From an optimization exercise on the open Yosys and OpenROAD flow, aimed at small area; shortcuts taken in it are not production practice.
Where RTL was checked, it was by simulation tests only, not by an equivalence proof against the original.
Not every run is shown, and edits may drop behaviour that the tests do not exercise.
No functional check of the RTL was part of run 7.
No activity file was given, so power comes from the tool's default toggle rates.

[flow/design.v]
module q100_multree(input [15:0] a, input [15:0] b, output [31:0] r0, output [31:0] r1);
wire [15:0] a_n = ~a;
wire one_n1;
wire two_n2;
wire neg3;
assign one_n1 = ~(b[0] ^ 1'b0);
assign two_n2 = ~((b[1] & ~b[0] & ~1'b0) | (~b[1] & b[0] & 1'b0));
assign neg3 = b[1];
wire m4;
q100_bsel u_m4(.one_n(one_n1), .aj_n(a_n[0]), .two_n(two_n2), .aj1_n(1'b1), .neg(neg3), .y(m4));
wire m5;
q100_bsel u_m5(.one_n(one_n1), .aj_n(a_n[1]), .two_n(two_n2), .aj1_n(a_n[0]), .neg(neg3), .y(m5));
wire m6;
q100_bsel u_m6(.one_n(one_n1), .aj_n(a_n[2]), .two_n(two_n2), .aj1_n(a_n[1]), .neg(neg3), .y(m6));
wire m7;
q100_bsel u_m7(.one_n(one_n1), .aj_n(a_n[3]), .two_n(two_n2), .aj1_n(a_n[2]), .neg(neg3), .y(m7));
wire m8;
q100_bsel u_m8(.one_n(one_n1), .aj_n(a_n[4]), .two_n(two_n2), .aj1_n(a_n[3]), .neg(neg3), .y(m8));
wire m9;
q100_bsel u_m9(.one_n(one_n1), .aj_n(a_n[5]), .two_n(two_n2), .aj1_n(a_n[4]), .neg(neg3), .y(m9));
wire m10;
q100_bsel u_m10(.one_n(one_n1), .aj_n(a_n[6]), .two_n(two_n2), .aj1_n(a_n[5]), .neg(neg3), .y(m10));
wire m11;
q100_bsel u_m11(.one_n(one_n1), .aj_n(a_n[7]), .two_n(two_n2), .aj1_n(a_n[6]), .neg(neg3), .y(m11));
wire m12;
q100_bsel u_m12(.one_n(one_n1), .aj_n(a_n[8]), .two_n(two_n2), .aj1_n(a_n[7]), .neg(neg3), .y(m12));
wire m13;
q100_bsel u_m13(.one_n(one_n1), .aj_n(a_n[9]), .two_n(two_n2), .aj1_n(a_n[8]), .neg(neg3), .y(m13));
wire m14;
q100_bsel u_m14(.one_n(one_n1), .aj_n(a_n[10]), .two_n(two_n2), .aj1_n(a_n[9]), .neg(neg3), .y(m14));
wire m15;
q100_bsel u_m15(.one_n(one_n1), .aj_n(a_n[11]), .two_n(two_n2), .aj1_n(a_n[10]), .neg(neg3), .y(m15));
wire m16;
q100_bsel u_m16(.one_n(one_n1), .aj_n(a_n[12]), .two_n(two_n2), .aj1_n(a_n[11]), .neg(neg3), .y(m16));
wire m17;
q100_bsel u_m17(.one_n(one_n1), .aj_n(a_n[13]), .two_n(two_n2), .aj1_n(a_n[12]), .neg(neg3), .y(m17));
wire m18;
q100_bsel u_m18(.one_n(one_n1), .aj_n(a_n[14]), .two_n(two_n2), .aj1_n(a_n[13]), .neg(neg3), .y(m18));
wire m19;
q100_bsel u_m19(.one_n(one_n1), .aj_n(a_n[15]), .two_n(two_n2), .aj1_n(a_n[14]), .neg(neg3), .y(m19));
wire m20;
q100_bsel u_m20(.one_n(one_n1), .aj_n(a_n[15]), .two_n(two_n2), .aj1_n(a_n[15]), .neg(neg3), .y(m20));
wire one_n21;
wire two_n22;
wire neg23;
assign one_n21 = ~(b[2] ^ b[1]);
assign two_n22 = ~((b[3] & ~b[2] & ~b[1]) | (~b[3] & b[2] & b[1]));
assign neg23 = b[3];
wire m24;
q100_bsel u_m24(.one_n(one_n21), .aj_n(a_n[0]), .two_n(two_n22), .aj1_n(1'b1), .neg(neg23), .y(m24));
wire m25;
q100_bsel u_m25(.one_n(one_n21), .aj_n(a_n[1]), .two_n(two_n22), .aj1_n(a_n[0]), .neg(neg23), .y(m25));
wire m26;
q100_bsel u_m26(.one_n(one_n21), .aj_n(a_n[2]), .two_n(two_n22), .aj1_n(a_n[1]), .neg(neg23), .y(m26));
wire m27;
q100_bsel u_m27(.one_n(one_n21), .aj_n(a_n[3]), .two_n(two_n22), .aj1_n(a_n[2]), .neg(neg23), .y(m27));
wire m28;
q100_bsel u_m28(.one_n(one_n21), .aj_n(a_n[4]), .two_n(two_n22), .aj1_n(a_n[3]), .neg(neg23), .y(m28));
wire m29;
q100_bsel u_m29(.one_n(one_n21), .aj_n(a_n[5]), .two_n(two_n22), .aj1_n(a_n[4]), .neg(neg23), .y(m29));
wire m30;
q100_bsel u_m30(.one_n(one_n21), .aj_n(a_n[6]), .two_n(two_n22), .aj1_n(a_n[5]), .neg(neg23), .y(m30));
wire m31;
q100_bsel u_m31(.one_n(one_n21), .aj_n(a_n[7]), .two_n(two_n22), .aj1_n(a_n[6]), .neg(neg23), .y(m31));
wire m32;
q100_bsel u_m32(.one_n(one_n21), .aj_n(a_n[8]), .two_n(two_n22), .aj1_n(a_n[7]), .neg(neg23), .y(m32));
wire m33;
q100_bsel u_m33(.one_n(one_n21), .aj_n(a_n[9]), .two_n(two_n22), .aj1_n(a_n[8]), .neg(neg23), .y(m33));
wire m34;
q100_bsel u_m34(.one_n(one_n21), .aj_n(a_n[10]), .two_n(two_n22), .aj1_n(a_n[9]), .neg(neg23), .y(m34));
wire m35;
q100_bsel u_m35(.one_n(one_n21), .aj_n(a_n[11]), .two_n(two_n22), .aj1_n(a_n[10]), .neg(neg23), .y(m35));
wire m36;
q100_bsel u_m36(.one_n(one_n21), .aj_n(a_n[12]), .two_n(two_n22), .aj1_n(a_n[11]), .neg(neg23), .y(m36));
wire m37;
q100_bsel u_m37(.one_n(one_n21), .aj_n(a_n[13]), .two_n(two_n22), .aj1_n(a_n[12]), .neg(neg23), .y(m37));
wire m38;
q100_bsel u_m38(.one_n(one_n21), .aj_n(a_n[14]), .two_n(two_n22), .aj1_n(a_n[13]), .neg(neg23), .y(m38));
wire m39;
q100_bsel u_m39(.one_n(one_n21), .aj_n(a_n[15]), .two_n(two_n22), .aj1_n(a_n[14]), .neg(neg23), .y(m39));
wire m40;
q100_bsel u_m40(.one_n(one_n21), .aj_n(a_n[15]), .two_n(two_n22), .aj1_n(a_n[15]), .neg(neg23), .y(m40));
wire one_n41;
wire two_n42;
wire neg43;
assign one_n41 = ~(b[4] ^ b[3]);
assign two_n42 = ~((b[5] & ~b[4] & ~b[3]) | (~b[5] & b[4] & b[3]));
assign neg43 = b[5];
wire m44;
q100_bsel u_m44(.one_n(one_n41), .aj_n(a_n[0]), .two_n(two_n42), .aj1_n(1'b1), .neg(neg43), .y(m44));
wire m45;
q100_bsel u_m45(.one_n(one_n41), .aj_n(a_n[1]), .two_n(two_n42), .aj1_n(a_n[0]), .neg(neg43), .y(m45));
wire m46;
q100_bsel u_m46(.one_n(one_n41), .aj_n(a_n[2]), .two_n(two_n42), .aj1_n(a_n[1]), .neg(neg43), .y(m46));
wire m47;
q100_bsel u_m47(.one_n(one_n41), .aj_n(a_n[3]), .two_n(two_n42), .aj1_n(a_n[2]), .neg(neg43), .y(m47));
wire m48;
q100_bsel u_m48(.one_n(one_n41), .aj_n(a_n[4]), .two_n(two_n42), .aj1_n(a_n[3]), .neg(neg43), .y(m48));
wire m49;
q100_bsel u_m49(.one_n(one_n41), .aj_n(a_n[5]), .two_n(two_n42), .aj1_n(a_n[4]), .neg(neg43), .y(m49));
wire m50;
q100_bsel u_m50(.one_n(one_n41), .aj_n(a_n[6]), .two_n(two_n42), .aj1_n(a_n[5]), .neg(neg43), .y(m50));
wire m51;
q100_bsel u_m51(.one_n(one_n41), .aj_n(a_n[7]), .two_n(two_n42), .aj1_n(a_n[6]), .neg(neg43), .y(m51));
wire m52;
q100_bsel u_m52(.one_n(one_n41), .aj_n(a_n[8]), .two_n(two_n42), .aj1_n(a_n[7]), .neg(neg43), .y(m52));
wire m53;
q100_bsel u_m53(.one_n(one_n41), .aj_n(a_n[9]), .two_n(two_n42), .aj1_n(a_n[8]), .neg(neg43), .y(m53));
wire m54;
q100_bsel u_m54(.one_n(one_n41), .aj_n(a_n[10]), .two_n(two_n42), .aj1_n(a_n[9]), .neg(neg43), .y(m54));
wire m55;
q100_bsel u_m55(.one_n(one_n41), .aj_n(a_n[11]), .two_n(two_n42), .aj1_n(a_n[10]), .neg(neg43), .y(m55));
wire m56;
q100_bsel u_m56(.one_n(one_n41), .aj_n(a_n[12]), .two_n(two_n42), .aj1_n(a_n[11]), .neg(neg43), .y(m56));
wire m57;
q100_bsel u_m57(.one_n(one_n41), .aj_n(a_n[13]), .two_n(two_n42), .aj1_n(a_n[12]), .neg(neg43), .y(m57));
wire m58;
q100_bsel u_m58(.one_n(one_n41), .aj_n(a_n[14]), .two_n(two_n42), .aj1_n(a_n[13]), .neg(neg43), .y(m58));
wire m59;
q100_bsel u_m59(.one_n(one_n41), .aj_n(a_n[15]), .two_n(two_n42), .aj1_n(a_n[14]), .neg(neg43), .y(m59));
wire m60;
q100_bsel u_m60(.one_n(one_n41), .aj_n(a_n[15]), .two_n(two_n42), .aj1_n(a_n[15]), .neg(neg43), .y(m60));
wire one_n61;
wire two_n62;
wire neg63;
assign one_n61 = ~(b[6] ^ b[5]);
assign two_n62 = ~((b[7] & ~b[6] & ~b[5]) | (~b[7] & b[6] & b[5]));
assign neg63 = b[7];
wire m64;
q100_bsel u_m64(.one_n(one_n61), .aj_n(a_n[0]), .two_n(two_n62), .aj1_n(1'b1), .neg(neg63), .y(m64));
wire m65;
q100_bsel u_m65(.one_n(one_n61), .aj_n(a_n[1]), .two_n(two_n62), .aj1_n(a_n[0]), .neg(neg63), .y(m65));
wire m66;
q100_bsel u_m66(.one_n(one_n61), .aj_n(a_n[2]), .two_n(two_n62), .aj1_n(a_n[1]), .neg(neg63), .y(m66));
wire m67;
q100_bsel u_m67(.one_n(one_n61), .aj_n(a_n[3]), .two_n(two_n62), .aj1_n(a_n[2]), .neg(neg63), .y(m67));
wire m68;
q100_bsel u_m68(.one_n(one_n61), .aj_n(a_n[4]), .two_n(two_n62), .aj1_n(a_n[3]), .neg(neg63), .y(m68));
wire m69;
q100_bsel u_m69(.one_n(one_n61), .aj_n(a_n[5]), .two_n(two_n62), .aj1_n(a_n[4]), .neg(neg63), .y(m69));
wire m70;
q100_bsel u_m70(.one_n(one_n61), .aj_n(a_n[6]), .two_n(two_n62), .aj1_n(a_n[5]), .neg(neg63), .y(m70));
wire m71;
q100_bsel u_m71(.one_n(one_n61), .aj_n(a_n[7]), .two_n(two_n62), .aj1_n(a_n[6]), .neg(neg63), .y(m71));
wire m72;
q100_bsel u_m72(.one_n(one_n61), .aj_n(a_n[8]), .two_n(two_n62), .aj1_n(a_n[7]), .neg(neg63), .y(m72));
wire m73;
q100_bsel u_m73(.one_n(one_n61), .aj_n(a_n[9]), .two_n(two_n62), .aj1_n(a_n[8]), .neg(neg63), .y(m73));
wire m74;
q100_bsel u_m74(.one_n(one_n61), .aj_n(a_n[10]), .two_n(two_n62), .aj1_n(a_n[9]), .neg(neg63), .y(m74));
wire m75;
q100_bsel u_m75(.one_n(one_n61), .aj_n(a_n[11]), .two_n(two_n62), .aj1_n(a_n[10]), .neg(neg63), .y(m75));
wire m76;
q100_bsel u_m76(.one_n(one_n61), .aj_n(a_n[12]), .two_n(two_n62), .aj1_n(a_n[11]), .neg(neg63), .y(m76));
wire m77;
q100_bsel u_m77(.one_n(one_n61), .aj_n(a_n[13]), .two_n(two_n62), .aj1_n(a_n[12]), .neg(neg63), .y(m77));
wire m78;
q100_bsel u_m78(.one_n(one_n61), .aj_n(a_n[14]), .two_n(two_n62), .aj1_n(a_n[13]), .neg(neg63), .y(m78));
wire m79;
q100_bsel u_m79(.one_n(one_n61), .aj_n(a_n[15]), .two_n(two_n62), .aj1_n(a_n[14]), .neg(neg63), .y(m79));
wire m80;
q100_bsel u_m80(.one_n(one_n61), .aj_n(a_n[15]), .two_n(two_n62), .aj1_n(a_n[15]), .neg(neg63), .y(m80));
wire one_n81;
wire two_n82;
wire neg83;
assign one_n81 = ~(b[8] ^ b[7]);
assign two_n82 = ~((b[9] & ~b[8] & ~b[7]) | (~b[9] & b[8] & b[7]));
assign neg83 = b[9];
wire m84;
q100_bsel u_m84(.one_n(one_n81), .aj_n(a_n[0]), .two_n(two_n82), .aj1_n(1'b1), .neg(neg83), .y(m84));
wire m85;
q100_bsel u_m85(.one_n(one_n81), .aj_n(a_n[1]), .two_n(two_n82), .aj1_n(a_n[0]), .neg(neg83), .y(m85));
wire m86;
q100_bsel u_m86(.one_n(one_n81), .aj_n(a_n[2]), .two_n(two_n82), .aj1_n(a_n[1]), .neg(neg83), .y(m86));
wire m87;
q100_bsel u_m87(.one_n(one_n81), .aj_n(a_n[3]), .two_n(two_n82), .aj1_n(a_n[2]), .neg(neg83), .y(m87));
wire m88;
q100_bsel u_m88(.one_n(one_n81), .aj_n(a_n[4]), .two_n(two_n82), .aj1_n(a_n[3]), .neg(neg83), .y(m88));
wire m89;
q100_bsel u_m89(.one_n(one_n81), .aj_n(a_n[5]), .two_n(two_n82), .aj1_n(a_n[4]), .neg(neg83), .y(m89));
wire m90;
q100_bsel u_m90(.one_n(one_n81), .aj_n(a_n[6]), .two_n(two_n82), .aj1_n(a_n[5]), .neg(neg83), .y(m90));
wire m91;
q100_bsel u_m91(.one_n(one_n81), .aj_n(a_n[7]), .two_n(two_n82), .aj1_n(a_n[6]), .neg(neg83), .y(m91));
wire m92;
q100_bsel u_m92(.one_n(one_n81), .aj_n(a_n[8]), .two_n(two_n82), .aj1_n(a_n[7]), .neg(neg83), .y(m92));
wire m93;
q100_bsel u_m93(.one_n(one_n81), .aj_n(a_n[9]), .two_n(two_n82), .aj1_n(a_n[8]), .neg(neg83), .y(m93));
wire m94;
q100_bsel u_m94(.one_n(one_n81), .aj_n(a_n[10]), .two_n(two_n82), .aj1_n(a_n[9]), .neg(neg83), .y(m94));
wire m95;
q100_bsel u_m95(.one_n(one_n81), .aj_n(a_n[11]), .two_n(two_n82), .aj1_n(a_n[10]), .neg(neg83), .y(m95));
wire m96;
q100_bsel u_m96(.one_n(one_n81), .aj_n(a_n[12]), .two_n(two_n82), .aj1_n(a_n[11]), .neg(neg83), .y(m96));
wire m97;
q100_bsel u_m97(.one_n(one_n81), .aj_n(a_n[13]), .two_n(two_n82), .aj1_n(a_n[12]), .neg(neg83), .y(m97));
wire m98;
q100_bsel u_m98(.one_n(one_n81), .aj_n(a_n[14]), .two_n(two_n82), .aj1_n(a_n[13]), .neg(neg83), .y(m98));
wire m99;
q100_bsel u_m99(.one_n(one_n81), .aj_n(a_n[15]), .two_n(two_n82), .aj1_n(a_n[14]), .neg(neg83), .y(m99));
wire m100;
q100_bsel u_m100(.one_n(one_n81), .aj_n(a_n[15]), .two_n(two_n82), .aj1_n(a_n[15]), .neg(neg83), .y(m100));
wire one_n101;
wire two_n102;
wire neg103;
assign one_n101 = ~(b[10] ^ b[9]);
assign two_n102 = ~((b[11] & ~b[10] & ~b[9]) | (~b[11] & b[10] & b[9]));
assign neg103 = b[11];
wire m104;
q100_bsel u_m104(.one_n(one_n101), .aj_n(a_n[0]), .two_n(two_n102), .aj1_n(1'b1), .neg(neg103), .y(m104));
wire m105;
q100_bsel u_m105(.one_n(one_n101), .aj_n(a_n[1]), .two_n(two_n102), .aj1_n(a_n[0]), .neg(neg103), .y(m105));
wire m106;
q100_bsel u_m106(.one_n(one_n101), .aj_n(a_n[2]), .two_n(two_n102), .aj1_n(a_n[1]), .neg(neg103), .y(m106));
wire m107;
q100_bsel u_m107(.one_n(one_n101), .aj_n(a_n[3]), .two_n(two_n102), .aj1_n(a_n[2]), .neg(neg103), .y(m107));
wire m108;
q100_bsel u_m108(.one_n(one_n101), .aj_n(a_n[4]), .two_n(two_n102), .aj1_n(a_n[3]), .neg(neg103), .y(m108));
wire m109;
q100_bsel u_m109(.one_n(one_n101), .aj_n(a_n[5]), .two_n(two_n102), .aj1_n(a_n[4]), .neg(neg103), .y(m109));
wire m110;
q100_bsel u_m110(.one_n(one_n101), .aj_n(a_n[6]), .two_n(two_n102), .aj1_n(a_n[5]), .neg(neg103), .y(m110));
wire m111;
q100_bsel u_m111(.one_n(one_n101), .aj_n(a_n[7]), .two_n(two_n102), .aj1_n(a_n[6]), .neg(neg103), .y(m111));
wire m112;
q100_bsel u_m112(.one_n(one_n101), .aj_n(a_n[8]), .two_n(two_n102), .aj1_n(a_n[7]), .neg(neg103), .y(m112));
wire m113;
q100_bsel u_m113(.one_n(one_n101), .aj_n(a_n[9]), .two_n(two_n102), .aj1_n(a_n[8]), .neg(neg103), .y(m113));
wire m114;
q100_bsel u_m114(.one_n(one_n101), .aj_n(a_n[10]), .two_n(two_n102), .aj1_n(a_n[9]), .neg(neg103), .y(m114));
wire m115;
q100_bsel u_m115(.one_n(one_n101), .aj_n(a_n[11]), .two_n(two_n102), .aj1_n(a_n[10]), .neg(neg103), .y(m115));
wire m116;
q100_bsel u_m116(.one_n(one_n101), .aj_n(a_n[12]), .two_n(two_n102), .aj1_n(a_n[11]), .neg(neg103), .y(m116));
wire m117;
q100_bsel u_m117(.one_n(one_n101), .aj_n(a_n[13]), .two_n(two_n102), .aj1_n(a_n[12]), .neg(neg103), .y(m117));
wire m118;
q100_bsel u_m118(.one_n(one_n101), .aj_n(a_n[14]), .two_n(two_n102), .aj1_n(a_n[13]), .neg(neg103), .y(m118));
wire m119;
q100_bsel u_m119(.one_n(one_n101), .aj_n(a_n[15]), .two_n(two_n102), .aj1_n(a_n[14]), .neg(neg103), .y(m119));
wire m120;
q100_bsel u_m120(.one_n(one_n101), .aj_n(a_n[15]), .two_n(two_n102), .aj1_n(a_n[15]), .neg(neg103), .y(m120));
wire one_n121;
wire two_n122;
wire neg123;
assign one_n121 = ~(b[12] ^ b[11]);
assign two_n122 = ~((b[13] & ~b[12] & ~b[11]) | (~b[13] & b[12] & b[11]));
assign neg123 = b[13];
wire m124;
q100_bsel u_m124(.one_n(one_n121), .aj_n(a_n[0]), .two_n(two_n122), .aj1_n(1'b1), .neg(neg123), .y(m124));
wire m125;
q100_bsel u_m125(.one_n(one_n121), .aj_n(a_n[1]), .two_n(two_n122), .aj1_n(a_n[0]), .neg(neg123), .y(m125));
wire m126;
q100_bsel u_m126(.one_n(one_n121), .aj_n(a_n[2]), .two_n(two_n122), .aj1_n(a_n[1]), .neg(neg123), .y(m126));
wire m127;
q100_bsel u_m127(.one_n(one_n121), .aj_n(a_n[3]), .two_n(two_n122), .aj1_n(a_n[2]), .neg(neg123), .y(m127));
wire m128;
q100_bsel u_m128(.one_n(one_n121), .aj_n(a_n[4]), .two_n(two_n122), .aj1_n(a_n[3]), .neg(neg123), .y(m128));
wire m129;
q100_bsel u_m129(.one_n(one_n121), .aj_n(a_n[5]), .two_n(two_n122), .aj1_n(a_n[4]), .neg(neg123), .y(m129));
wire m130;
q100_bsel u_m130(.one_n(one_n121), .aj_n(a_n[6]), .two_n(two_n122), .aj1_n(a_n[5]), .neg(neg123), .y(m130));
wire m131;
q100_bsel u_m131(.one_n(one_n121), .aj_n(a_n[7]), .two_n(two_n122), .aj1_n(a_n[6]), .neg(neg123), .y(m131));
wire m132;
q100_bsel u_m132(.one_n(one_n121), .aj_n(a_n[8]), .two_n(two_n122), .aj1_n(a_n[7]), .neg(neg123), .y(m132));
wire m133;
q100_bsel u_m133(.one_n(one_n121), .aj_n(a_n[9]), .two_n(two_n122), .aj1_n(a_n[8]), .neg(neg123), .y(m133));
wire m134;
q100_bsel u_m134(.one_n(one_n121), .aj_n(a_n[10]), .two_n(two_n122), .aj1_n(a_n[9]), .neg(neg123), .y(m134));
wire m135;
q100_bsel u_m135(.one_n(one_n121), .aj_n(a_n[11]), .two_n(two_n122), .aj1_n(a_n[10]), .neg(neg123), .y(m135));
wire m136;
q100_bsel u_m136(.one_n(one_n121), .aj_n(a_n[12]), .two_n(two_n122), .aj1_n(a_n[11]), .neg(neg123), .y(m136));
wire m137;
q100_bsel u_m137(.one_n(one_n121), .aj_n(a_n[13]), .two_n(two_n122), .aj1_n(a_n[12]), .neg(neg123), .y(m137));
wire m138;
q100_bsel u_m138(.one_n(one_n121), .aj_n(a_n[14]), .two_n(two_n122), .aj1_n(a_n[13]), .neg(neg123), .y(m138));
wire m139;
q100_bsel u_m139(.one_n(one_n121), .aj_n(a_n[15]), .two_n(two_n122), .aj1_n(a_n[14]), .neg(neg123), .y(m139));
wire m140;
q100_bsel u_m140(.one_n(one_n121), .aj_n(a_n[15]), .two_n(two_n122), .aj1_n(a_n[15]), .neg(neg123), .y(m140));
wire one_n141;
wire two_n142;
wire neg143;
assign one_n141 = ~(b[14] ^ b[13]);
assign two_n142 = ~((b[15] & ~b[14] & ~b[13]) | (~b[15] & b[14] & b[13]));
assign neg143 = b[15];
wire m144;
q100_bsel u_m144(.one_n(one_n141), .aj_n(a_n[0]), .two_n(two_n142), .aj1_n(1'b1), .neg(neg143), .y(m144));
wire m145;
q100_bsel u_m145(.one_n(one_n141), .aj_n(a_n[1]), .two_n(two_n142), .aj1_n(a_n[0]), .neg(neg143), .y(m145));
wire m146;
q100_bsel u_m146(.one_n(one_n141), .aj_n(a_n[2]), .two_n(two_n142), .aj1_n(a_n[1]), .neg(neg143), .y(m146));
wire m147;
q100_bsel u_m147(.one_n(one_n141), .aj_n(a_n[3]), .two_n(two_n142), .aj1_n(a_n[2]), .neg(neg143), .y(m147));
wire m148;
q100_bsel u_m148(.one_n(one_n141), .aj_n(a_n[4]), .two_n(two_n142), .aj1_n(a_n[3]), .neg(neg143), .y(m148));
wire m149;
q100_bsel u_m149(.one_n(one_n141), .aj_n(a_n[5]), .two_n(two_n142), .aj1_n(a_n[4]), .neg(neg143), .y(m149));
wire m150;
q100_bsel u_m150(.one_n(one_n141), .aj_n(a_n[6]), .two_n(two_n142), .aj1_n(a_n[5]), .neg(neg143), .y(m150));
wire m151;
q100_bsel u_m151(.one_n(one_n141), .aj_n(a_n[7]), .two_n(two_n142), .aj1_n(a_n[6]), .neg(neg143), .y(m151));
wire m152;
q100_bsel u_m152(.one_n(one_n141), .aj_n(a_n[8]), .two_n(two_n142), .aj1_n(a_n[7]), .neg(neg143), .y(m152));
wire m153;
q100_bsel u_m153(.one_n(one_n141), .aj_n(a_n[9]), .two_n(two_n142), .aj1_n(a_n[8]), .neg(neg143), .y(m153));
wire m154;
q100_bsel u_m154(.one_n(one_n141), .aj_n(a_n[10]), .two_n(two_n142), .aj1_n(a_n[9]), .neg(neg143), .y(m154));
wire m155;
q100_bsel u_m155(.one_n(one_n141), .aj_n(a_n[11]), .two_n(two_n142), .aj1_n(a_n[10]), .neg(neg143), .y(m155));
wire m156;
q100_bsel u_m156(.one_n(one_n141), .aj_n(a_n[12]), .two_n(two_n142), .aj1_n(a_n[11]), .neg(neg143), .y(m156));
wire m157;
q100_bsel u_m157(.one_n(one_n141), .aj_n(a_n[13]), .two_n(two_n142), .aj1_n(a_n[12]), .neg(neg143), .y(m157));
wire m158;
q100_bsel u_m158(.one_n(one_n141), .aj_n(a_n[14]), .two_n(two_n142), .aj1_n(a_n[13]), .neg(neg143), .y(m158));
wire m159;
q100_bsel u_m159(.one_n(one_n141), .aj_n(a_n[15]), .two_n(two_n142), .aj1_n(a_n[14]), .neg(neg143), .y(m159));
wire m160;
q100_bsel u_m160(.one_n(one_n141), .aj_n(a_n[15]), .two_n(two_n142), .aj1_n(a_n[15]), .neg(neg143), .y(m160));
wire m161;
wire m162;
assign m161 = m14 ^ m32;
assign m162 = m14 & m32;
wire m163;
wire m164;
assign m163 = m15 ^ m33;
assign m164 = m15 & m33;
wire m165;
wire m166;
q100_fa u_m165(.a(m16), .b(m34), .c(m52), .s(m165), .co(m166));
wire m167;
wire m168;
assign m167 = m70 ^ m88;
assign m168 = m70 & m88;
wire m169;
wire m170;
q100_fa u_m169(.a(m17), .b(m35), .c(m53), .s(m169), .co(m170));
wire m171;
wire m172;
assign m171 = m71 ^ m89;
assign m172 = m71 & m89;
wire m173;
wire m174;
q100_fa u_m173(.a(m18), .b(m36), .c(m54), .s(m173), .co(m174));
wire m175;
wire m176;
q100_fa u_m175(.a(m72), .b(m90), .c(m108), .s(m175), .co(m176));
wire m177;
wire m178;
assign m177 = m126 ^ m144;
assign m178 = m126 & m144;
wire m179;
wire m180;
q100_fa u_m179(.a(m19), .b(m37), .c(m55), .s(m179), .co(m180));
wire m181;
wire m182;
q100_fa u_m181(.a(m73), .b(m91), .c(m109), .s(m181), .co(m182));
wire m183;
wire m184;
assign m183 = m127 ^ m145;
assign m184 = m127 & m145;
wire m185;
wire m186;
assign m185 = m38 ^ m56;
assign m186 = m38 | m56;
wire m187;
wire m188;
q100_fa u_m187(.a(m74), .b(m92), .c(m110), .s(m187), .co(m188));
wire m189;
wire m190;
q100_fa u_m189(.a(~m20), .b(m128), .c(m146), .s(m189), .co(m190));
wire m191;
wire m192;
assign m191 = m39 ^ m57;
assign m192 = m39 | m57;
wire m193;
wire m194;
q100_fa u_m193(.a(m75), .b(m93), .c(m111), .s(m193), .co(m194));
wire m195;
wire m196;
assign m195 = m129 ^ m147;
assign m196 = m129 & m147;
wire m197;
wire m198;
q100_fa u_m197(.a(m58), .b(m76), .c(m94), .s(m197), .co(m198));
wire m199;
wire m200;
q100_fa u_m199(.a(m112), .b(m130), .c(m148), .s(m199), .co(m200));
wire m201;
wire m202;
assign m201 = m59 ^ m77;
assign m202 = m59 | m77;
wire m203;
wire m204;
assign m203 = m95 ^ m113;
assign m204 = m95 & m113;
wire m205;
wire m206;
q100_fa u_m205(.a(m78), .b(m96), .c(m114), .s(m205), .co(m206));
wire m207;
wire m208;
assign m207 = m79 ^ m97;
assign m208 = m79 & m97;
wire m209;
wire m210;
assign m209 = m10 ^ m28;
assign m210 = m10 & m28;
wire m211;
wire m212;
assign m211 = m11 ^ m29;
assign m212 = m11 & m29;
wire m213;
wire m214;
q100_fa u_m213(.a(m12), .b(m30), .c(m48), .s(m213), .co(m214));
wire m215;
wire m216;
assign m215 = m66 ^ m84;
assign m216 = m66 & m84;
wire m217;
wire m218;
q100_fa u_m217(.a(m13), .b(m31), .c(m49), .s(m217), .co(m218));
wire m219;
wire m220;
assign m219 = m67 ^ m85;
assign m220 = m67 & m85;
wire m221;
wire m222;
q100_fa u_m221(.a(m50), .b(m68), .c(m86), .s(m221), .co(m222));
wire m223;
wire m224;
q100_fa u_m223(.a(m104), .b(neg103), .c(m161), .s(m223), .co(m224));
wire m225;
wire m226;
q100_fa u_m225(.a(m51), .b(m69), .c(m87), .s(m225), .co(m226));
wire m227;
wire m228;
q100_fa u_m227(.a(m105), .b(m162), .c(m163), .s(m227), .co(m228));
wire m229;
wire m230;
q100_fa u_m229(.a(m106), .b(m124), .c(neg123), .s(m229), .co(m230));
wire m231;
wire m232;
q100_fa u_m231(.a(m164), .b(m165), .c(m167), .s(m231), .co(m232));
wire m233;
wire m234;
q100_fa u_m233(.a(m107), .b(m125), .c(m166), .s(m233), .co(m234));
wire m235;
wire m236;
q100_fa u_m235(.a(m168), .b(m169), .c(m171), .s(m235), .co(m236));
wire m237;
wire m238;
q100_fa u_m237(.a(neg143), .b(m170), .c(m172), .s(m237), .co(m238));
wire m239;
wire m240;
q100_fa u_m239(.a(m173), .b(m175), .c(m177), .s(m239), .co(m240));
wire m241;
wire m242;
q100_fa u_m241(.a(m174), .b(m176), .c(m178), .s(m241), .co(m242));
wire m243;
wire m244;
q100_fa u_m243(.a(m179), .b(m181), .c(m183), .s(m243), .co(m244));
wire m245;
wire m246;
q100_fa u_m245(.a(m180), .b(m182), .c(m184), .s(m245), .co(m246));
wire m247;
wire m248;
q100_fa u_m247(.a(~m185), .b(m187), .c(m189), .s(m247), .co(m248));
wire m249;
wire m250;
q100_fa u_m249(.a(m186), .b(m188), .c(m190), .s(m249), .co(m250));
wire m251;
wire m252;
q100_fa u_m251(.a(~m191), .b(m193), .c(m195), .s(m251), .co(m252));
wire m253;
wire m254;
q100_fa u_m253(.a(m192), .b(m194), .c(m196), .s(m253), .co(m254));
wire m255;
wire m256;
q100_fa u_m255(.a(~m40), .b(m197), .c(m199), .s(m255), .co(m256));
wire m257;
wire m258;
q100_fa u_m257(.a(m131), .b(m149), .c(m198), .s(m257), .co(m258));
wire m259;
wire m260;
q100_fa u_m259(.a(m200), .b(~m201), .c(m203), .s(m259), .co(m260));
wire m261;
wire m262;
q100_fa u_m261(.a(m132), .b(m150), .c(m202), .s(m261), .co(m262));
wire m263;
wire m264;
q100_fa u_m263(.a(~m60), .b(m204), .c(m205), .s(m263), .co(m264));
wire m265;
wire m266;
assign m265 = m115 ^ m133;
assign m266 = m115 | m133;
wire m267;
wire m268;
q100_fa u_m267(.a(m151), .b(m206), .c(m207), .s(m267), .co(m268));
wire m269;
wire m270;
q100_fa u_m269(.a(m98), .b(m116), .c(m134), .s(m269), .co(m270));
wire m271;
wire m272;
q100_fa u_m271(.a(~m80), .b(m152), .c(m208), .s(m271), .co(m272));
wire m273;
wire m274;
assign m273 = m99 ^ m117;
assign m274 = m99 | m117;
wire m275;
wire m276;
assign m275 = m135 ^ m153;
assign m276 = m135 & m153;
wire m277;
wire m278;
q100_fa u_m277(.a(m118), .b(m136), .c(m154), .s(m277), .co(m278));
wire m279;
wire m280;
assign m279 = m119 ^ m137;
assign m280 = m119 & m137;
wire m281;
wire m282;
assign m281 = m8 ^ m26;
assign m282 = m8 & m26;
wire m283;
wire m284;
assign m283 = m9 ^ m27;
assign m284 = m9 & m27;
wire m285;
wire m286;
q100_fa u_m285(.a(m46), .b(m64), .c(neg63), .s(m285), .co(m286));
wire m287;
wire m288;
q100_fa u_m287(.a(m47), .b(m65), .c(m210), .s(m287), .co(m288));
wire m289;
wire m290;
q100_fa u_m289(.a(neg83), .b(m212), .c(m213), .s(m289), .co(m290));
wire m291;
wire m292;
q100_fa u_m291(.a(m214), .b(m216), .c(m217), .s(m291), .co(m292));
wire m293;
wire m294;
q100_fa u_m293(.a(m218), .b(m220), .c(m221), .s(m293), .co(m294));
wire m295;
wire m296;
q100_fa u_m295(.a(m222), .b(m224), .c(m225), .s(m295), .co(m296));
wire m297;
wire m298;
q100_fa u_m297(.a(m226), .b(m228), .c(m229), .s(m297), .co(m298));
wire m299;
wire m300;
q100_fa u_m299(.a(m230), .b(m232), .c(m233), .s(m299), .co(m300));
wire m301;
wire m302;
q100_fa u_m301(.a(m234), .b(m236), .c(m237), .s(m301), .co(m302));
wire m303;
wire m304;
q100_fa u_m303(.a(m238), .b(m240), .c(m241), .s(m303), .co(m304));
wire m305;
wire m306;
q100_fa u_m305(.a(m242), .b(m244), .c(m245), .s(m305), .co(m306));
wire m307;
wire m308;
q100_fa u_m307(.a(m246), .b(m248), .c(m249), .s(m307), .co(m308));
wire m309;
wire m310;
q100_fa u_m309(.a(m250), .b(m252), .c(m253), .s(m309), .co(m310));
wire m311;
wire m312;
q100_fa u_m311(.a(m254), .b(m256), .c(m257), .s(m311), .co(m312));
wire m313;
wire m314;
q100_fa u_m313(.a(m258), .b(m260), .c(m261), .s(m313), .co(m314));
wire m315;
wire m316;
q100_fa u_m315(.a(m262), .b(m264), .c(m267), .s(m315), .co(m316));
wire m317;
wire m318;
q100_fa u_m317(.a(m266), .b(m268), .c(m269), .s(m317), .co(m318));
wire m319;
wire m320;
q100_fa u_m319(.a(m270), .b(m272), .c(m275), .s(m319), .co(m320));
wire m321;
wire m322;
q100_fa u_m321(.a(m274), .b(m276), .c(m277), .s(m321), .co(m322));
wire m323;
wire m324;
assign m323 = m155 ^ m278;
assign m324 = m155 | m278;
wire m325;
wire m326;
q100_fa u_m325(.a(m138), .b(m156), .c(m280), .s(m325), .co(m326));
wire m327;
wire m328;
assign m327 = m139 ^ m157;
assign m328 = m139 & m157;
wire m329;
wire m330;
assign m329 = m6 ^ m24;
assign m330 = m6 & m24;
wire m331;
wire m332;
assign m331 = m7 ^ m25;
assign m332 = m7 & m25;
wire m333;
wire m334;
q100_fa u_m333(.a(m44), .b(neg43), .c(m281), .s(m333), .co(m334));
wire m335;
wire m336;
q100_fa u_m335(.a(m45), .b(m282), .c(m283), .s(m335), .co(m336));
wire m337;
wire m338;
q100_fa u_m337(.a(m209), .b(m284), .c(m285), .s(m337), .co(m338));
wire m339;
wire m340;
q100_fa u_m339(.a(m211), .b(m286), .c(m287), .s(m339), .co(m340));
wire m341;
wire m342;
q100_fa u_m341(.a(m215), .b(m288), .c(m289), .s(m341), .co(m342));
wire m343;
wire m344;
q100_fa u_m343(.a(m219), .b(m290), .c(m291), .s(m343), .co(m344));
wire m345;
wire m346;
q100_fa u_m345(.a(m223), .b(m292), .c(m293), .s(m345), .co(m346));
wire m347;
wire m348;
q100_fa u_m347(.a(m227), .b(m294), .c(m295), .s(m347), .co(m348));
wire m349;
wire m350;
q100_fa u_m349(.a(m231), .b(m296), .c(m297), .s(m349), .co(m350));
wire m351;
wire m352;
q100_fa u_m351(.a(m235), .b(m298), .c(m299), .s(m351), .co(m352));
wire m353;
wire m354;
q100_fa u_m353(.a(m239), .b(m300), .c(m301), .s(m353), .co(m354));
wire m355;
wire m356;
q100_fa u_m355(.a(m243), .b(m302), .c(m303), .s(m355), .co(m356));
wire m357;
wire m358;
q100_fa u_m357(.a(m247), .b(m304), .c(m305), .s(m357), .co(m358));
wire m359;
wire m360;
q100_fa u_m359(.a(m251), .b(m306), .c(m307), .s(m359), .co(m360));
wire m361;
wire m362;
q100_fa u_m361(.a(m255), .b(m308), .c(m309), .s(m361), .co(m362));
wire m363;
wire m364;
q100_fa u_m363(.a(m259), .b(m310), .c(m311), .s(m363), .co(m364));
wire m365;
wire m366;
q100_fa u_m365(.a(m263), .b(m312), .c(m313), .s(m365), .co(m366));
wire m367;
wire m368;
q100_fa u_m367(.a(~m265), .b(m314), .c(m315), .s(m367), .co(m368));
wire m369;
wire m370;
q100_fa u_m369(.a(m271), .b(m316), .c(m317), .s(m369), .co(m370));
wire m371;
wire m372;
q100_fa u_m371(.a(~m273), .b(m318), .c(m319), .s(m371), .co(m372));
wire m373;
wire m374;
q100_fa u_m373(.a(~m100), .b(m320), .c(m321), .s(m373), .co(m374));
wire m375;
wire m376;
q100_fa u_m375(.a(m279), .b(m322), .c(~m323), .s(m375), .co(m376));
wire m377;
wire m378;
q100_fa u_m377(.a(~m120), .b(m324), .c(m325), .s(m377), .co(m378));
wire m379;
wire m380;
assign m379 = m326 ^ m327;
assign m380 = m326 | m327;
wire m381;
wire m382;
q100_fa u_m381(.a(~m140), .b(m158), .c(m328), .s(m381), .co(m382));
assign r0 = {1'b1, ~m160, m382, m380, m378, m376, m374, m372, m370, m368, m366, m364, m362, m360, m358, m356, m354, m352, m350, m348, m346, m344, m342, m340, m338, m336, m334, m332, m330, neg23, m5, m4};
assign r1 = {1'b0, m159, ~m159, m381, ~m379, m377, m375, m373, m371, m369, m367, m365, m363, m361, m359, m357, m355, m353, m351, m349, m347, m345, m343, m341, m339, m337, m335, m333, m331, m329, 1'b0, neg3};
endmodule
module q100_bsel(input one_n, input aj_n, input two_n, input aj1_n, input neg, output y);
wire m;
q100_oai22 u_sel(.a1(one_n), .b1(aj_n), .a2(two_n), .b2(aj1_n), .y(m));
q100_xor2 u_neg(.a(m), .b(neg), .y(y));
endmodule
module q100_oai22(input a1, input b1, input a2, input b2, output y);
assign y = ~((a1 | b1) & (a2 | b2));
endmodule
module q100_xor2(input a, input b, output y);
assign y = a ^ b;
endmodule
module q100_fa(input a, input b, input c, output s, output co);
assign s = a ^ b ^ c;
assign co = (a & b) | (a & c) | (b & c);
endmodule
module q100_rdport(
    input  [32:0]      sel,     
    input  [33*32-1:0] d,       
    output [31:0]      y
);
genvar b, k;
generate
    for (b = 0; b < 32; b++) begin : g_bit
        wire [10:0] t;
        for (k = 0; k < 11; k++) begin : g_grp
            q100_aoi222 u_aoi(
                .a1(sel[3*k]),   .b1(d[32*(3*k)   + b]),
                .a2(sel[3*k+1]), .b2(d[32*(3*k+1) + b]),
                .a3(sel[3*k+2]), .b3(d[32*(3*k+2) + b]),
                .y(t[k]));
        end
        q100_nand11 u_or(.a(t), .y(y[b]));
    end
endgenerate
endmodule
module q100_aoi222(input a1, input b1, input a2, input b2, input a3, input b3, output y);
assign y = ~((a1 & b1) | (a2 & b2) | (a3 & b3));
endmodule
module q100_nand11(input [10:0] a, output y);
assign y = ~&a;
endmodule
module q100_core
(
    input clk,
    input rst,
    output [12-1:0] itcm_addr_o,
    input  [32-1:0] itcm_din_i,
    output [17-1:0] dtcm_addr_o,
    output [4-1:0]       dtcm_we_o,
    output [32-1:0] dtcm_dout_o,
    input  [32-1:0] dtcm_din_i,
    output                        done_intr_o
);
localparam [6:0] OP_LUI   = 7'b0110111;
localparam [6:0] OP_AUIPC = 7'b0010111;
localparam [6:0] OP_JAL   = 7'b1101111;
localparam [6:0] OP_JALR  = 7'b1100111;
localparam [6:0] OP_BR    = 7'b1100011;
localparam [6:0] OP_LD    = 7'b0000011;
localparam [6:0] OP_ST    = 7'b0100011;
localparam [6:0] OP_IMM   = 7'b0010011;
localparam [6:0] OP_OP    = 7'b0110011;
localparam [6:0] OP_SYS   = 7'b1110011;
logic [31:0] pc, pc_d, instr_d;           
logic [31:0] d_ins, d_pc;                 
logic [31:0] e_ins, e_pc;                 
logic [31:0] e_xa, e_xb;                  
logic        e_bub;                       
logic        x_vld;                       
logic [31:0] x_tgt;
logic [2:0]  x_bd;
logic [31:0] x_res, x_rs2v;
logic        x_wb, x_ld, x_we0, x_we1, x_we23, x_csrw, x_csrv;
logic        f_ax, f_aw, f_bx, f_bw;     
logic [4:0]  x_rd;
logic        m_wb, m_ld, m_csrw, m_csrv;  
logic [31:0] m_res;
logic [4:0]  m_rd;
logic [31:0] rf [1:31];
logic        done;
logic keep;
wire [31:0] fa = x_vld ? x_tgt : pc;
assign itcm_addr_o = fa[12-1:0];
wire [31:0] fa4;
wire [32:2] inc_c;
assign fa4[1:0] = fa[1:0];
assign inc_c[2] = 1'b1;
generate
    for (genvar i = 2; i < 32; i++) begin : g_inc
        q100_ha u_ha(.a(fa[i]), .b(inc_c[i]), .s(fa4[i]), .co(inc_c[i + 1]));
    end
endgenerate
always_ff @(posedge clk) begin
    if (rst) pc <= 0;
    else if (!(keep | done)) pc <= fa4;
    pc_d <= fa;
    if (rst || pc_d != pc) instr_d <= itcm_din_i;
end
wire [31:0] instr = (pc_d == pc) ? instr_d : itcm_din_i;
always_ff @(posedge clk) begin
    if (rst) d_ins <= 0;
    else if (!keep) d_ins <= instr;
    if (!keep) d_pc <= pc_d;
end
function automatic logic rs1_none(input logic [6:0] op);
    rs1_none = (op == OP_LUI) | (op == OP_AUIPC) | (op == OP_JAL);
endfunction
function automatic logic rs2_none(input logic [6:0] op);
    rs2_none = (op == OP_LUI) | (op == OP_AUIPC) | (op == OP_JAL) | (op == OP_JALR) |
               (op == OP_LD) | (op == OP_IMM) | (op == OP_SYS);
endfunction
wire [4:0] d_rs1 = rs1_none(d_ins[6:0]) ? 5'd0 : d_ins[19:15];
wire [4:0] d_rs2 = rs2_none(d_ins[6:0]) ? 5'd0 : d_ins[24:20];
wire [6:0] e_opr = e_ins[6:0];
assign keep = !e_bub & (e_opr == OP_LD) & ((e_ins[11:7] == d_rs1) | (e_ins[11:7] == d_rs2));
wire [31:0] w_res = m_ld ? dtcm_din_i : m_res;
wire d_auipc = (d_ins[6:0] == OP_AUIPC);
wire fd_a = m_wb & (d_rs1 == m_rd);
wire fd_b = m_wb & (d_rs2 == m_rd);
logic [32:0] sel_a, sel_b;
logic [33*32-1:0] rd_in;
always_comb begin
    sel_a[0]  = d_auipc;
    sel_a[32] = fd_a & !d_auipc;
    sel_b[0]  = 1'b0;
    sel_b[32] = fd_b;
    rd_in[31:0] = d_pc;
    rd_in[32*32 +: 32] = w_res;
    for (int i = 1; i < 32; i++) begin
        sel_a[i] = (d_rs1 == i) & !fd_a & !d_auipc;
        sel_b[i] = (d_rs2 == i) & !fd_b;
        rd_in[32*i +: 32] = rf[i];
    end
end
wire [31:0] rd_a, rd_b;
q100_rdport u_rda(.sel(sel_a), .d(rd_in), .y(rd_a));
q100_rdport u_rdb(.sel(sel_b), .d(rd_in), .y(rd_b));
always_ff @(posedge clk) begin
    e_ins <= d_ins;
    e_pc  <= d_pc;
    e_bub <= keep;
    e_xa  <= rd_a;
    e_xb  <= rd_b;
end
wire v = !e_bub;
wire is_lui   = v & (e_opr == OP_LUI);
wire is_auipc = v & (e_opr == OP_AUIPC);
wire is_jal   = v & (e_opr == OP_JAL);
wire is_jalr  = v & (e_opr == OP_JALR);
wire is_br    = v & (e_opr == OP_BR);
wire is_ld    = v & (e_opr == OP_LD);
wire is_st    = v & (e_opr == OP_ST);
wire is_imm   = v & (e_opr == OP_IMM);
wire is_op    = v & (e_opr == OP_OP);
wire is_sys   = v & (e_opr == OP_SYS);
wire [2:0] f3  = e_ins[14:12];
wire       f70 = e_ins[25];
wire       f75 = e_ins[30];
wire [4:0] e_rs1  = (v & !rs1_none(e_opr)) ? e_ins[19:15] : 5'd0;
wire [4:0] e_rs2  = (v & !rs2_none(e_opr)) ? e_ins[24:20] : 5'd0;
wire [4:0] e_rd   = v ? e_ins[11:7] : 5'd0;
wire [31:0] imm_i = {{20{e_ins[31]}}, e_ins[31:20]};
wire [31:0] imm_s = {{20{e_ins[31]}}, e_ins[31:25], e_ins[11:7]};
wire [31:0] imm_b = {{20{e_ins[31]}}, e_ins[7], e_ins[30:25], e_ins[11:8], 1'b0};
wire [31:0] imm_u = {e_ins[31:12], 12'h0};
wire [31:0] imm_j = {{12{e_ins[31]}}, e_ins[19:12], e_ins[20], e_ins[30:21], 1'b0};
wire e_regwr = is_ld | is_imm | is_op | is_auipc | is_lui;
always_ff @(posedge clk) begin
    f_ax <= !keep & e_regwr & (e_rd != 0) & (e_rd == d_rs1);
    f_aw <= !keep & x_wb & (x_rd != 0) & (e_rd != d_rs1) & (x_rd == d_rs1);
    f_bx <= !keep & e_regwr & (e_rd != 0) & (e_rd == d_rs2);
    f_bw <= !keep & x_wb & (x_rd != 0) & (e_rd != d_rs2) & (x_rd == d_rs2);
end
wire [31:0] porta = f_ax ? x_res : f_aw ? w_res : e_xa;
wire [31:0] rs2v  = f_bx ? x_res : f_bw ? w_res : e_xb;
wire b_imm = is_imm | is_lui | is_auipc | is_ld | is_st;
wire [31:0] portb = !b_imm ? rs2v :
                    (is_lui | is_auipc) ? imm_u :
                    is_st ? imm_s : imm_i;
wire arith = is_imm | is_op;
wire op_mul = is_op & (f3 == 3'b000) & f70;
wire op_sub = is_op & (f3 == 3'b000) & !f70 & f75;
wire op_lt  = arith & (f3 == 3'b010);
wire op_ltu = arith & (f3 == 3'b011);
wire op_xor = arith & (f3 == 3'b100);
wire op_or  = arith & (f3 == 3'b110);
wire op_and = arith & (f3 == 3'b111);
wire op_sll = arith & (f3 == 3'b001);
wire op_sr  = arith & (f3 == 3'b101);
wire op_add = !(op_mul | op_sub | op_lt | op_ltu | op_xor | op_or | op_and | op_sll | op_sr | is_lui);
wire [31:0] mr0, mr1;
q100_multree u_mul(.a(porta[15:0]), .b(portb[15:0]), .r0(mr0), .r1(mr1));
wire [31:0] add_a = op_mul ? mr0 : porta;
wire [31:0] add_b = op_mul ? mr1 : op_sub ? ~portb : portb;
wire [31:0] sum = add_a + add_b + {31'd0, op_sub};
wire [32:0] diff = {1'b0, porta} + {1'b0, ~portb} + 33'd1;
wire ltu = !diff[32];
wire lts = (porta[31] ^ portb[31]) ? porta[31] : ltu;
wire eq  = (porta == portb);
wire        sh_left = (f3 == 3'b001);
wire        sh_fill = f75 & porta[31];
logic [31:0] sh_st [0:5];
assign sh_st[0] = porta;
generate
    for (genvar k = 0; k < 5; k++) begin : g_sh
        localparam int K = 1 << k;
        localparam bit P = k % 2;           
        wire s_n = !portb[k];
        wire s_r = portb[k] & !sh_left;
        wire s_l = portb[k] & sh_left;
        for (genvar i = 0; i < 32; i++) begin : g_b
            wire xr = (i + K <= 31) ? sh_st[k][(i + K) % 32] : (sh_fill ^ P);
            wire xl = (i - K >= 0)  ? sh_st[k][(i - K + 32) % 32] : P;
            q100_aoi222 u_m(.a1(s_n), .b1(sh_st[k][i]), .a2(s_r), .b2(xr), .a3(s_l), .b3(xl),
                            .y(sh_st[k + 1][i]));
        end
    end
endgenerate
wire [31:0] sh_out = ~sh_st[5];
wire lu11 = op_and | op_or | is_lui;
wire lu10 = op_or | op_xor;
wire lu01 = op_or | op_xor | is_lui;
logic [31:0] logic_res;
always_comb
    for (int i = 0; i < 32; i++)
        logic_res[i] = porta[i] ? (portb[i] ? lu11 : lu10) : (portb[i] ? lu01 : 1'b0);
wire [31:0] alu_res = ({32{op_add | op_sub | op_mul}} & sum) |
                      ({32{op_lt}}  & {31'd0, lts}) |
                      ({32{op_ltu}} & {31'd0, ltu}) |
                      logic_res |
                      ({32{op_sll | op_sr}} & sh_out);
logic br_take;
always_comb begin
    case (f3)
        3'b000: br_take = eq;
        3'b001: br_take = !eq;
        3'b100: br_take = lts;
        3'b101: br_take = !lts;
        3'b110: br_take = ltu;
        3'b111: br_take = !ltu;
        default: br_take = 1'b0;
    endcase
end
wire branch_en = is_jal | is_jalr | (is_br & br_take);
wire cancel = |x_bd;
wire [31:0] tgt_imm = (e_opr == OP_JAL) ? imm_j : (e_opr == OP_BR) ? imm_b : imm_i;
wire [31:0] tgt = ((e_opr == OP_JALR) ? porta : e_pc) + tgt_imm;
always_ff @(posedge clk) begin
    x_vld   <= branch_en;
    x_tgt   <= tgt;
    x_bd    <= {x_bd[1:0], branch_en};
    x_res   <= alu_res;
    x_rs2v  <= rs2v;
    x_rd    <= e_rd;
    x_wb    <= (is_lui | is_auipc | is_jal | is_jalr | is_ld | is_imm | is_op) & !cancel;
    x_ld    <= is_ld;
    x_we0   <= is_st & !cancel;
    x_we1   <= is_st & !cancel & (f3 != 3'b000);
    x_we23  <= is_st & !cancel & (f3 == 3'b010);
    x_csrw  <= is_sys & !cancel & (e_ins[31:20] == 12'd0);
    x_csrv  <= ((f3 == 3'b001) | (f3 == 3'b010) | (f3 == 3'b011)) ? e_xa[0] : e_ins[15];
end
assign dtcm_addr_o = x_res[17-1:0];
assign dtcm_dout_o = x_rs2v;
assign dtcm_we_o   = {x_we23, x_we23, x_we1, x_we0};
always_ff @(posedge clk) begin
    m_wb   <= x_wb;
    m_res  <= x_res;
    m_ld   <= x_ld;
    m_rd   <= x_rd;
    m_csrw <= x_csrw;
    m_csrv <= x_csrv;
end
wire [31:0] rf_wdata = rst ? 32'd0 : w_res;
generate
    for (genvar i = 1; i < 32; i++) begin : g_rf
        always_ff @(posedge clk)
            if (rst | (m_wb & (m_rd == i))) rf[i] <= rf_wdata;
    end
endgenerate
always_ff @(posedge clk)
    if (rst) done <= 1'b0;
    else if (m_csrw) done <= m_csrv;
assign done_intr_o = done;
endmodule
module q100_ha(input a, input b, output s, output co);
assign s = a ^ b;
assign co = a & b;
endmodule
[flow/run.sh]
#!/bin/bash
# synth_recipe.tcl (not shown) runs the flow's synth.tcl, then flattens the netlist and writes it again
# the make line also repeats each setting of config.mk as NAME=value (left out here)
make -C /OpenROAD-flow-scripts/flow DESIGN_CONFIG=/design/flow/config.mk WORK_HOME=/design/flow/orfs CLKGATE_MAP_FILE= SYNTH_SCRIPT=/design/flow/synth_recipe.tcl finish
[flow/config.mk]
export PLATFORM = sky130hd
export DESIGN_NAME = q100_core
export DESIGN_NICKNAME = q100_core
export VERILOG_FILES = /design/flow/design.v
export SDC_FILE = /design/flow/constraint.sdc
export NUM_CORES = 4
export LEC_CHECK = 0
export CAP_MARGIN = 20
export CORE_MARGIN = 2
export CORE_UTILIZATION = 40
export SLEW_MARGIN = 20
export SYNTH_HIERARCHICAL = 1
export SYNTH_MINIMUM_KEEP_SIZE = 0
[flow/constraint.sdc]
create_clock -name core_clock -period 10.0 [get_ports {clk}]
set_input_delay 2.0000 -clock core_clock [delete_from_list [all_inputs] [get_ports {clk}]]
set_output_delay 2.0000 -clock core_clock [all_outputs]
set_load 0.01 [all_outputs]
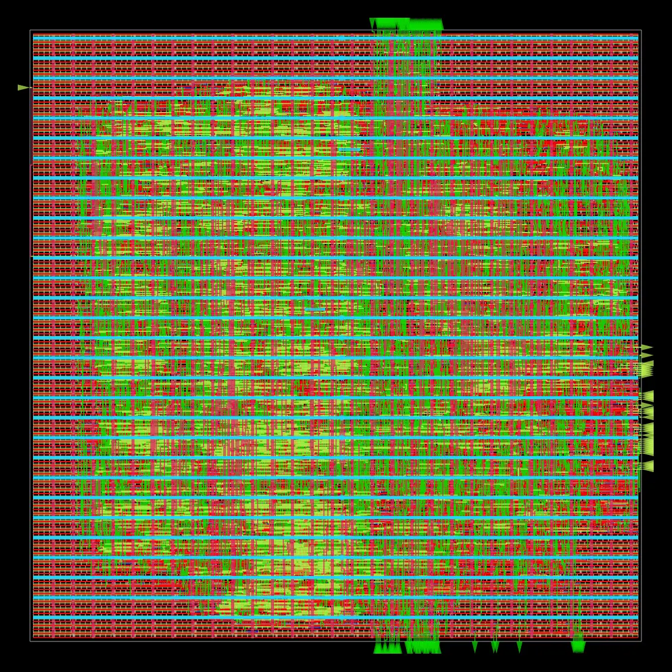
run_1/layout.png
final WL: 281000 um
Final Non-Filler Cells: 7950

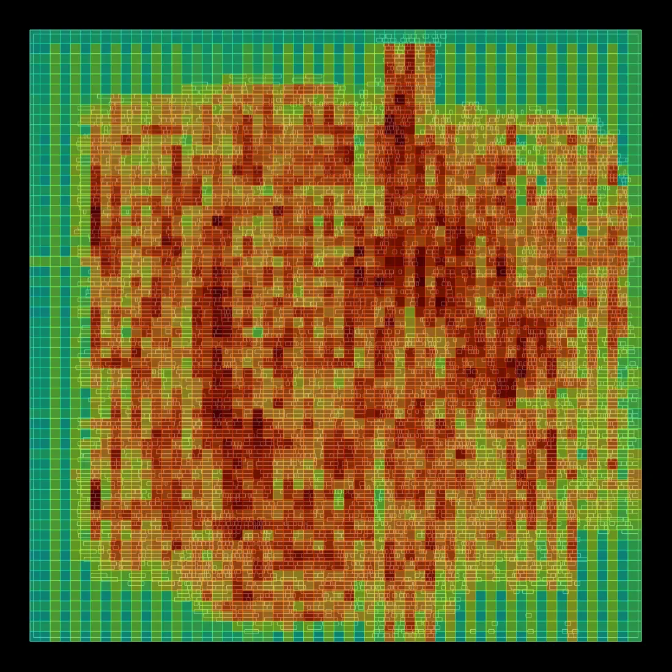
run_1/congestion.png
grt met3 use: 0.0829
fin util: 0.465
GRT Util Overall: 0.313

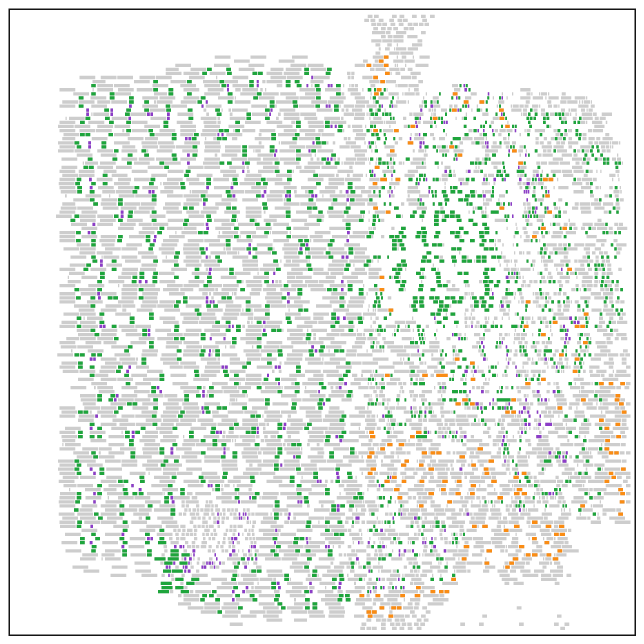
run_1/logic_types.png
(1.5 px per um)
[multiplexers] orange | cells: 181
[inverting AOI/OAI gates] green | cells: 1611 | where: widely spread
[NAND gates] purple | cells: 414 | where: widely spread
commonest non-fill, non-tap cell in the layout: edfxtp_1
multi-input combinational area share: 0.351

==> impl_metrics.ini, run 1 <==
[outcome]
status = complete, no violations

[sta]
setup_slack_ns = 0.812
maxSlewHeadroom = 0.177
skew_ns = 0.0413
final.period_utilization = 0.919
setup_viol = 0
fmax_ghz = 0.109
maxSlewViolCount = 0
fin_crit_ns = 9.19
max_slew.worst_pin.slew_ns = 1.20
rsz0062_at_grt = false
setup_tns_ns = 0
holdWs_ns = 0.335
hold_viol_final = 0

[grt]
grt_max_degree = 92
antenna_found_initial = 16
grt_pass1_wl_um = 391000
gr-total-overflow = 0
first_global_vias = 53000

[min_path]
hp-start = x_csrw
hold-path-endpoint = m_csrw
hold_class = register to register
holdPathStages = 0

[worst_setup_path]
critical_path_class = input port to register
cp_max_fo = 17
critPathMaxStageDelay_ns = 0.92
worst_setup_path_end_kind = register
r2r-end = x_res[28]
critPathRequiredTime_ns = 10.67
path_delay_family = compound AO/OA/AOI/OAI gates
critPathBufInv = 2
cp-start-kind = input port
crit_path_top_delay_cell = mux2i_1
rr_startpoint = m_ld
reg2regPathDepth = 25
cp.arrival_ns = 9.85
reg2reg_slack_ns = 1.37
startpoint = dtcm_din_i[3]

[cts]
htree_levels = 4
cts_tree = built
cts.clk_slew.worst_paths_ns = 0.06
cts-buffers-inserted = 150
ctsHoldBuffers = 0
ctsRootBufferMaster = clkbuf_16
clock-sinks = 1438
clock_latency_ns = 0.82
cts_buffer_depth = 3
post_cts_buffers = 0
ctsResizeCount = 0

[detailed_routing]
wl_per_cell_um = 35.4
ant_nets = 0
drc = 0
drt_iter0_drc = 12300
via_per_inst = 7.00
drt_first_pass_iters = 15
vias = 55600

[placement]
port_buffers = 131
gp_congestion = 1.00
dp_hpwl_um = 181000
dpl_worst_slack_ns = 0.290

[synthesis]
async_flop_share = 0
netlist_instances = 5251
ys_ff_latch = 1438
ys_warn_count = 11
yosysTopAreaCellShare = 0.466
synthTopCellsByArea = edfxtp_1 47%, a222oi_1 13%, dfxtp_1 11%
synth-edff-count = 1056
yosysUniqueCellTypes = 89
synth_area_per_cell_um2 = 12.9
synth_top_area_cell = edfxtp_1
synthesis.area_mm2 = 0.0680
ys.flop_type = edfxtp_1
ys_seq_area_frac = 0.579

[floorplanning]
ioPinCount = 132
rows = 151
dieHeight_um = 416
die_x_um = 416
die_area_mm2 = 0.173
start_util = 0.402
core_mm2 = 0.169

[cells_and_area]
nets = 5910
syn2layout_area_growth_pct = 15.6
drive_above_1_share = 0.121

[pwr]
p_per_area_mw_per_mm2 = 328
leakagePower_nw = 29.6
vdd_drop_max_mv = 0.281

[job]
drv_cap = 0
[run 1: synthesized netlist by cell type, types with 135 or more instances]
library cell and count:
edfxtp_1 1056, a222oi_1 864, nor2_1 386, dfxtp_1 382
a21oi_1 226, xor2_1 193, inv_1 184, o22ai_1 161
nand4_1 150, ha_1 148, mux2i_1 137, nand2_1 135
[run 1: metal layers]
| metal | vias up | global-route usage | share of wire |
|---|---|---|---|
| met5 | - | 0 | 0.000085 |
| met4 | 4 | 0.189 | 0.068 |
| met3 | 930 | 0.0829 | 0.13 |
| met2 | 4302 | 0.484 | 0.45 |
| met1 | 27400 | 0.392 | 0.36 |
| li1 | 23000 | - | - |
[run 1: final cells by class]
cell class,count,area (um^2)
well taps,2218,2780
fillers,15000,90500
inverters,187,702
diodes,2,5.00
multi-input cells,3439,27600
clock inverters,73,687
flip-flops and latches,1438,39400
clock buffers,200,4150
repair buffers,393,3300
[run 1: how the worst max path moves through the flow]
stage / endpoint / slack, ns / depth (start not counted)
final: x_res[28] / 0.81 / 26
after global routing: x_res[28] / 0.55 / 27
after CTS: x_res[28] / 1.10 / 27
after detailed placement: x_res[28] / 0.29 / 27
after global placement: x_res[28] / 0.26 / 27
after floorplan: x_res[28] / 0.05 / 27
[run 1: Yosys stat by module (local to each module, per instance), excerpt]
module,cells,times used,cell area [um^2]
q100_xor2,1,136,8.76
q100_ha,1,30,12.5
q100_fa,1,84,20.0
q100_multree,173,1,1190
q100_aoi222,1,864,10.0
q100_nand11,4,64,23.8
q100_oai22,1,136,6.26
q100_core,3572,1,52500
[run 1: where the power goes]
| group | switching [mW] | total, mW | internal, mW |
|---|---|---|---|
| clock | 2.40 | 5.59 | 3.18 |
| sequential | 0.767 | 8.68 | 7.91 |
| combinational | 7.20 | 11.5 | 4.30 |
| total | 10.4 | 25.8 | 15.4 |
[run 1: kinds of logic after synthesis]
group	count (synthesis)	synth area share
buffers and inverters	445	0.0306
adders and majority gates	235	0.0528
other	4	0.000221
muxes	181	0.0276
and+or+nand+nor	1003	0.0726
AOI/OAI and AO/OA	1690	0.204
DFF	1438	0.579
xor gates and xnor gates	255	0.0328
[run 1: layout by cell type (no fill, tap or decap), types with 21 or more instances in the layout]
master / instances
o221ai_1: 23
clkbuf_1: 36
xnor2_1: 62
or3_1: 68
nand2_1: 126
a21o_1: 41
o21ai_0: 111
mux2_2: 43
nor2_1: 291
a222oi_1: 864
a31oi_1: 22
a21oi_1: 224
edfxtp_1: 1056
mux2i_1: 136
o22ai_1: 160
nor2b_1: 29
clkbuf_16: 156
clkinv_2: 26
clkinv_1: 22
nor2_4: 40
inv_1: 182
conb_1: 75
nand4_1: 150
fa_1: 87
dfxtp_1: 377
xor2_1: 193
clkdlybuf4s50_1: 130
buf_4: 260
a211oi_1: 104
nor2_2: 56
nand3_1: 99
ha_1: 148
nand2b_1: 21
[run 1: sequential cells by signal, indices dropped and copies added, names as in the netlist, 3 cells and up]
signal,flops
e_ins,32
x_res,32
rf,992
pc_d,32
m_rd,5
pc,32
x_rd,5
d_ins,32
m_res,32
x_rs2v,32
e_xa,32
x_tgt,32
x_bd,3
d_pc,32
e_xb,32
instr_d,32
e_pc,32
[run 1: through the flow]
stage	power (mW)	instances	area [um^2]
floorplan	17.6	5322	68300
global placement	19.8	7674	73600
detailed placement	19.8	7674	73600
CTS	25.5	7947	78500
global route	27.0	7948	78600
finish	25.8	7950	78600
[run 1: worst reg2reg max path: stages (launching register included)]
cell and delay [ns]:
dfxtp_2 0.89, mux2i_1 1.09, a211oi_1 0.22, a21oi_1 0.50, o22ai_2 0.28, and3b_1 0.29
a21oi_1 0.04, buf_4 0.23, o22ai_1 0.18, xor2_1 0.22, fa_1 0.48, fa_1 0.46
fa_1 0.55, fa_1 0.42, o22ai_1 0.19, a21oi_1 0.08, ha_1 0.40, and4_1 0.22
and2_1 0.19, o31ai_1 0.30, nor2_1 0.10, a221oi_2 0.44, o21ai_1 0.25, a21oi_1 0.22
mux2i_1 0.20, o21ai_1 0.07
run_1/detail.png
Region (183, 183) to (233, 233) um. Cells in gray, sequential cells in the stronger gray; small squares are vias.
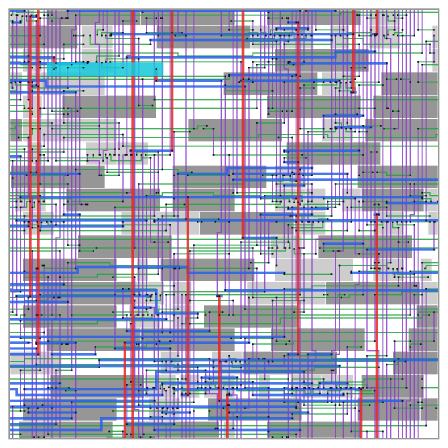

## Run 2: what changed since run 1
--- a/flow/config.mk
+++ b/flow/config.mk
@@ -8,6 +8,8 @@
 export CAP_MARGIN = 20
 export CORE_MARGIN = 2
 export CORE_UTILIZATION = 40
+export CTS_CLUSTER_DIAMETER = 80
+export CTS_CLUSTER_SIZE = 20
 export SLEW_MARGIN = 20
 export SYNTH_HIERARCHICAL = 1
 export SYNTH_MINIMUM_KEEP_SIZE = 0
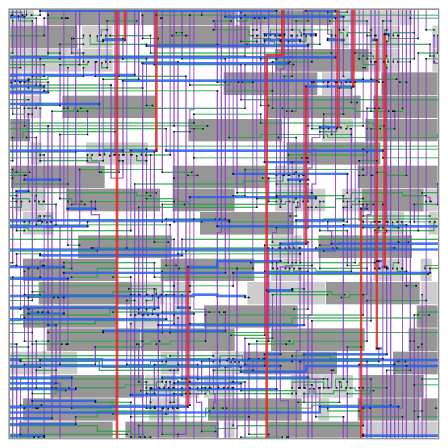
run_2/detail.png
Region (183, 183) to (233, 233) um. Cells in gray, sequential cells in the stronger gray; small squares are vias.
[metal 4] red
[metal 3] blue
[metal 1] green
[metal 2] purple
most frequent: edfxtp_1 (37), a222oi_1 (27), nand4_1 (7)
netlist names of flops here include: rf (37), e_xa (3), e_xb (2)
sequential cells in the window: 42
cells with their middle in the window: 88

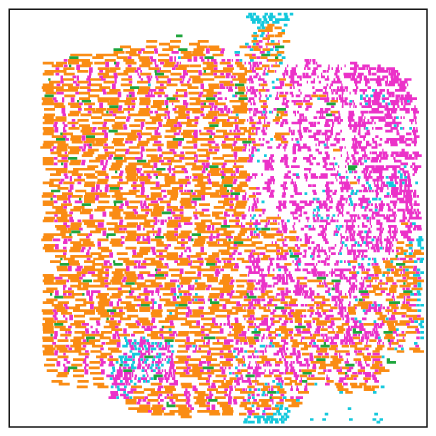
run_2/placement_by_type.png
(1 px per um)
[other buffers and delay cells] cyan | cells: 392 | share of their area: 4.5%
[clock drivers and dummy loads] green | cells: 155 | share of their area: 3.5%
[combinational and other logic] magenta | cells: 3626 | share of their area: 39%
[flops] orange | cells: 1438 | share of their area: 54%
Rows: 151
Placeable Area: 0.169 mm^2
fin util: 0.451

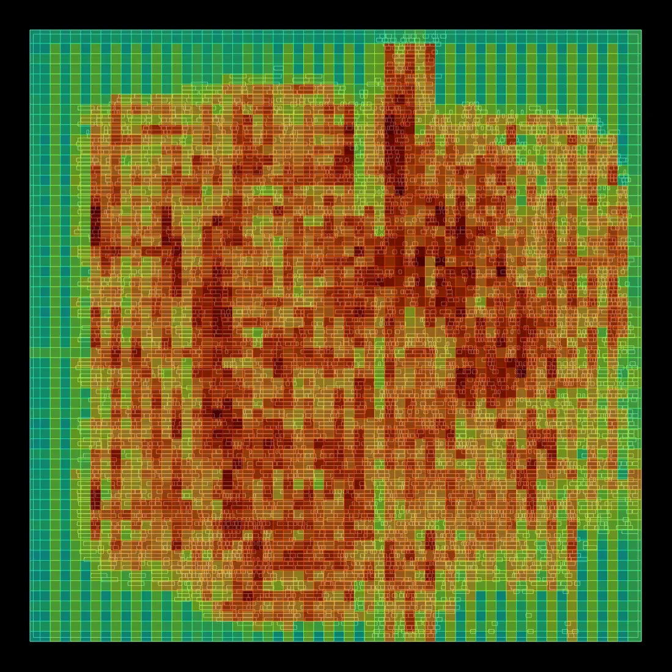
run_2/congestion.png
grt met3 use: 0.0780
met2 Usage GRT: 0.489
Top Usage Layer GRT: met2

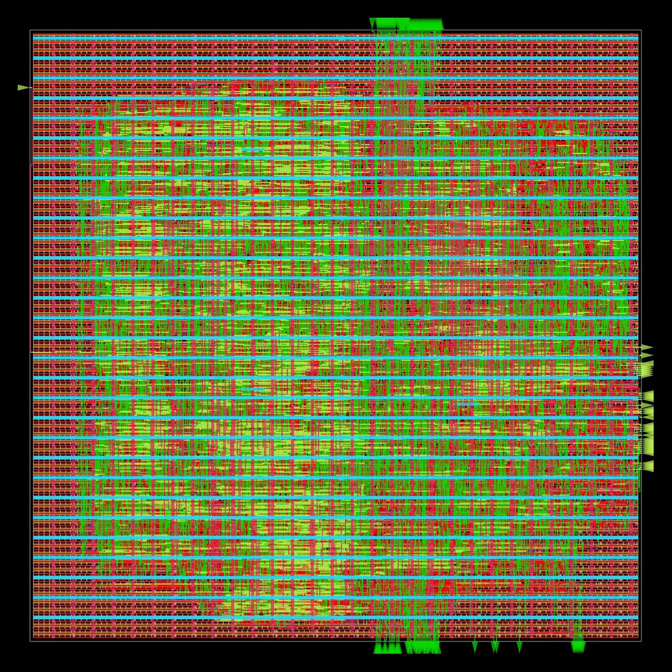
run_2/layout.png
fin area: 0.0763 mm^2
final WL: 279000 um

==> impl_metrics.ini, run 2 <==
[synthesis]
ys.flop_type = edfxtp_1
synthTopCellsByArea = edfxtp_1 47%, a222oi_1 13%, dfxtp_1 11%
yosysTopAreaCellShare = 0.466
netlist_instances = 5251
synth-edff-count = 1056
synth_top_area_cell = edfxtp_1
synth_area_per_cell_um2 = 12.9
synthesis.area_mm2 = 0.0680
synth.most_common_cell = edfxtp_1
ys_ff_latch = 1438
ys_warn_count = 11
synth_common_cells = 1056 x edfxtp_1, 864 x a222oi_1, 386 x nor2_1
yosysUniqueCellTypes = 89
ys_seq_area_frac = 0.579
async_flop_share = 0

[outcome]
status = complete, no violations

[cts]
clock-sinks = 1438
htree_levels = 3
cts_buffer_depth = 3
cts.clk_slew.worst_paths_ns = 0.08
cts_tree = built
ctsHoldBuffers = 0
ctsResizeCount = 0
clock_latency_ns = 0.73
post_cts_buffers = 0
cts-buffers-inserted = 86
ctsRootBufferMaster = clkbuf_16

[floorplanning]
die_area_mm2 = 0.173
dieHeight_um = 416
die_x_um = 416
ioPinCount = 132
start_util = 0.402

[cells_and_area]
nets = 5845
seqCellArea_mm2 = 0.0394
fillers = 15200
syn2layout_area_growth_pct = 12.2
layout.cells.most_common = edfxtp_1
multi_input_area_mm2 = 0.0276
drive_above_1_share = 0.104
largest_reg_flops = 992
top_register = rf
final_cell_mix = 1056 x edfxtp_1, 864 x a222oi_1, 377 x dfxtp_1

[sta]
holdWs_ns = 0.336
max_slew.worst_pin.slew_ns = 1.26
maxSlewHeadroom = 0.152
setup_viol = 0
rsz0062_at_grt = false
setup_tns_ns = 0
fmax_ghz = 0.109
hold_viol_final = 0
fin_crit_ns = 9.15
skew_ns = 0.0246
maxSlewViolCount = 0
final.period_utilization = 0.915

[detailed_routing]
drt_iter0_drc = 12700
vias = 54900
topRoutingLayerUsed = met5
ant_nets = 0
wl_met2_um = 126000
wl_per_cell_um = 35.6
wl_met3_um = 35000
drc = 0
via_per_inst = 7.01
drt_first_pass_iters = 14
wl_met1_um = 101000

[job]
drv_cap = 0

[worst_setup_path]
cp.arrival_ns = 9.74
critical_path_class = input port to register
worst_setup_path_end_kind = register
cp-start-kind = input port
cp_max_fo = 17
critPathMaxStageDelay_ns = 0.86
critPathRequiredTime_ns = 10.59
crit_path_top_delay_cell = mux2i_1
reg2regPathDepth = 25

[min_path]
hold_class = register to register
holdPathStages = 0

[pwr]
power_mw = 23.9
p_per_area_mw_per_mm2 = 313
leakagePower_nw = 28.5
vdd_drop_max_mv = 0.292

[grt]
grt_max_degree = 92
first_global_vias = 52200
gr-total-overflow = 0
antenna_found_initial = 19
grt_pass1_wl_um = 389000
grt_usage = 0.311

[placement]
gp_congestion = 1.00
port_buffers = 131
dp_hpwl_um = 181000
## run 2: changes by cell type in the layout (fill, tap and decap cells not counted), sizes merged
| cell | change |
|---|---|
| clkinvlp | -3 |
| clkbuf | -59 |
| buf | -1 |
| bufinv | -9 |
| diode | +4 |
| inv | +3 |
| clkinv | -50 |
## run 2: area by class of cell
type,count,share of cell area
flip-flops and latches,1438,0.516
diodes,6,0.000197
well taps,2218,0.0364
inverters,187,0.00920
clock inverters,14,0.00184
clock buffers,141,0.0315
repair buffers,392,0.0431
multi-input cells,3439,0.362
## run 2: power breakdown
part           switching [mW]  leakage, nW  internal (mW)
combinational            7.21         13.2           4.31
clock                    2.04         1.23           1.69
sequential              0.766         14.0           7.90
total                    10.0         28.5           13.9
## run 2: worst paths after layout
kind / slack, ns / endpoint / from
max reg2reg: 1.48 / x_res[28] / m_ld
min reg2reg: 0.34 / m_csrw / x_csrw
max: 0.85 / x_res[28] / dtcm_din_i[3]
min: 0.34 / m_csrw / x_csrw
## run 2: stage by stage
stage | cells | setup slack (ns) | util | cell area (um^2)
6_report | 7835 | 0.850 | 0.451 | 76300
5_1_grt | 7829 | 0.462 | 0.451 | 76300
4_1_cts | 7829 | 1.01 | 0.451 | 76200
3_5_place_dp | 7674 | 0.290 | 0.436 | 73600
3_3_place_gp | 7674 | 0.262 | 0.435 | 73600
2_1_floorplan | 5322 | 0.0460 | - | 68300
## run 2: Yosys stat by module, one instance, submodules excluded, excerpt
module | copies in the design | area [um^2] | flip-flops and latches
q100_aoi222 | 864 | 10.0 | 0
q100_xor2 | 136 | 8.76 | 0
q100_fa | 84 | 20.0 | 0
q100_nand11 | 64 | 23.8 | 0
q100_oai22 | 136 | 6.26 | 0
q100_multree | 1 | 1190 | 0
q100_core | 1 | 52500 | 1438
## run 2: cell families after synthesis
kind of cell,share of synthesized area
flip-flops,0.579
adder cells (fa/ha/maj),0.0528
AND/OR/NAND/NOR,0.0726
other,0.000221
multiplexers,0.0276
buffers and inverters,0.0306
AO/OA/AOI/OAI,0.204
XOR/XNOR,0.0328
## run 2: metal layers
layer  global-route usage  vias up
met4                0.168        6
met5                    0        -
met3               0.0780      788
li1                     -    22800
met1                0.392    27200
met2                0.489     4137
## run 2: worst max-delay path: cells and delay by family
kind | cells | cell delay (ns)
simple gates | 4 | 0.77
buf+inv | 2 | 0.67
fa+ha+maj | 5 | 2.32
xor+xnor | 1 | 0.19
mux | 2 | 1.06
compound gates | 12 | 2.73
## Run 3: what changed since run 2
--- a/flow/config.mk
+++ b/flow/config.mk
@@ -7,7 +7,7 @@
 export LEC_CHECK = 0
 export CAP_MARGIN = 20
 export CORE_MARGIN = 2
-export CORE_UTILIZATION = 40
+export CORE_UTILIZATION = 50
 export CTS_CLUSTER_DIAMETER = 80
 export CTS_CLUSTER_SIZE = 20
 export SLEW_MARGIN = 20
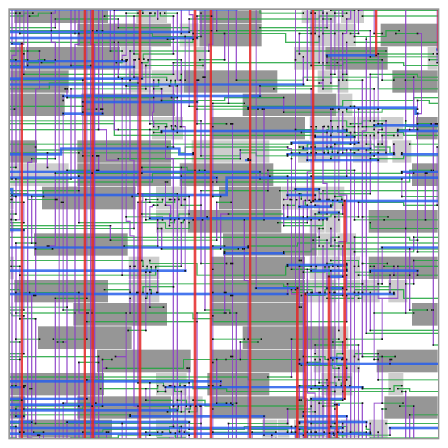
run_3/detail.png
Region (161, 161) to (211, 211) um. Cells in gray, sequential cells in the stronger gray; small squares are vias.
[metal 2] purple
[metal 3] blue
[metal 1] green
[metal 4] red
sequential cells in the window: 40
most frequent: edfxtp_1 (33), a222oi_1 (20), nand3_1 (11)
netlist names of flops here include: rf (33), e_xa (3), e_xb (2)
cells with their middle in the window: 99

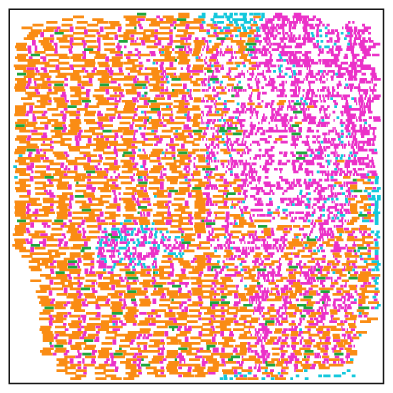
run_3/placement_by_type.png
(1 px per um)
[clock drivers and dummy loads] green | cells: 144 | share of their area: 3.7%
[other buffers and delay cells] cyan | cells: 396 | share of their area: 4.5%
[flops] orange | cells: 1438 | share of their area: 53%
[combinational and other logic] magenta | cells: 3626 | share of their area: 38%
fin util: 0.561
Seq area share: 0.519
fin area: 0.0759 mm^2

==> impl_metrics.ini, run 3 <==
[outcome]
status = complete, no violations

[placement]
port_buffers = 131
dp_hpwl_um = 175000
place_area_mm2 = 0.0731
gp_congestion = 1.02

[cells_and_area]
top_register = rf
layout.cells.most_common = edfxtp_1
drive_above_1_share = 0.106
syn2layout_area_growth_pct = 11.6
final_cell_mix = 1056 x edfxtp_1, 864 x a222oi_1, 377 x dfxtp_1
fillers = 11300
largest_reg_flops = 992

[worst_setup_path]
critPathMaxStageDelay_ns = 0.82
rr_startpoint = m_ld
cp_max_fo = 17
reg2regPathDepth = 28
crit_path_top_delay_cell = o21ai_0
critPathRequiredTime_ns = 10.60
cp.arrival_ns = 10.06

[synthesis]
synthesis.area_mm2 = 0.0680
async_flop_share = 0
synthTopCellsByArea = edfxtp_1 47%, a222oi_1 13%, dfxtp_1 11%
yosysUniqueCellTypes = 89
ys_seq_area_frac = 0.579
synth_top_area_cell = edfxtp_1
ys.flop_type = edfxtp_1
synth-edff-count = 1056
ys_ff_latch = 1438

[detailed_routing]
wl_per_cell_um = 36.6
wl_um = 271000
drt_first_pass_iters = 16
wl_met2_um = 117000
topRoutingLayerUsed = met5
drc = 0
wl_met3_um = 32300
drt_iter0_drc = 12600

[grt]
grt_pass1_wl_um = 377000
grt_max_degree = 92
antenna_found_initial = 26

[sta]
maxSlewViolCount = 0
setup_viol = 0
fmax_ghz = 0.106
hold_viol_final = 0
rsz0062_at_grt = false
setup_slack_ns = 0.546
final.period_utilization = 0.945

[cts]
post_cts_buffers = 0
ctsHoldBuffers = 0
ctsRootBufferMaster = clkbuf_16
clock_latency_ns = 0.76
cts-buffers-inserted = 88
cts_tree = built
ctsResizeCount = 0

[job]
drv_cap = 0

[floorplanning]
start_util = 0.503
core_mm2 = 0.135
die_x_um = 373
rows = 135
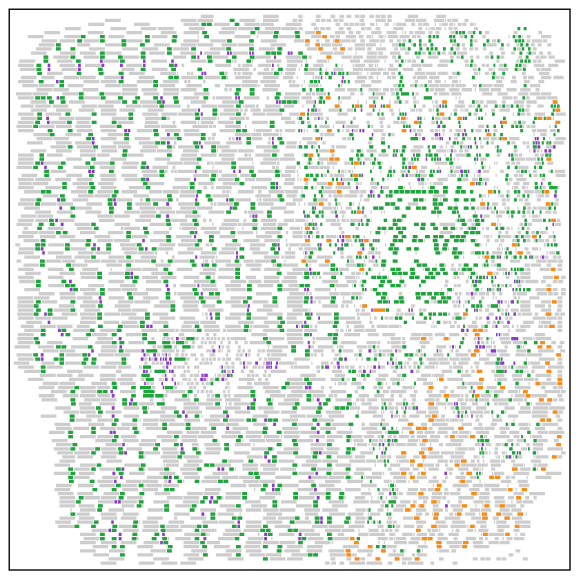
run_3/logic_types.png
(1.5 px per um)
[multiplexers] orange | cells: 181
[inverting AOI/OAI gates] green | cells: 1611 | where: widely spread
[NAND gates] purple | cells: 414 | where: widely spread
Final Non-Filler Cells: 7402
multi-input combinational area share: 0.362

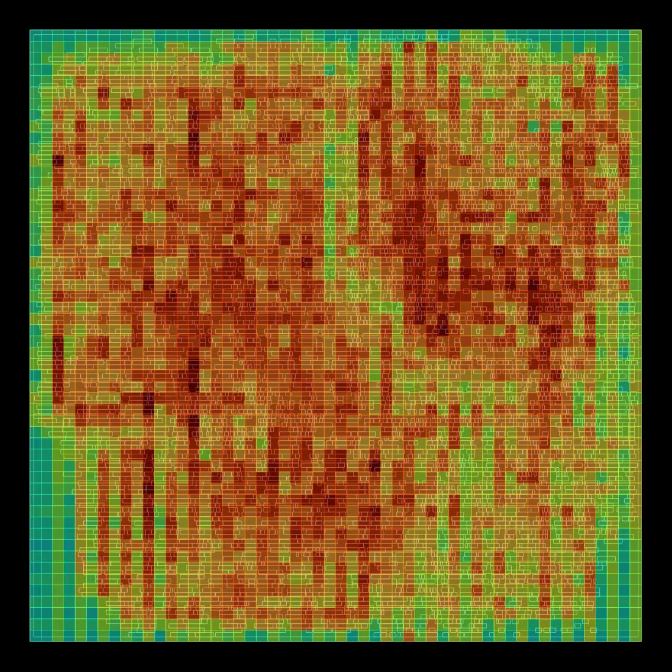
run_3/congestion.png
grt met3 use: 0.0855
M1 GR Usage: 0.493

## run 3: kinds of logic after synthesis
kind of cell / share of synthesized area
mux: 0.0276
simple gates: 0.0726
other cells: 0.000221
xor+xnor: 0.0328
compound gates: 0.204
fa+ha+maj: 0.0528
flops: 0.579
buf+inv: 0.0306
## run 3: modules after synthesis (local to each module, per instance), excerpt
module	cells inside	cell area [um^2]	times used	flops+latches
q100_oai22	1	6.26	136	0
q100_xor2	1	8.76	136	0
q100_ha	1	12.5	30	0
q100_multree	173	1190	1	0
q100_core	3572	52500	1	1438
q100_aoi222	1	10.0	864	0
q100_nand11	4	23.8	64	0
q100_fa	1	20.0	84	0
## run 3: layout make-up
class / instances / area [um^2] / area share
tap: 1781 / 2230 / 0.0294
timing repair buffer: 396 / 3310 / 0.0436
clock buffer: 124 / 2420 / 0.0319
inverter: 187 / 702 / 0.00925
multi-input combinational: 3439 / 27500 / 0.362
antenna: 17 / 42.5 / 0.000561
sequential: 1438 / 39400 / 0.519
clock inverter: 20 / 300 / 0.00396
## run 3: how the worst max path moves through the flow
stage,start,to,slack (ns),depth (start not counted)
after floorplan,dtcm_din_i[4],x_res[28],0.05,27
after global placement,dtcm_din_i[5],x_res[28],0.05,28
after detailed placement,dtcm_din_i[5],x_res[28],-0.03,28
after CTS,dtcm_din_i[5],x_res[28],0.71,28
after global routing,dtcm_din_i[5],x_res[28],0.38,28
final,dtcm_din_i[5],x_res[28],0.55,28
## run 3: worst max-delay path: cells and delay by family
family / cells / cell delay (ns)
AO/OA/AOI/OAI: 12 / 3.19
adder cells (fa/ha/maj): 5 / 2.24
AND/OR/NAND/NOR: 6 / 1.27
buffers and inverters: 2 / 0.74
multiplexers: 2 / 0.42
XOR/XNOR: 1 / 0.19
## run 3: layer usage
layer  vias up  track usage
li1      22800            -
met1     26900        0.493
met2      4065        0.560
met3       688       0.0855
met4        16        0.251
met5         -            0
## run 3: where the power goes
group / internal (mW) / switching, mW
sequential: 7.90 / 0.708
clock: 1.76 / 2.09
combinational: 4.31 / 7.37
total: 14.0 / 10.2
## run 3: per-stage QoR
step,util,hold slack (ns),power [mW],std cells
after CTS,0.560,0.334,23.9,7384
after global placement,0.540,0.313,20.0,7240
after global routing,0.561,0.350,25.2,7392
after detailed placement,0.540,0.313,20.1,7240
after floorplan,-,0.310,17.6,5322
final,0.561,0.334,24.1,7402
run_3/wires.png
(1 px per um) Only two layers are drawn.
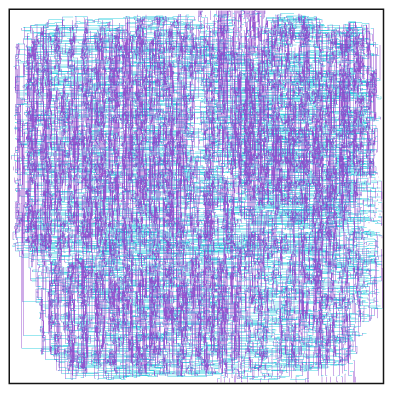

## Run 4: what changed since run 3
--- a/flow/config.mk
+++ b/flow/config.mk
@@ -7,9 +7,9 @@
 export LEC_CHECK = 0
 export CAP_MARGIN = 20
 export CORE_MARGIN = 2
-export CORE_UTILIZATION = 50
-export CTS_CLUSTER_DIAMETER = 80
-export CTS_CLUSTER_SIZE = 20
+export CORE_UTILIZATION = 40
+export CTS_CLUSTER_DIAMETER = 90
+export CTS_CLUSTER_SIZE = 24
 export SLEW_MARGIN = 20
 export SYNTH_HIERARCHICAL = 1
 export SYNTH_MINIMUM_KEEP_SIZE = 0
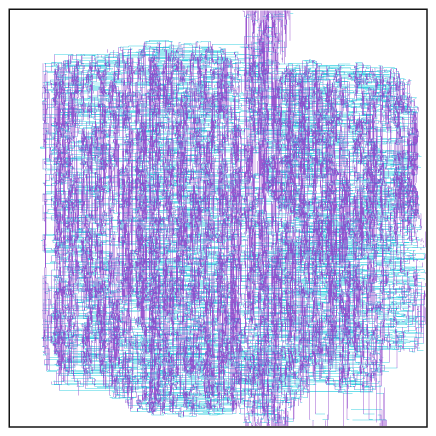
run_4/wires.png
(1 px per um) Only two layers are drawn.
[metal 1] cyan | wire length: 99.9 mm
[metal 2] purple | wire length: 125 mm
final WL: 278000 um
GRT Util Overall: 0.309
total vias in the final route: 54.9k
post-DR wirelength/cell: 35.6 um

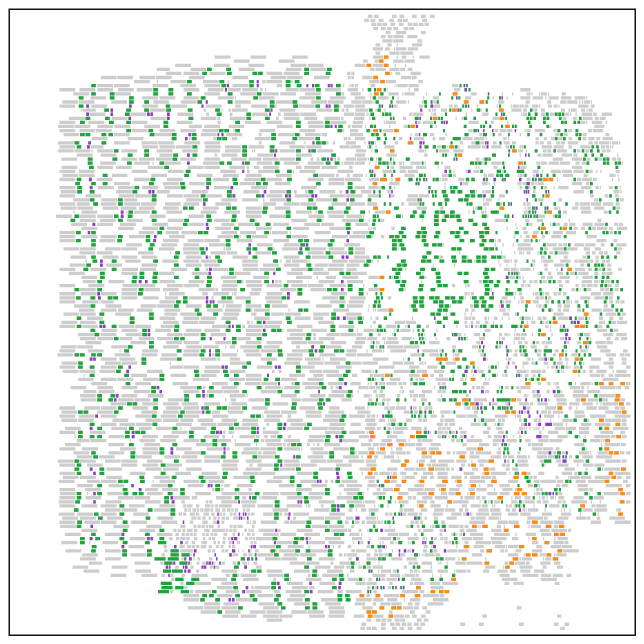
run_4/logic_types.png
(1.5 px per um)
[multiplexers] orange | cells: 181
[NAND gates] purple | cells: 414 | where: widely spread
[inverting AOI/OAI gates] green | cells: 1611 | where: widely spread
multi-input combinational area share: 0.363
Final Non-Filler Cells: 7814

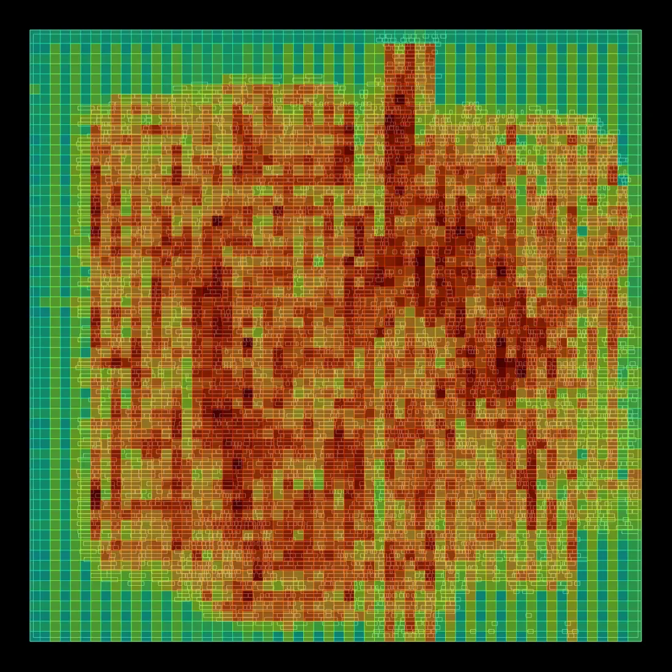
run_4/congestion.png
fin util: 0.450
M1 GR Usage: 0.389
grt met3 use: 0.0800
met2 Usage GRT: 0.483

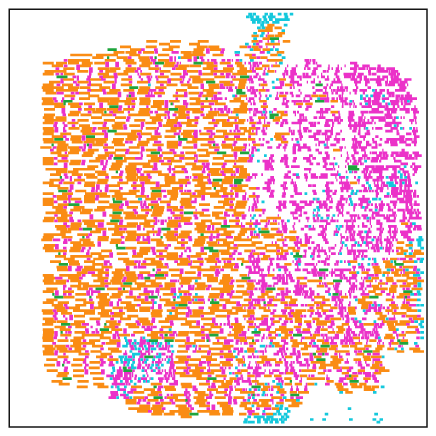
run_4/placement_by_type.png
(1 px per um)
[combinational and other logic] magenta | cells: 3626 | share of their area: 39%
[flops] orange | cells: 1438 | share of their area: 54%
[other buffers and delay cells] cyan | cells: 393 | share of their area: 4.5%
[clock drivers and dummy loads] green | cells: 134 | share of their area: 3.1%
Seq area share: 0.518
fin area: 0.0760 mm^2

==> impl_metrics.ini, run 4 <==
[outcome]
status = complete, no violations

[cells_and_area]
nets = 5833
largest_reg_flops = 992
top_register = rf
drive_above_1_share = 0.101
layout.cells.most_common = edfxtp_1
final_cell_mix = 1056 x edfxtp_1, 864 x a222oi_1, 377 x dfxtp_1
syn2layout_area_growth_pct = 11.8

[sta]
maxSlewHeadroom = 0.177
setup_viol = 0
final.period_utilization = 0.922
fin_crit_ns = 9.22
maxSlewViolCount = 0
rsz0062_at_grt = false
skew_ns = 0.0418
setup_tns_ns = 0
max_slew.worst_pin.slew_ns = 1.23

[detailed_routing]
drt_iter0_drc = 12700
drc = 0
drt_first_pass_iters = 17
ant_nets = 0

[job]
drv_cap = 0

[worst_setup_path]
critPathRequiredTime_ns = 10.58
worst_setup_path_end_kind = register
r2r-end = x_res[28]
critPathMaxStageDelay_ns = 0.87
cp.depth = 26
critPathBufInv = 2
cp-start-kind = input port
reg2regPathDepth = 25
cp_max_fo = 17
reg2reg_slack_ns = 1.37
rr_startpoint = m_ld
path_delay_family = compound AO/OA/AOI/OAI gates
critical_path_class = input port to register
crit_path_top_delay_cell = mux2i_1

[grt]
gr-total-overflow = 0
grt_pass1_wl_um = 388000
grt_max_degree = 92
first_global_vias = 52000
antenna_found_initial = 22

[pwr]
leakagePower_nw = 28.3
combPwrFrac = 0.486
p_sw_mw = 9.96
seq_power_share = 0.367
power_mw = 23.6
p_per_area_mw_per_mm2 = 311
p_int_mw = 13.7
p_clk_frac = 0.147
vdd_drop_max_mv = 0.281

[cts]
cts-buffers-inserted = 73
cts_tree = built
clock_latency_ns = 0.74
post_cts_buffers = 0
ctsResizeCount = 0
htree_levels = 3
cts.clk_slew.worst_paths_ns = 0.10
cts_buffer_depth = 3
clock-sinks = 1438

[min_path]
hold_class = register to register

[synthesis]
synth_xor_area_frac = 0.0328
synth_area_per_cell_um2 = 12.9
synth-adder-area-share = 0.0528
ys_ff_latch = 1438
synth_common_cells = 1056 x edfxtp_1, 864 x a222oi_1, 386 x nor2_1
synthTopCellsByArea = edfxtp_1 47%, a222oi_1 13%, dfxtp_1 11%
ys_seq_area_frac = 0.579
async_flop_share = 0
ys_warn_count = 11
yosysUniqueCellTypes = 89
synth_mux_area_frac = 0.0276
yosys.area_share.simple = 0.0726
yosysTopAreaCellShare = 0.466
synth_top_area_cell = edfxtp_1
synth_compound_area_frac = 0.204
synth-edff-count = 1056
synthesis.area_mm2 = 0.0680
ys.flop_type = edfxtp_1

[placement]
gp_congestion = 1.00
port_buffers = 131
dp_hpwl_um = 181000

[floorplanning]
core_mm2 = 0.169
dieHeight_um = 416
die_area_mm2 = 0.173
rows = 151
ioPinCount = 132
-- run 4: cell types whose count changed in the layout (fill, tap and decap cells not counted), sizes merged --
| cell | previous run | this run |
|---|---|---|
| diode | 17 | 5 |
| clkinvlp | 2 | 0 |
| bufinv | 1 | 0 |
| clkinv | 9 | 6 |
| buf | 266 | 263 |
| clkbuf | 124 | 120 |
-- run 4: power by group through the flow --
stage | logic (mW) | clock network, mW | registers [mW]
5_1_grt | 12.4 | 3.70 | 8.74
6_report | 11.5 | 3.47 | 8.66
3_3_place_gp | 11.1 | 0 | 8.71
3_5_place_dp | 11.1 | 0 | 8.76
4_1_cts | 11.2 | 3.49 | 8.63
2_1_floorplan | 9.12 | 0 | 8.44
-- run 4: kinds of logic (layout without fill, tap and decap cells) --
logic type | after synthesis | after routing
xor gates and xnor gates | 255 | 255
other | 4 | 80
AOI/OAI and AO/OA | 1690 | 1690
DFF | 1438 | 1438
and+or+nand+nor | 1003 | 1003
muxes | 181 | 181
buffers and inverters | 445 | 714
adders and majority gates | 235 | 235
-- run 4: routing by layer --
metal  vias to the layer above  global-route usage  part of all wire
met2                      4201               0.483              0.45
met3                       817              0.0800              0.13
met5                         -                   0           0.00034
li1                      22800                   -                 -
met4                        14               0.175             0.064
met1                     27100               0.389              0.36
-- run 4: final cells by class --
class | instances | area, um^2
clock inverter | 14 | 191
tap | 2218 | 2780
antenna | 5 | 12.5
multi-input combinational | 3439 | 27600
fill | 15300 | 93100
timing repair buffer | 393 | 3300
sequential | 1438 | 39400
inverter | 187 | 702
clock buffer | 120 | 2060
-- run 4: how the worst min path moves through the flow --
stage	startpoint	end	slack, ns	cells after the start
finish	x_csrw	m_csrw	0.34	0
detailed placement	x_csrw	m_csrw	0.31	0
global route	x_csrw	m_csrw	0.35	0
global placement	x_csrv	m_csrv	0.31	0
floorplan	x_csrv	m_csrv	0.31	0
CTS	x_csrw	m_csrw	0.34	0
-- run 4: per-module statistics from Yosys, one instance, submodules excluded, a selection --
| module | cells | copies in the design | flip-flops and latches |
|---|---|---|---|
| q100_ha | 1 | 30 | 0 |
| q100_xor2 | 1 | 136 | 0 |
| q100_multree | 173 | 1 | 0 |
| q100_core | 3572 | 1 | 1438 |
| q100_fa | 1 | 84 | 0 |
| q100_nand11 | 4 | 64 | 0 |
| q100_aoi222 | 1 | 864 | 0 |
| q100_oai22 | 1 | 136 | 0 |
-- run 4: through the flow --
stage                     area (um^2)  cells   util  worst slack (ns)
after global routing            76000   7810  0.450             0.459
after floorplan                 68300   5322      -            0.0460
after CTS                       75900   7808  0.449             0.995
after global placement          73600   7674  0.435             0.262
after detailed placement        73600   7674  0.436             0.290
final                           76000   7814  0.450             0.780
-- run 4: worst register-to-register path: stages (launching register included) --
cell and delay [ns]:
dfxtp_2 0.93, mux2i_1 1.04, a211oi_1 0.21, a21oi_1 0.48, o22ai_2 0.29, and3b_1 0.26
a21oi_1 0.11, buf_4 0.27, o22ai_1 0.13, xor2_1 0.19, fa_1 0.49, fa_1 0.46
fa_1 0.55, fa_1 0.41, o22ai_1 0.19, a21oi_1 0.08, ha_1 0.40, and4_1 0.22
and2_1 0.19, o31ai_1 0.31, nor2_1 0.10, a221oi_2 0.44, o21ai_1 0.25, a21oi_1 0.22
mux2i_1 0.20, o21ai_1 0.07
## Run 5: what changed since run 4
--- a/flow/config.mk
+++ b/flow/config.mk
@@ -9,7 +9,7 @@
 export CORE_MARGIN = 2
 export CORE_UTILIZATION = 40
 export CTS_CLUSTER_DIAMETER = 90
-export CTS_CLUSTER_SIZE = 24
+export CTS_CLUSTER_SIZE = 26
 export SLEW_MARGIN = 20
 export SYNTH_HIERARCHICAL = 1
 export SYNTH_MINIMUM_KEEP_SIZE = 0
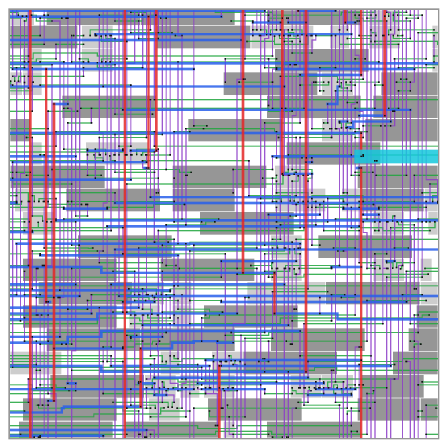
run_5/detail.png
Region (183, 183) to (233, 233) um. Cells in gray, sequential cells in the stronger gray; small squares are vias.
[metal 3] blue
[metal 4] red
[metal 2] purple
[metal 1] green
[metal 5] cyan
sequential cells in the window: 42
most frequent: edfxtp_1 (37), a222oi_1 (27), nand4_1 (7)
cells with their middle in the window: 84
netlist names of flops here include: rf (37), e_xa (3), e_xb (2)

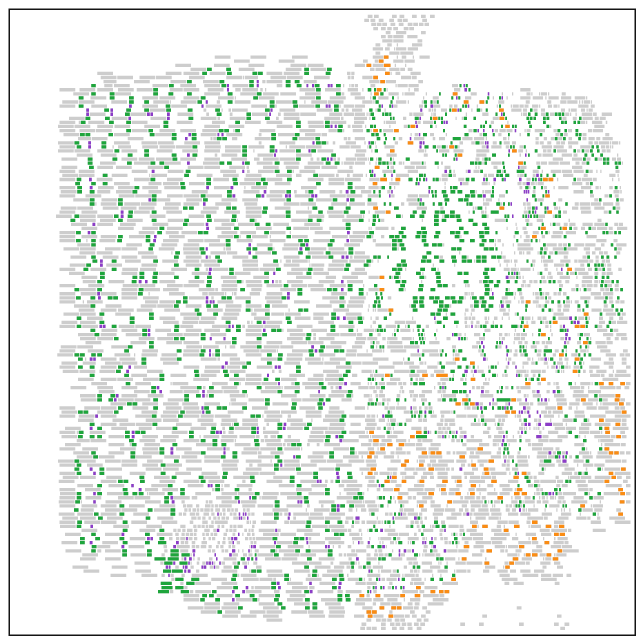
run_5/logic_types.png
(1.5 px per um)
[NAND gates] purple | cells: 414 | where: widely spread
[multiplexers] orange | cells: 181
[inverting AOI/OAI gates] green | cells: 1611 | where: widely spread
Final Non-Filler Cells: 7813
multi-input combinational area share: 0.363

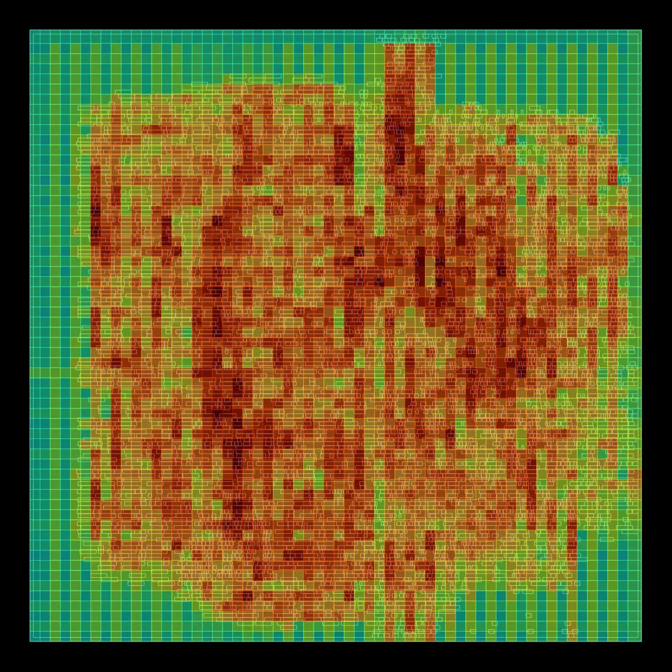
run_5/congestion.png
post-DR wirelength/cell: 35.7 um
M1 GR Usage: 0.394
fin util: 0.450
GRT Util Overall: 0.310

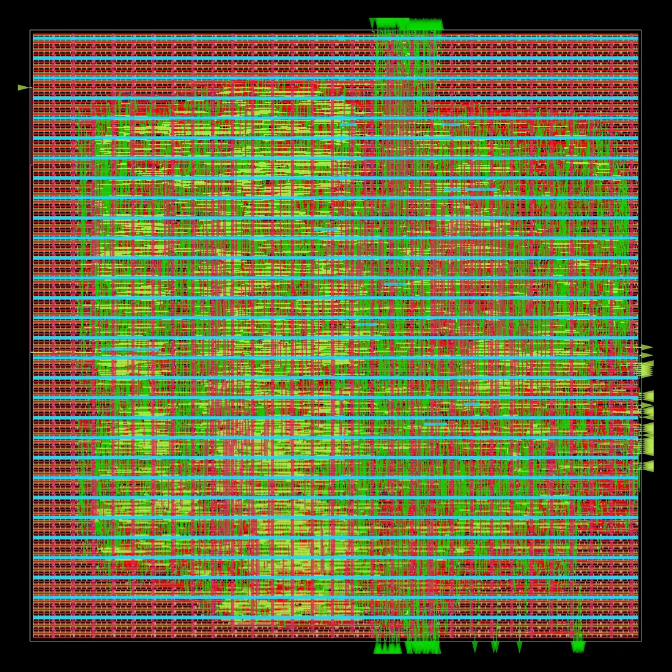
run_5/layout.png
Top Ports: 132
DIE AREA: 0.173 mm^2
fin area: 0.0760 mm^2

==> impl_metrics.ini, run 5 <==
[worst_setup_path]
rr_startpoint = m_ld
cp.arrival_ns = 9.80
crit_end = x_res[28]
reg2regPathDepth = 26
reg2reg_slack_ns = 1.38
startpoint = dtcm_din_i[6]
cp-start-kind = input port
worst_setup_path_end_kind = register
critPathRequiredTime_ns = 10.60
r2r-end = x_res[28]
cp_max_fo = 10
critical_path_class = input port to register

[cts]
cts-buffers-inserted = 70
cts.clk_slew.worst_paths_ns = 0.09
post_cts_buffers = 0
ctsRootBufferMaster = clkbuf_16
clock_latency_ns = 0.75
cts_buffer_depth = 3
ctsHoldBuffers = 0
htree_levels = 3
cts_tree = built
clock-sinks = 1438
ctsResizeCount = 0

[synthesis]
synthTopCellsByArea = edfxtp_1 47%, a222oi_1 13%, dfxtp_1 11%
yosysTopAreaCellShare = 0.466
synth-edff-count = 1056
ys_ff_latch = 1438
yosysUniqueCellTypes = 89
netlist_instances = 5251
synth.most_common_cell = edfxtp_1
synthesis.area_mm2 = 0.0680
ys.flop_type = edfxtp_1
synth_top_area_cell = edfxtp_1
ys_seq_area_frac = 0.579
async_flop_share = 0
ys_warn_count = 11
synth_area_per_cell_um2 = 12.9
synth_common_cells = 1056 x edfxtp_1, 864 x a222oi_1, 386 x nor2_1

[pwr]
seq_power_share = 0.367
combPwrFrac = 0.486
p_sw_mw = 9.98
leakagePower_nw = 28.3
p_int_mw = 13.6
p_clk_frac = 0.147
sw_frac_of_total = 0.423
p_per_area_mw_per_mm2 = 311
vdd_drop_max_mv = 0.284

[min_path]
hold_class = register to register

[sta]
max_slew.worst_pin.slew_ns = 1.26
skew_ns = 0.0601
maxSlewHeadroom = 0.158
fmax_ghz = 0.109
holdWs_ns = 0.342
setup_viol = 0
rsz0062_at_grt = false
fin_crit_ns = 9.20
hold_viol_final = 0
setup_tns_ns = 0
maxSlewViolCount = 0
final.period_utilization = 0.920

[grt]
first_global_vias = 51800
gr-total-overflow = 0
use_met3 = 0.0781
antenna_found_initial = 26
grt_max_degree = 92
grt_pass1_wl_um = 389000
busiest_layer = met2
met2_usage = 0.490

[cells_and_area]
drive_above_1_share = 0.102
nets = 5830
fillers = 15300
top_register = rf
syn2layout_area_growth_pct = 11.8
largest_reg_flops = 992
final_cell_mix = 1056 x edfxtp_1, 864 x a222oi_1, 377 x dfxtp_1
layout.cells.most_common = edfxtp_1

[placement]
port_buffers = 131
dpl.cell_count = 7674
gp_congestion = 1.00
dp_hpwl_um = 181000

[job]
drv_cap = 0

[detailed_routing]
via_per_inst = 7.03
drc = 0
drt_iter0_drc = 12900
drt_first_pass_iters = 14
vias = 55000
wl_um = 279000
ant_nets = 0

[floorplanning]
rows = 151
start_util = 0.402
core_mm2 = 0.169
dieHeight_um = 416
die_x_um = 416

[outcome]
status = complete, no violations
==> run 5: cell counts after synthesis <==
No cell type changed its count.
==> run 5: area by class of cell <==
cell class | instances | area, um^2 | area share
antenna | 9 | 22.5 | 0.000296
clock buffer | 111 | 1950 | 0.0256
clock inverter | 18 | 297 | 0.00390
inverter | 187 | 702 | 0.00923
multi-input combinational | 3439 | 27600 | 0.363
sequential | 1438 | 39400 | 0.518
tap | 2218 | 2780 | 0.0365
timing repair buffer | 393 | 3300 | 0.0435
==> run 5: how the worst min path moves through the flow <==
stage	startpoint	to	slack, ns	cells after the start
5_1_grt	x_csrw	m_csrw	0.35	0
4_1_cts	x_csrw	m_csrw	0.34	0
3_3_place_gp	x_csrv	m_csrv	0.31	0
2_1_floorplan	x_csrv	m_csrv	0.31	0
6_report	x_csrw	m_csrw	0.34	0
3_5_place_dp	x_csrw	m_csrw	0.31	0
==> run 5: power groups by stage <==
stage               Sequential (mW)  Combinational [mW]  Clock, mW
finish                         8.66                11.5       3.47
global route                   8.74                12.5       3.70
CTS                            8.62                11.2       3.49
detailed placement             8.76                11.1          0
global placement               8.71                11.1          0
floorplan                      8.44                9.12          0
==> run 5: worst max-delay path: stages <==
cell and delay (ns):
clkdlybuf4s50_1 0.41, mux2i_1 0.18, nand2_1 0.07, o21ai_0 0.08, o21ai_0 0.10, buf_4 0.21
a22oi_1 0.50, inv_1 0.30, xnor2_1 0.90, o22ai_1 0.21, xor2_1 0.21, fa_1 0.51
fa_1 0.43, fa_1 0.55, fa_1 0.42, o22ai_1 0.18, a21oi_1 0.08, ha_1 0.40
and4_1 0.22, and2_1 0.19, o31ai_1 0.31, nor2_1 0.12, a221oi_2 0.45, o21ai_1 0.26
a21oi_1 0.22, mux2i_1 0.20, o21ai_1 0.07
==> run 5: metrics by stage <==
| step | power (mW) | instance area, um^2 | util | setup WS (ns) |
|---|---|---|---|---|
| finish | 23.6 | 76000 | 0.450 | 0.801 |
| CTS | 23.3 | 75900 | 0.449 | 1.02 |
| global placement | 19.8 | 73600 | 0.435 | 0.262 |
| detailed placement | 19.8 | 73600 | 0.436 | 0.290 |
| floorplan | 17.6 | 68300 | - | 0.0460 |
| global route | 24.9 | 76000 | 0.450 | 0.471 |
==> run 5: kinds of logic after synthesis <==
group	share of synthesized area
buffers and inverters	0.0306
and+or+nand+nor	0.0726
other	0.000221
AOI/OAI and AO/OA	0.204
xor gates and xnor gates	0.0328
DFF	0.579
muxes	0.0276
adders and majority gates	0.0528
==> run 5: modules after synthesis, one instance, submodules excluded, excerpt <==
module	cells inside	flip-flops and latches
q100_ha	1	0
q100_fa	1	0
q100_multree	173	0
q100_aoi222	1	0
q100_xor2	1	0
q100_core	3572	1438
q100_nand11	4	0
==> run 5: per-layer routing <==
| metal | part of all wire | vias to the layer above |
|---|---|---|
| li1 | - | 22700 |
| met1 | 0.36 | 27200 |
| met2 | 0.45 | 4239 |
| met3 | 0.13 | 776 |
| met4 | 0.059 | 20 |
| met5 | 0.00052 | - |
run_5/placement_by_type.png
(1 px per um)
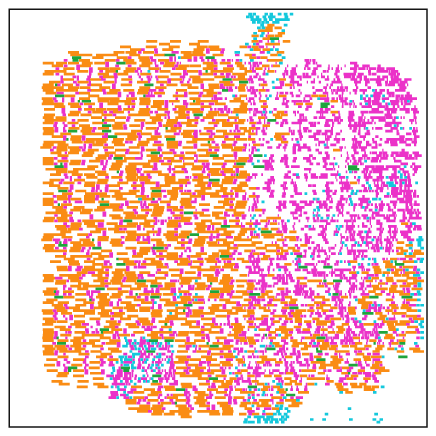

## Run 6: what changed since run 5
--- a/flow/config.mk
+++ b/flow/config.mk
@@ -8,8 +8,8 @@
 export CAP_MARGIN = 20
 export CORE_MARGIN = 2
 export CORE_UTILIZATION = 40
-export CTS_CLUSTER_DIAMETER = 90
-export CTS_CLUSTER_SIZE = 26
+export CTS_CLUSTER_DIAMETER = 100
+export CTS_CLUSTER_SIZE = 28
 export SLEW_MARGIN = 20
 export SYNTH_HIERARCHICAL = 1
 export SYNTH_MINIMUM_KEEP_SIZE = 0
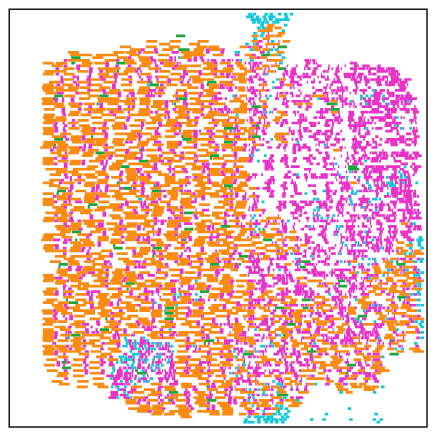
run_6/placement_by_type.png
(1 px per um)
[flops] orange | cells: 1438 | share of their area: 54%
[other buffers and delay cells] cyan | cells: 393 | share of their area: 4.5%
[clock drivers and dummy loads] green | cells: 115 | share of their area: 2.7%
[combinational and other logic] magenta | cells: 3626 | share of their area: 39%
fin util: 0.448
fin area: 0.0757 mm^2
Seq area share: 0.520

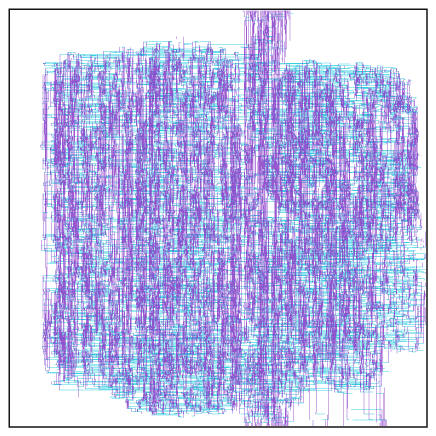
run_6/wires.png
(1 px per um) Only two layers are drawn.
[metal 2] purple | wire length: 125 mm
[metal 1] cyan | wire length: 100 mm
final WL: 279000 um
GRT Util Overall: 0.308

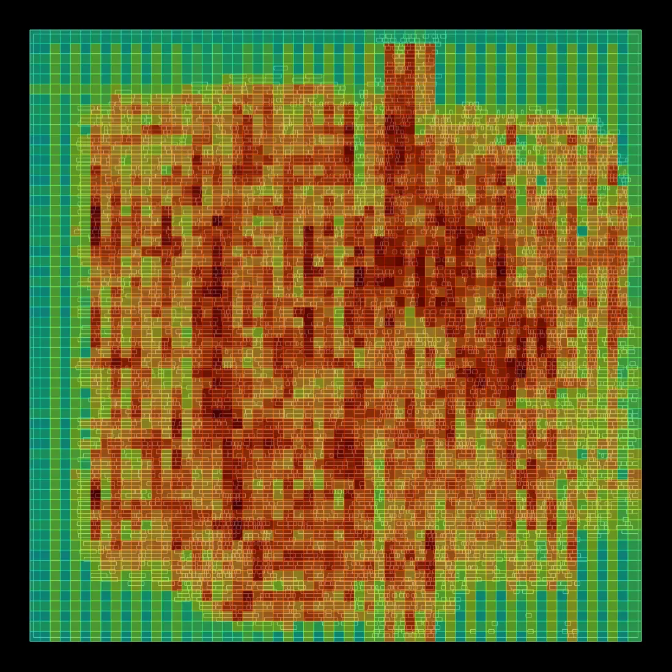
run_6/congestion.png
post-DR wirelength/cell: 35.8 um
M1 GR Usage: 0.391

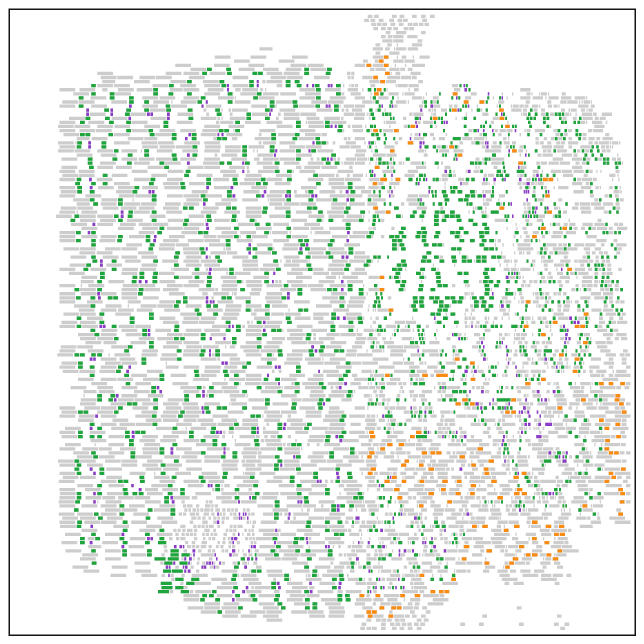
run_6/logic_types.png
(1.5 px per um)
[inverting AOI/OAI gates] green | cells: 1611 | where: widely spread
[multiplexers] orange | cells: 181
[NAND gates] purple | cells: 414 | where: widely spread
Final Non-Filler Cells: 7790
multi-input combinational area share: 0.365

==> impl_metrics.ini, run 6 <==
[outcome]
status = complete, no violations

[detailed_routing]
drc = 0
vias = 54800
via_per_inst = 7.03
ant_nets = 0
drt_first_pass_iters = 15

[sta]
rsz0062_at_grt = false
fmax_ghz = 0.109
fin_crit_ns = 9.17
setup_tns_ns = 0
final.period_utilization = 0.917
holdWs_ns = 0.342
maxSlewViolCount = 0
maxSlewHeadroom = 0.180
setup_slack_ns = 0.834

[floorplanning]
die_x_um = 416
die_area_mm2 = 0.173
core_mm2 = 0.169
dieHeight_um = 416
start_util = 0.402
ioPinCount = 132
rows = 151

[synthesis]
ys.flop_type = edfxtp_1
ys_ff_latch = 1438
synth_compound_area_frac = 0.204
synth_top_area_cell = edfxtp_1
synth_area_per_cell_um2 = 12.9
synth.most_common_cell = edfxtp_1
async_flop_share = 0
synth_mux_area_frac = 0.0276
netlist_instances = 5251
synth-edff-count = 1056
synth_top_family_by_area = compound AO/OA/AOI/OAI gates
synthesis.area_mm2 = 0.0680
yosysTopAreaCellShare = 0.466
ys_warn_count = 11
synth-adder-area-share = 0.0528
yosys.area_share.simple = 0.0726

[worst_setup_path]
crit_top_cell = fa_1
worst_setup_path_end_kind = register
critPathRequiredTime_ns = 10.62
rr_startpoint = e_bub
crit_path_top_delay_cell = xnor2_1
r2r-end = x_res[28]
reg2reg_slack_ns = 1.41
critical_path_class = input port to register
cp.arrival_ns = 9.79
cp-start-kind = input port
critPathMaxStageDelay_ns = 0.91

[cts]
htree_levels = 2
cts_buffer_depth = 3
ctsRootBufferMaster = clkbuf_16
cts-buffers-inserted = 61
post_cts_buffers = 0
cts_tree = built
cts.clk_slew.worst_paths_ns = 0.12
ctsHoldBuffers = 0
ctsResizeCount = 0
clock_latency_ns = 0.78

[placement]
dpl.cell_count = 7674
port_buffers = 131
dp_hpwl_um = 181000
gp_congestion = 1.00
dpl_worst_slack_ns = 0.290

[cells_and_area]
largest_reg_flops = 992
final_cell_mix = 1056 x edfxtp_1, 864 x a222oi_1, 377 x dfxtp_1
drive_above_1_share = 0.0991
top_register = rf
layout.cells.most_common = edfxtp_1
syn2layout_area_growth_pct = 11.3
nets = 5821

[min_path]
hp-start = x_ld
hold_class = register to register
holdPathStages = 0

[grt]
antenna_found_initial = 17
first_global_vias = 51900
gr-total-overflow = 0
grt_pass1_wl_um = 387000
grt_max_degree = 92

[pwr]
leakagePower_nw = 28.2
vdd_drop_max_mv = 0.282
power_mw = 23.3
p_per_area_mw_per_mm2 = 308
-- run 6: cell types whose count changed in the layout (fill, tap and decap cells not counted), sizes merged --
cell    previous run  this run
clkinv             9         6
clkbuf           111       102
diode              9         0
inv              194       192
-- run 6: per-module statistics from Yosys (local to each module, per instance), excerpt --
module / times used / area (um^2) / cells inside
q100_multree: 1 / 1190 / 173
q100_ha: 30 / 12.5 / 1
q100_oai22: 136 / 6.26 / 1
q100_aoi222: 864 / 10.0 / 1
q100_core: 1 / 52500 / 3572
q100_nand11: 64 / 23.8 / 4
q100_xor2: 136 / 8.76 / 1
q100_fa: 84 / 20.0 / 1
-- run 6: cells by family (layout without fill, tap and decap cells) --
kind of cell | after synthesis | in the layout
AO/OA/AOI/OAI | 1690 | 1690
XOR/XNOR | 255 | 255
multiplexers | 181 | 181
adder cells (fa/ha/maj) | 235 | 235
flip-flops | 1438 | 1438
buffers and inverters | 445 | 695
other | 4 | 75
AND/OR/NAND/NOR | 1003 | 1003
-- run 6: power by group --
part / switching, mW / internal [mW]
logic: 7.18 / 4.30
registers: 0.766 / 7.90
clock network: 1.96 / 1.24
-- run 6: worst max-delay path by stage --
stage	end	depth (start not counted)	startpoint
final	x_res[28]	27	dtcm_din_i[6]
after global routing	x_res[28]	27	dtcm_din_i[6]
after CTS	x_res[28]	27	dtcm_din_i[6]
after detailed placement	x_res[28]	27	dtcm_din_i[6]
after global placement	x_res[28]	27	dtcm_din_i[6]
after floorplan	x_res[28]	27	dtcm_din_i[4]
-- run 6: cell type report --
type / instances / area [um^2]
clock buffer: 102 / 1690
fill: 15300 / 93400
clock inverter: 13 / 248
timing repair buffer: 393 / 3300
sequential: 1438 / 39400
tap: 2218 / 2780
multi-input combinational: 3439 / 27600
inverter: 187 / 702
-- run 6: critical path: cells and delay by family --
| kind | cells | cell delay, ns |
|---|---|---|
| compound gates | 11 | 2.46 |
| simple gates | 4 | 0.58 |
| mux | 2 | 0.38 |
| fa+ha+maj | 5 | 2.32 |
| buf+inv | 3 | 0.94 |
| xor+xnor | 2 | 1.12 |
-- run 6: metal layers --
metal,vias up,GRT usage,share of wire,wire [um]
li1,22700,-,-,-
met1,27100,0.391,0.36,100000
met2,4142,0.484,0.45,125000
met3,808,0.0774,0.13,35600
met4,8,0.168,0.064,17900
met5,-,0,0.00020,57
## Run 7: large edit since run 6, in outline
flow/design.v: 974 -> 1425 lines; modules unchanged: 4
  q100_multree: edited, 685 -> 1160 lines
  q100_core: edited, 244 -> 235 lines
  removed: q100_bsel, q100_oai22, q100_xor2, q100_ha
--- a/flow/config.mk
+++ b/flow/config.mk
@@ -9,6 +9,4 @@
 export CORE_MARGIN = 2
 export CORE_UTILIZATION = 40
-export CTS_CLUSTER_DIAMETER = 100
-export CTS_CLUSTER_SIZE = 28
 export SLEW_MARGIN = 20
 export SYNTH_HIERARCHICAL = 1
==> impl_metrics.ini, run 7 <==
[synthesis]
synth-edff-count = 1024
synth_top_area_cell = edfxtp_1
async_flop_share = 0
synth.most_common_cell = edfxtp_1
synth_common_cells = 1024 x edfxtp_1, 868 x a222oi_1, 486 x nor2_1
synthTopCellsByArea = edfxtp_1 44%, a222oi_1 12%, dfxtp_1 12%
ys_seq_area_frac = 0.557
synth_area_per_cell_um2 = 12.5
netlist_instances = 5595
synthesis.area_mm2 = 0.0701

[worst_setup_path]
rr_startpoint = m_ld
reg2reg_slack_ns = 1.46
critPathRequiredTime_ns = 10.67
crit_path_top_delay_cell = o21ai_0
path_delay_family = compound AO/OA/AOI/OAI gates
r2r-end = x_res[31]
critPathMaxStageDelay_ns = 0.83
cp.arrival_ns = 9.78
reg2regPathDepth = 28
critical_path_class = input port to register
worst_setup_path_end_kind = register
critPathBufInv = 7
crit_top_cell = fa_1

[grt]
grt_pass1_wl_um = 407000
gr-total-overflow = 0
first_global_vias = 54600
antenna_found_initial = 27
grt_max_degree = 86

[pwr]
sw_frac_of_total = 0.401
combPwrFrac = 0.406
p_int_mw = 14.5
p_clk_frac = 0.235
vdd_drop_max_mv = 0.186
p_per_area_mw_per_mm2 = 297
power_mw = 24.2
seq_power_share = 0.359
p_sw_mw = 9.70

[sta]
final.period_utilization = 0.912
fmax_ghz = 0.110
maxSlewHeadroom = 0.0828
hold_viol_final = 0
maxSlewViolCount = 0
setup_viol = 0

[placement]
dp_hpwl_um = 195000
gp_congestion = 1.01
port_buffers = 131

[detailed_routing]
drt_iter0_drc = 12700
drc = 0
ant_nets = 0
drt_first_pass_iters = 14
via_per_inst = 6.80

[floorplanning]
start_util = 0.403
ioPinCount = 132
die_x_um = 423

[cts]
cts_tree = built
post_cts_buffers = 0
cts-buffers-inserted = 153
ctsHoldBuffers = 0
cts_buffer_depth = 3
ctsResizeCount = 0
htree_levels = 4
clock-sinks = 1438
cts.clk_slew.worst_paths_ns = 0.07
ctsRootBufferMaster = clkbuf_16

[min_path]
hold-path-endpoint = m_csrv
hold_class = register to register
holdPathStages = 0
hp-start = x_csrv

[cells_and_area]
final_cell_mix = 1024 x edfxtp_1, 868 x a222oi_1, 414 x nand2_1
nets = 6417
fillers = 15700
drive_above_1_share = 0.122
top_register = rf
largest_reg_flops = 992

[outcome]
status = complete, no violations

[job]
drv_cap = 0
## run 7: cell families after synthesis
kind of cell | count (synthesis) | share of synthesized area
AOI/OAI and AO/OA | 1533 | 0.187
xor gates and xnor gates | 132 | 0.0165
adders and majority gates | 349 | 0.0836
buffers and inverters | 502 | 0.0330
DFF | 1438 | 0.557
muxes | 173 | 0.0255
other | 4 | 0.000214
and+or+nand+nor | 1464 | 0.0975
## run 7: layout make-up
type	count	area, um^2	area share
clock inverters	66	726	0.00893
flip-flops and latches	1438	39000	0.481
repair buffers	428	3560	0.0438
multi-input cells	3718	29700	0.366
clock buffers	212	4250	0.0524
diodes	12	30.0	0.000370
well taps	2325	2910	0.0358
inverters	263	988	0.0122
## run 7: worst register-to-register path, delay by kind of cell (launching register included)
kind	cells	cell delay [ns]
DFF	1	0.90
muxes	1	0.35
adders and majority gates	5	2.37
AOI/OAI and AO/OA	12	2.91
buffers and inverters	6	1.09
and+or+nand+nor	4	0.78
## run 7: per-stage QoR
step           worst slack (ns)   util  instances  area (um^2)  hold WS, ns
2_1_floorplan             0.623      -       5658        70400        0.310
3_3_place_gp              0.265  0.438       8171        76200        0.314
3_5_place_dp              0.225  0.438       8172        76200        0.314
4_1_cts                    1.01  0.467       8450        81200        0.313
5_1_grt                   0.610  0.467       8453        81200        0.319
6_report                  0.883  0.467       8462        81300        0.331
## run 7: how the worst max path moves through the flow
stage	startpoint	depth (start not counted)	to	slack, ns
2_1_floorplan	dtcm_din_i[4]	29	x_res[30]	0.62
3_3_place_gp	dtcm_din_i[1]	29	x_res[31]	0.26
3_5_place_dp	dtcm_din_i[1]	29	x_res[31]	0.22
4_1_cts	dtcm_din_i[1]	29	x_res[31]	1.01
5_1_grt	dtcm_din_i[1]	29	x_res[31]	0.61
6_report	dtcm_din_i[1]	29	x_res[31]	0.88
## run 7: power by group through the flow
stage | combinational (mW) | clock, mW | sequential [mW]
3_3_place_gp | 9.46 | 0 | 8.70
2_1_floorplan | 5.63 | 0 | 8.42
5_1_grt | 10.4 | 5.95 | 8.75
3_5_place_dp | 9.53 | 0 | 8.74
6_report | 9.81 | 5.67 | 8.67
4_1_cts | 9.58 | 5.70 | 8.63
## run 7: routing by layer
metal / wire, um / global-route usage / vias to the layer above
met5: 220 / 0.00565 / -
met4: 21800 / 0.199 / 14
li1: - / - / 23700
met2: 128000 / 0.478 / 4495
met1: 106000 / 0.399 / 28500
met3: 38200 / 0.0914 / 821
## run 7: modules after synthesis, one instance, submodules excluded, excerpt
module	times used	cells inside
q100_aoi222	864	1
q100_core	1	3837
q100_nand11	64	4
q100_multree	1	442
q100_fa	196	1
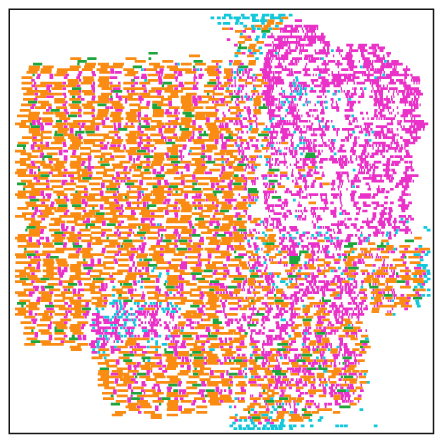
run_7/placement_by_type.png
(1 px per um)
[other buffers and delay cells] cyan | cells: 428 | share of their area: 4.5%
[flops] orange | cells: 1438 | share of their area: 50%
[clock drivers and dummy loads] green | cells: 278 | share of their area: 6.4%
[combinational and other logic] magenta | cells: 3981 | share of their area: 39%
fin area: 0.0813 mm^2
Placeable Area: 0.174 mm^2
Seq area share: 0.481
fin util: 0.467
Rows: 153

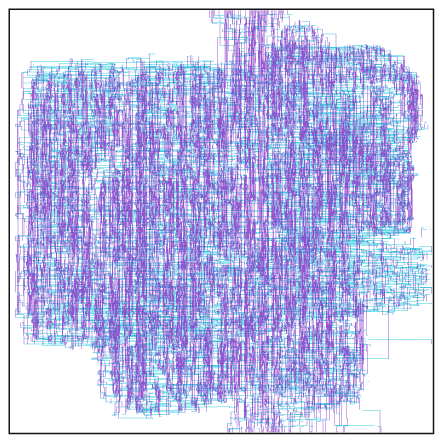
run_7/wires.png
(1 px per um) Only two layers are drawn.
[metal 2] purple | wire length: 128 mm
[metal 1] cyan | wire length: 106 mm
total vias in the final route: 57.6k
GRT Util Overall: 0.317

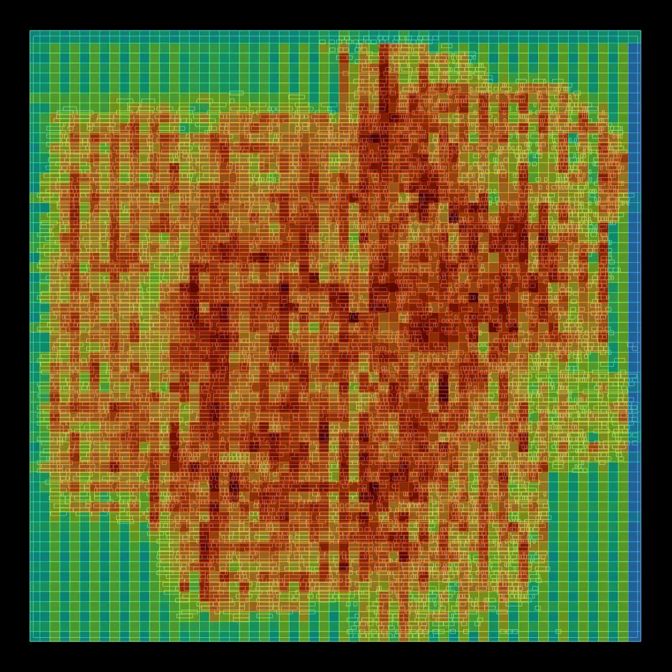
run_7/congestion.png
M1 GR Usage: 0.399
met2 Usage GRT: 0.478
post-DR wirelength/cell: 34.8 um
grt met3 use: 0.0914

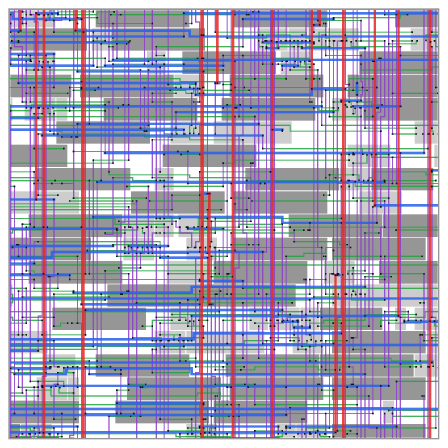
run_7/detail.png
Region (186, 186) to (236, 236) um. Cells in gray, sequential cells in the stronger gray; small squares are vias.
[metal 2] purple
[metal 1] green
[metal 3] blue
[metal 4] red
sequential cells in the window: 46
cells with their middle in the window: 98
netlist names of flops here include: rf (41), e_xa (3)
most frequent: edfxtp_1 (41), a222oi_1 (30), nand4_1 (8)


==> screenshots <==
Finished layout with every layer on.
Plate I
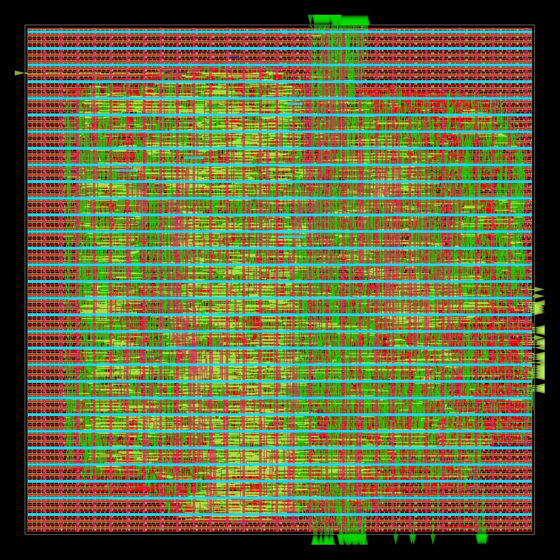
Plate II
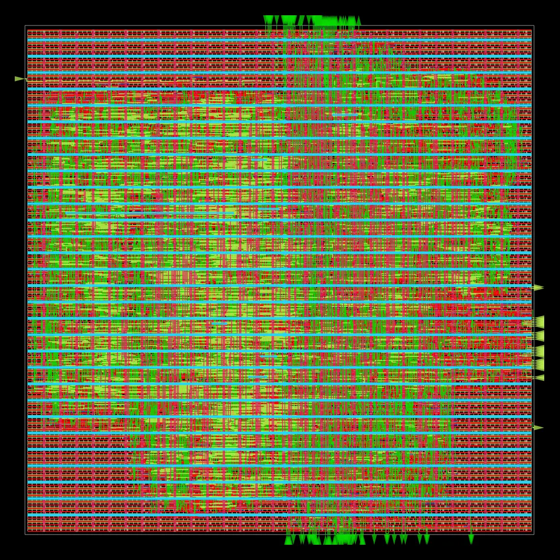
Plate III
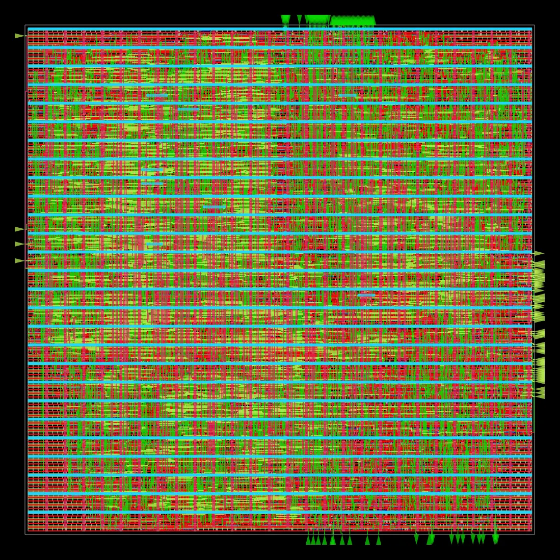
Run 7 is Plate II.
Run 6 is Plate I.
Run 3 is Plate III.
The one with the highest utilization is Plate III.
The one with the smallest die is Plate III.

[afterwards: timing with drivers on the ports]
How much do the figures lean on ideal ports? The routed layouts below were timed once more, with nothing changed but the port constraints. Step 1 (the two cells are an assumption about what drives the block):
set clk [get_ports {clk}]
set_driving_cell -lib_cell sky130_fd_sc_hd__clkbuf_16 $clk
set_driving_cell -lib_cell sky130_fd_sc_hd__buf_2 [delete_from_list [all_inputs] $clk]
Step 2 moves the port delays by t, midway between the first and last clock arrival at a register: inputs arrive t later, outputs are due t later. That takes back most of the time a late clock gives input paths. Slacks: ideal ports / drivers / drivers and shift; pairs: ideal ports / drivers.
run | shift t [ns] | setup WS [ns] | worst slew at a driven data input, ns
run 1 | 0.881 | 0.812 / 0.861 / -0.020 | 0.06
run 2 | 0.788 | 0.850 / 0.891 / 0.103 | 0.07
run 3 | 0.791 | 0.546 / 0.586 / -0.205 | 0.05
run 4 | 0.798 | 0.780 / 0.829 / 0.031 | 0.07
run 5 | 0.805 | 0.801 / 0.864 / 0.059 | 0.06
run 6 | 0.839 | 0.834 / 0.899 / 0.061 | 0.07
run 7 | 0.866 | 0.883 / 0.910 / 0.044 | 0.05
Met with ideal ports but missed after step 2: setup timing in run 1 and run 3. The setup slack of run 7, which loses most, moves by +0.027 ns with the drivers and by -0.839 ns with both steps.
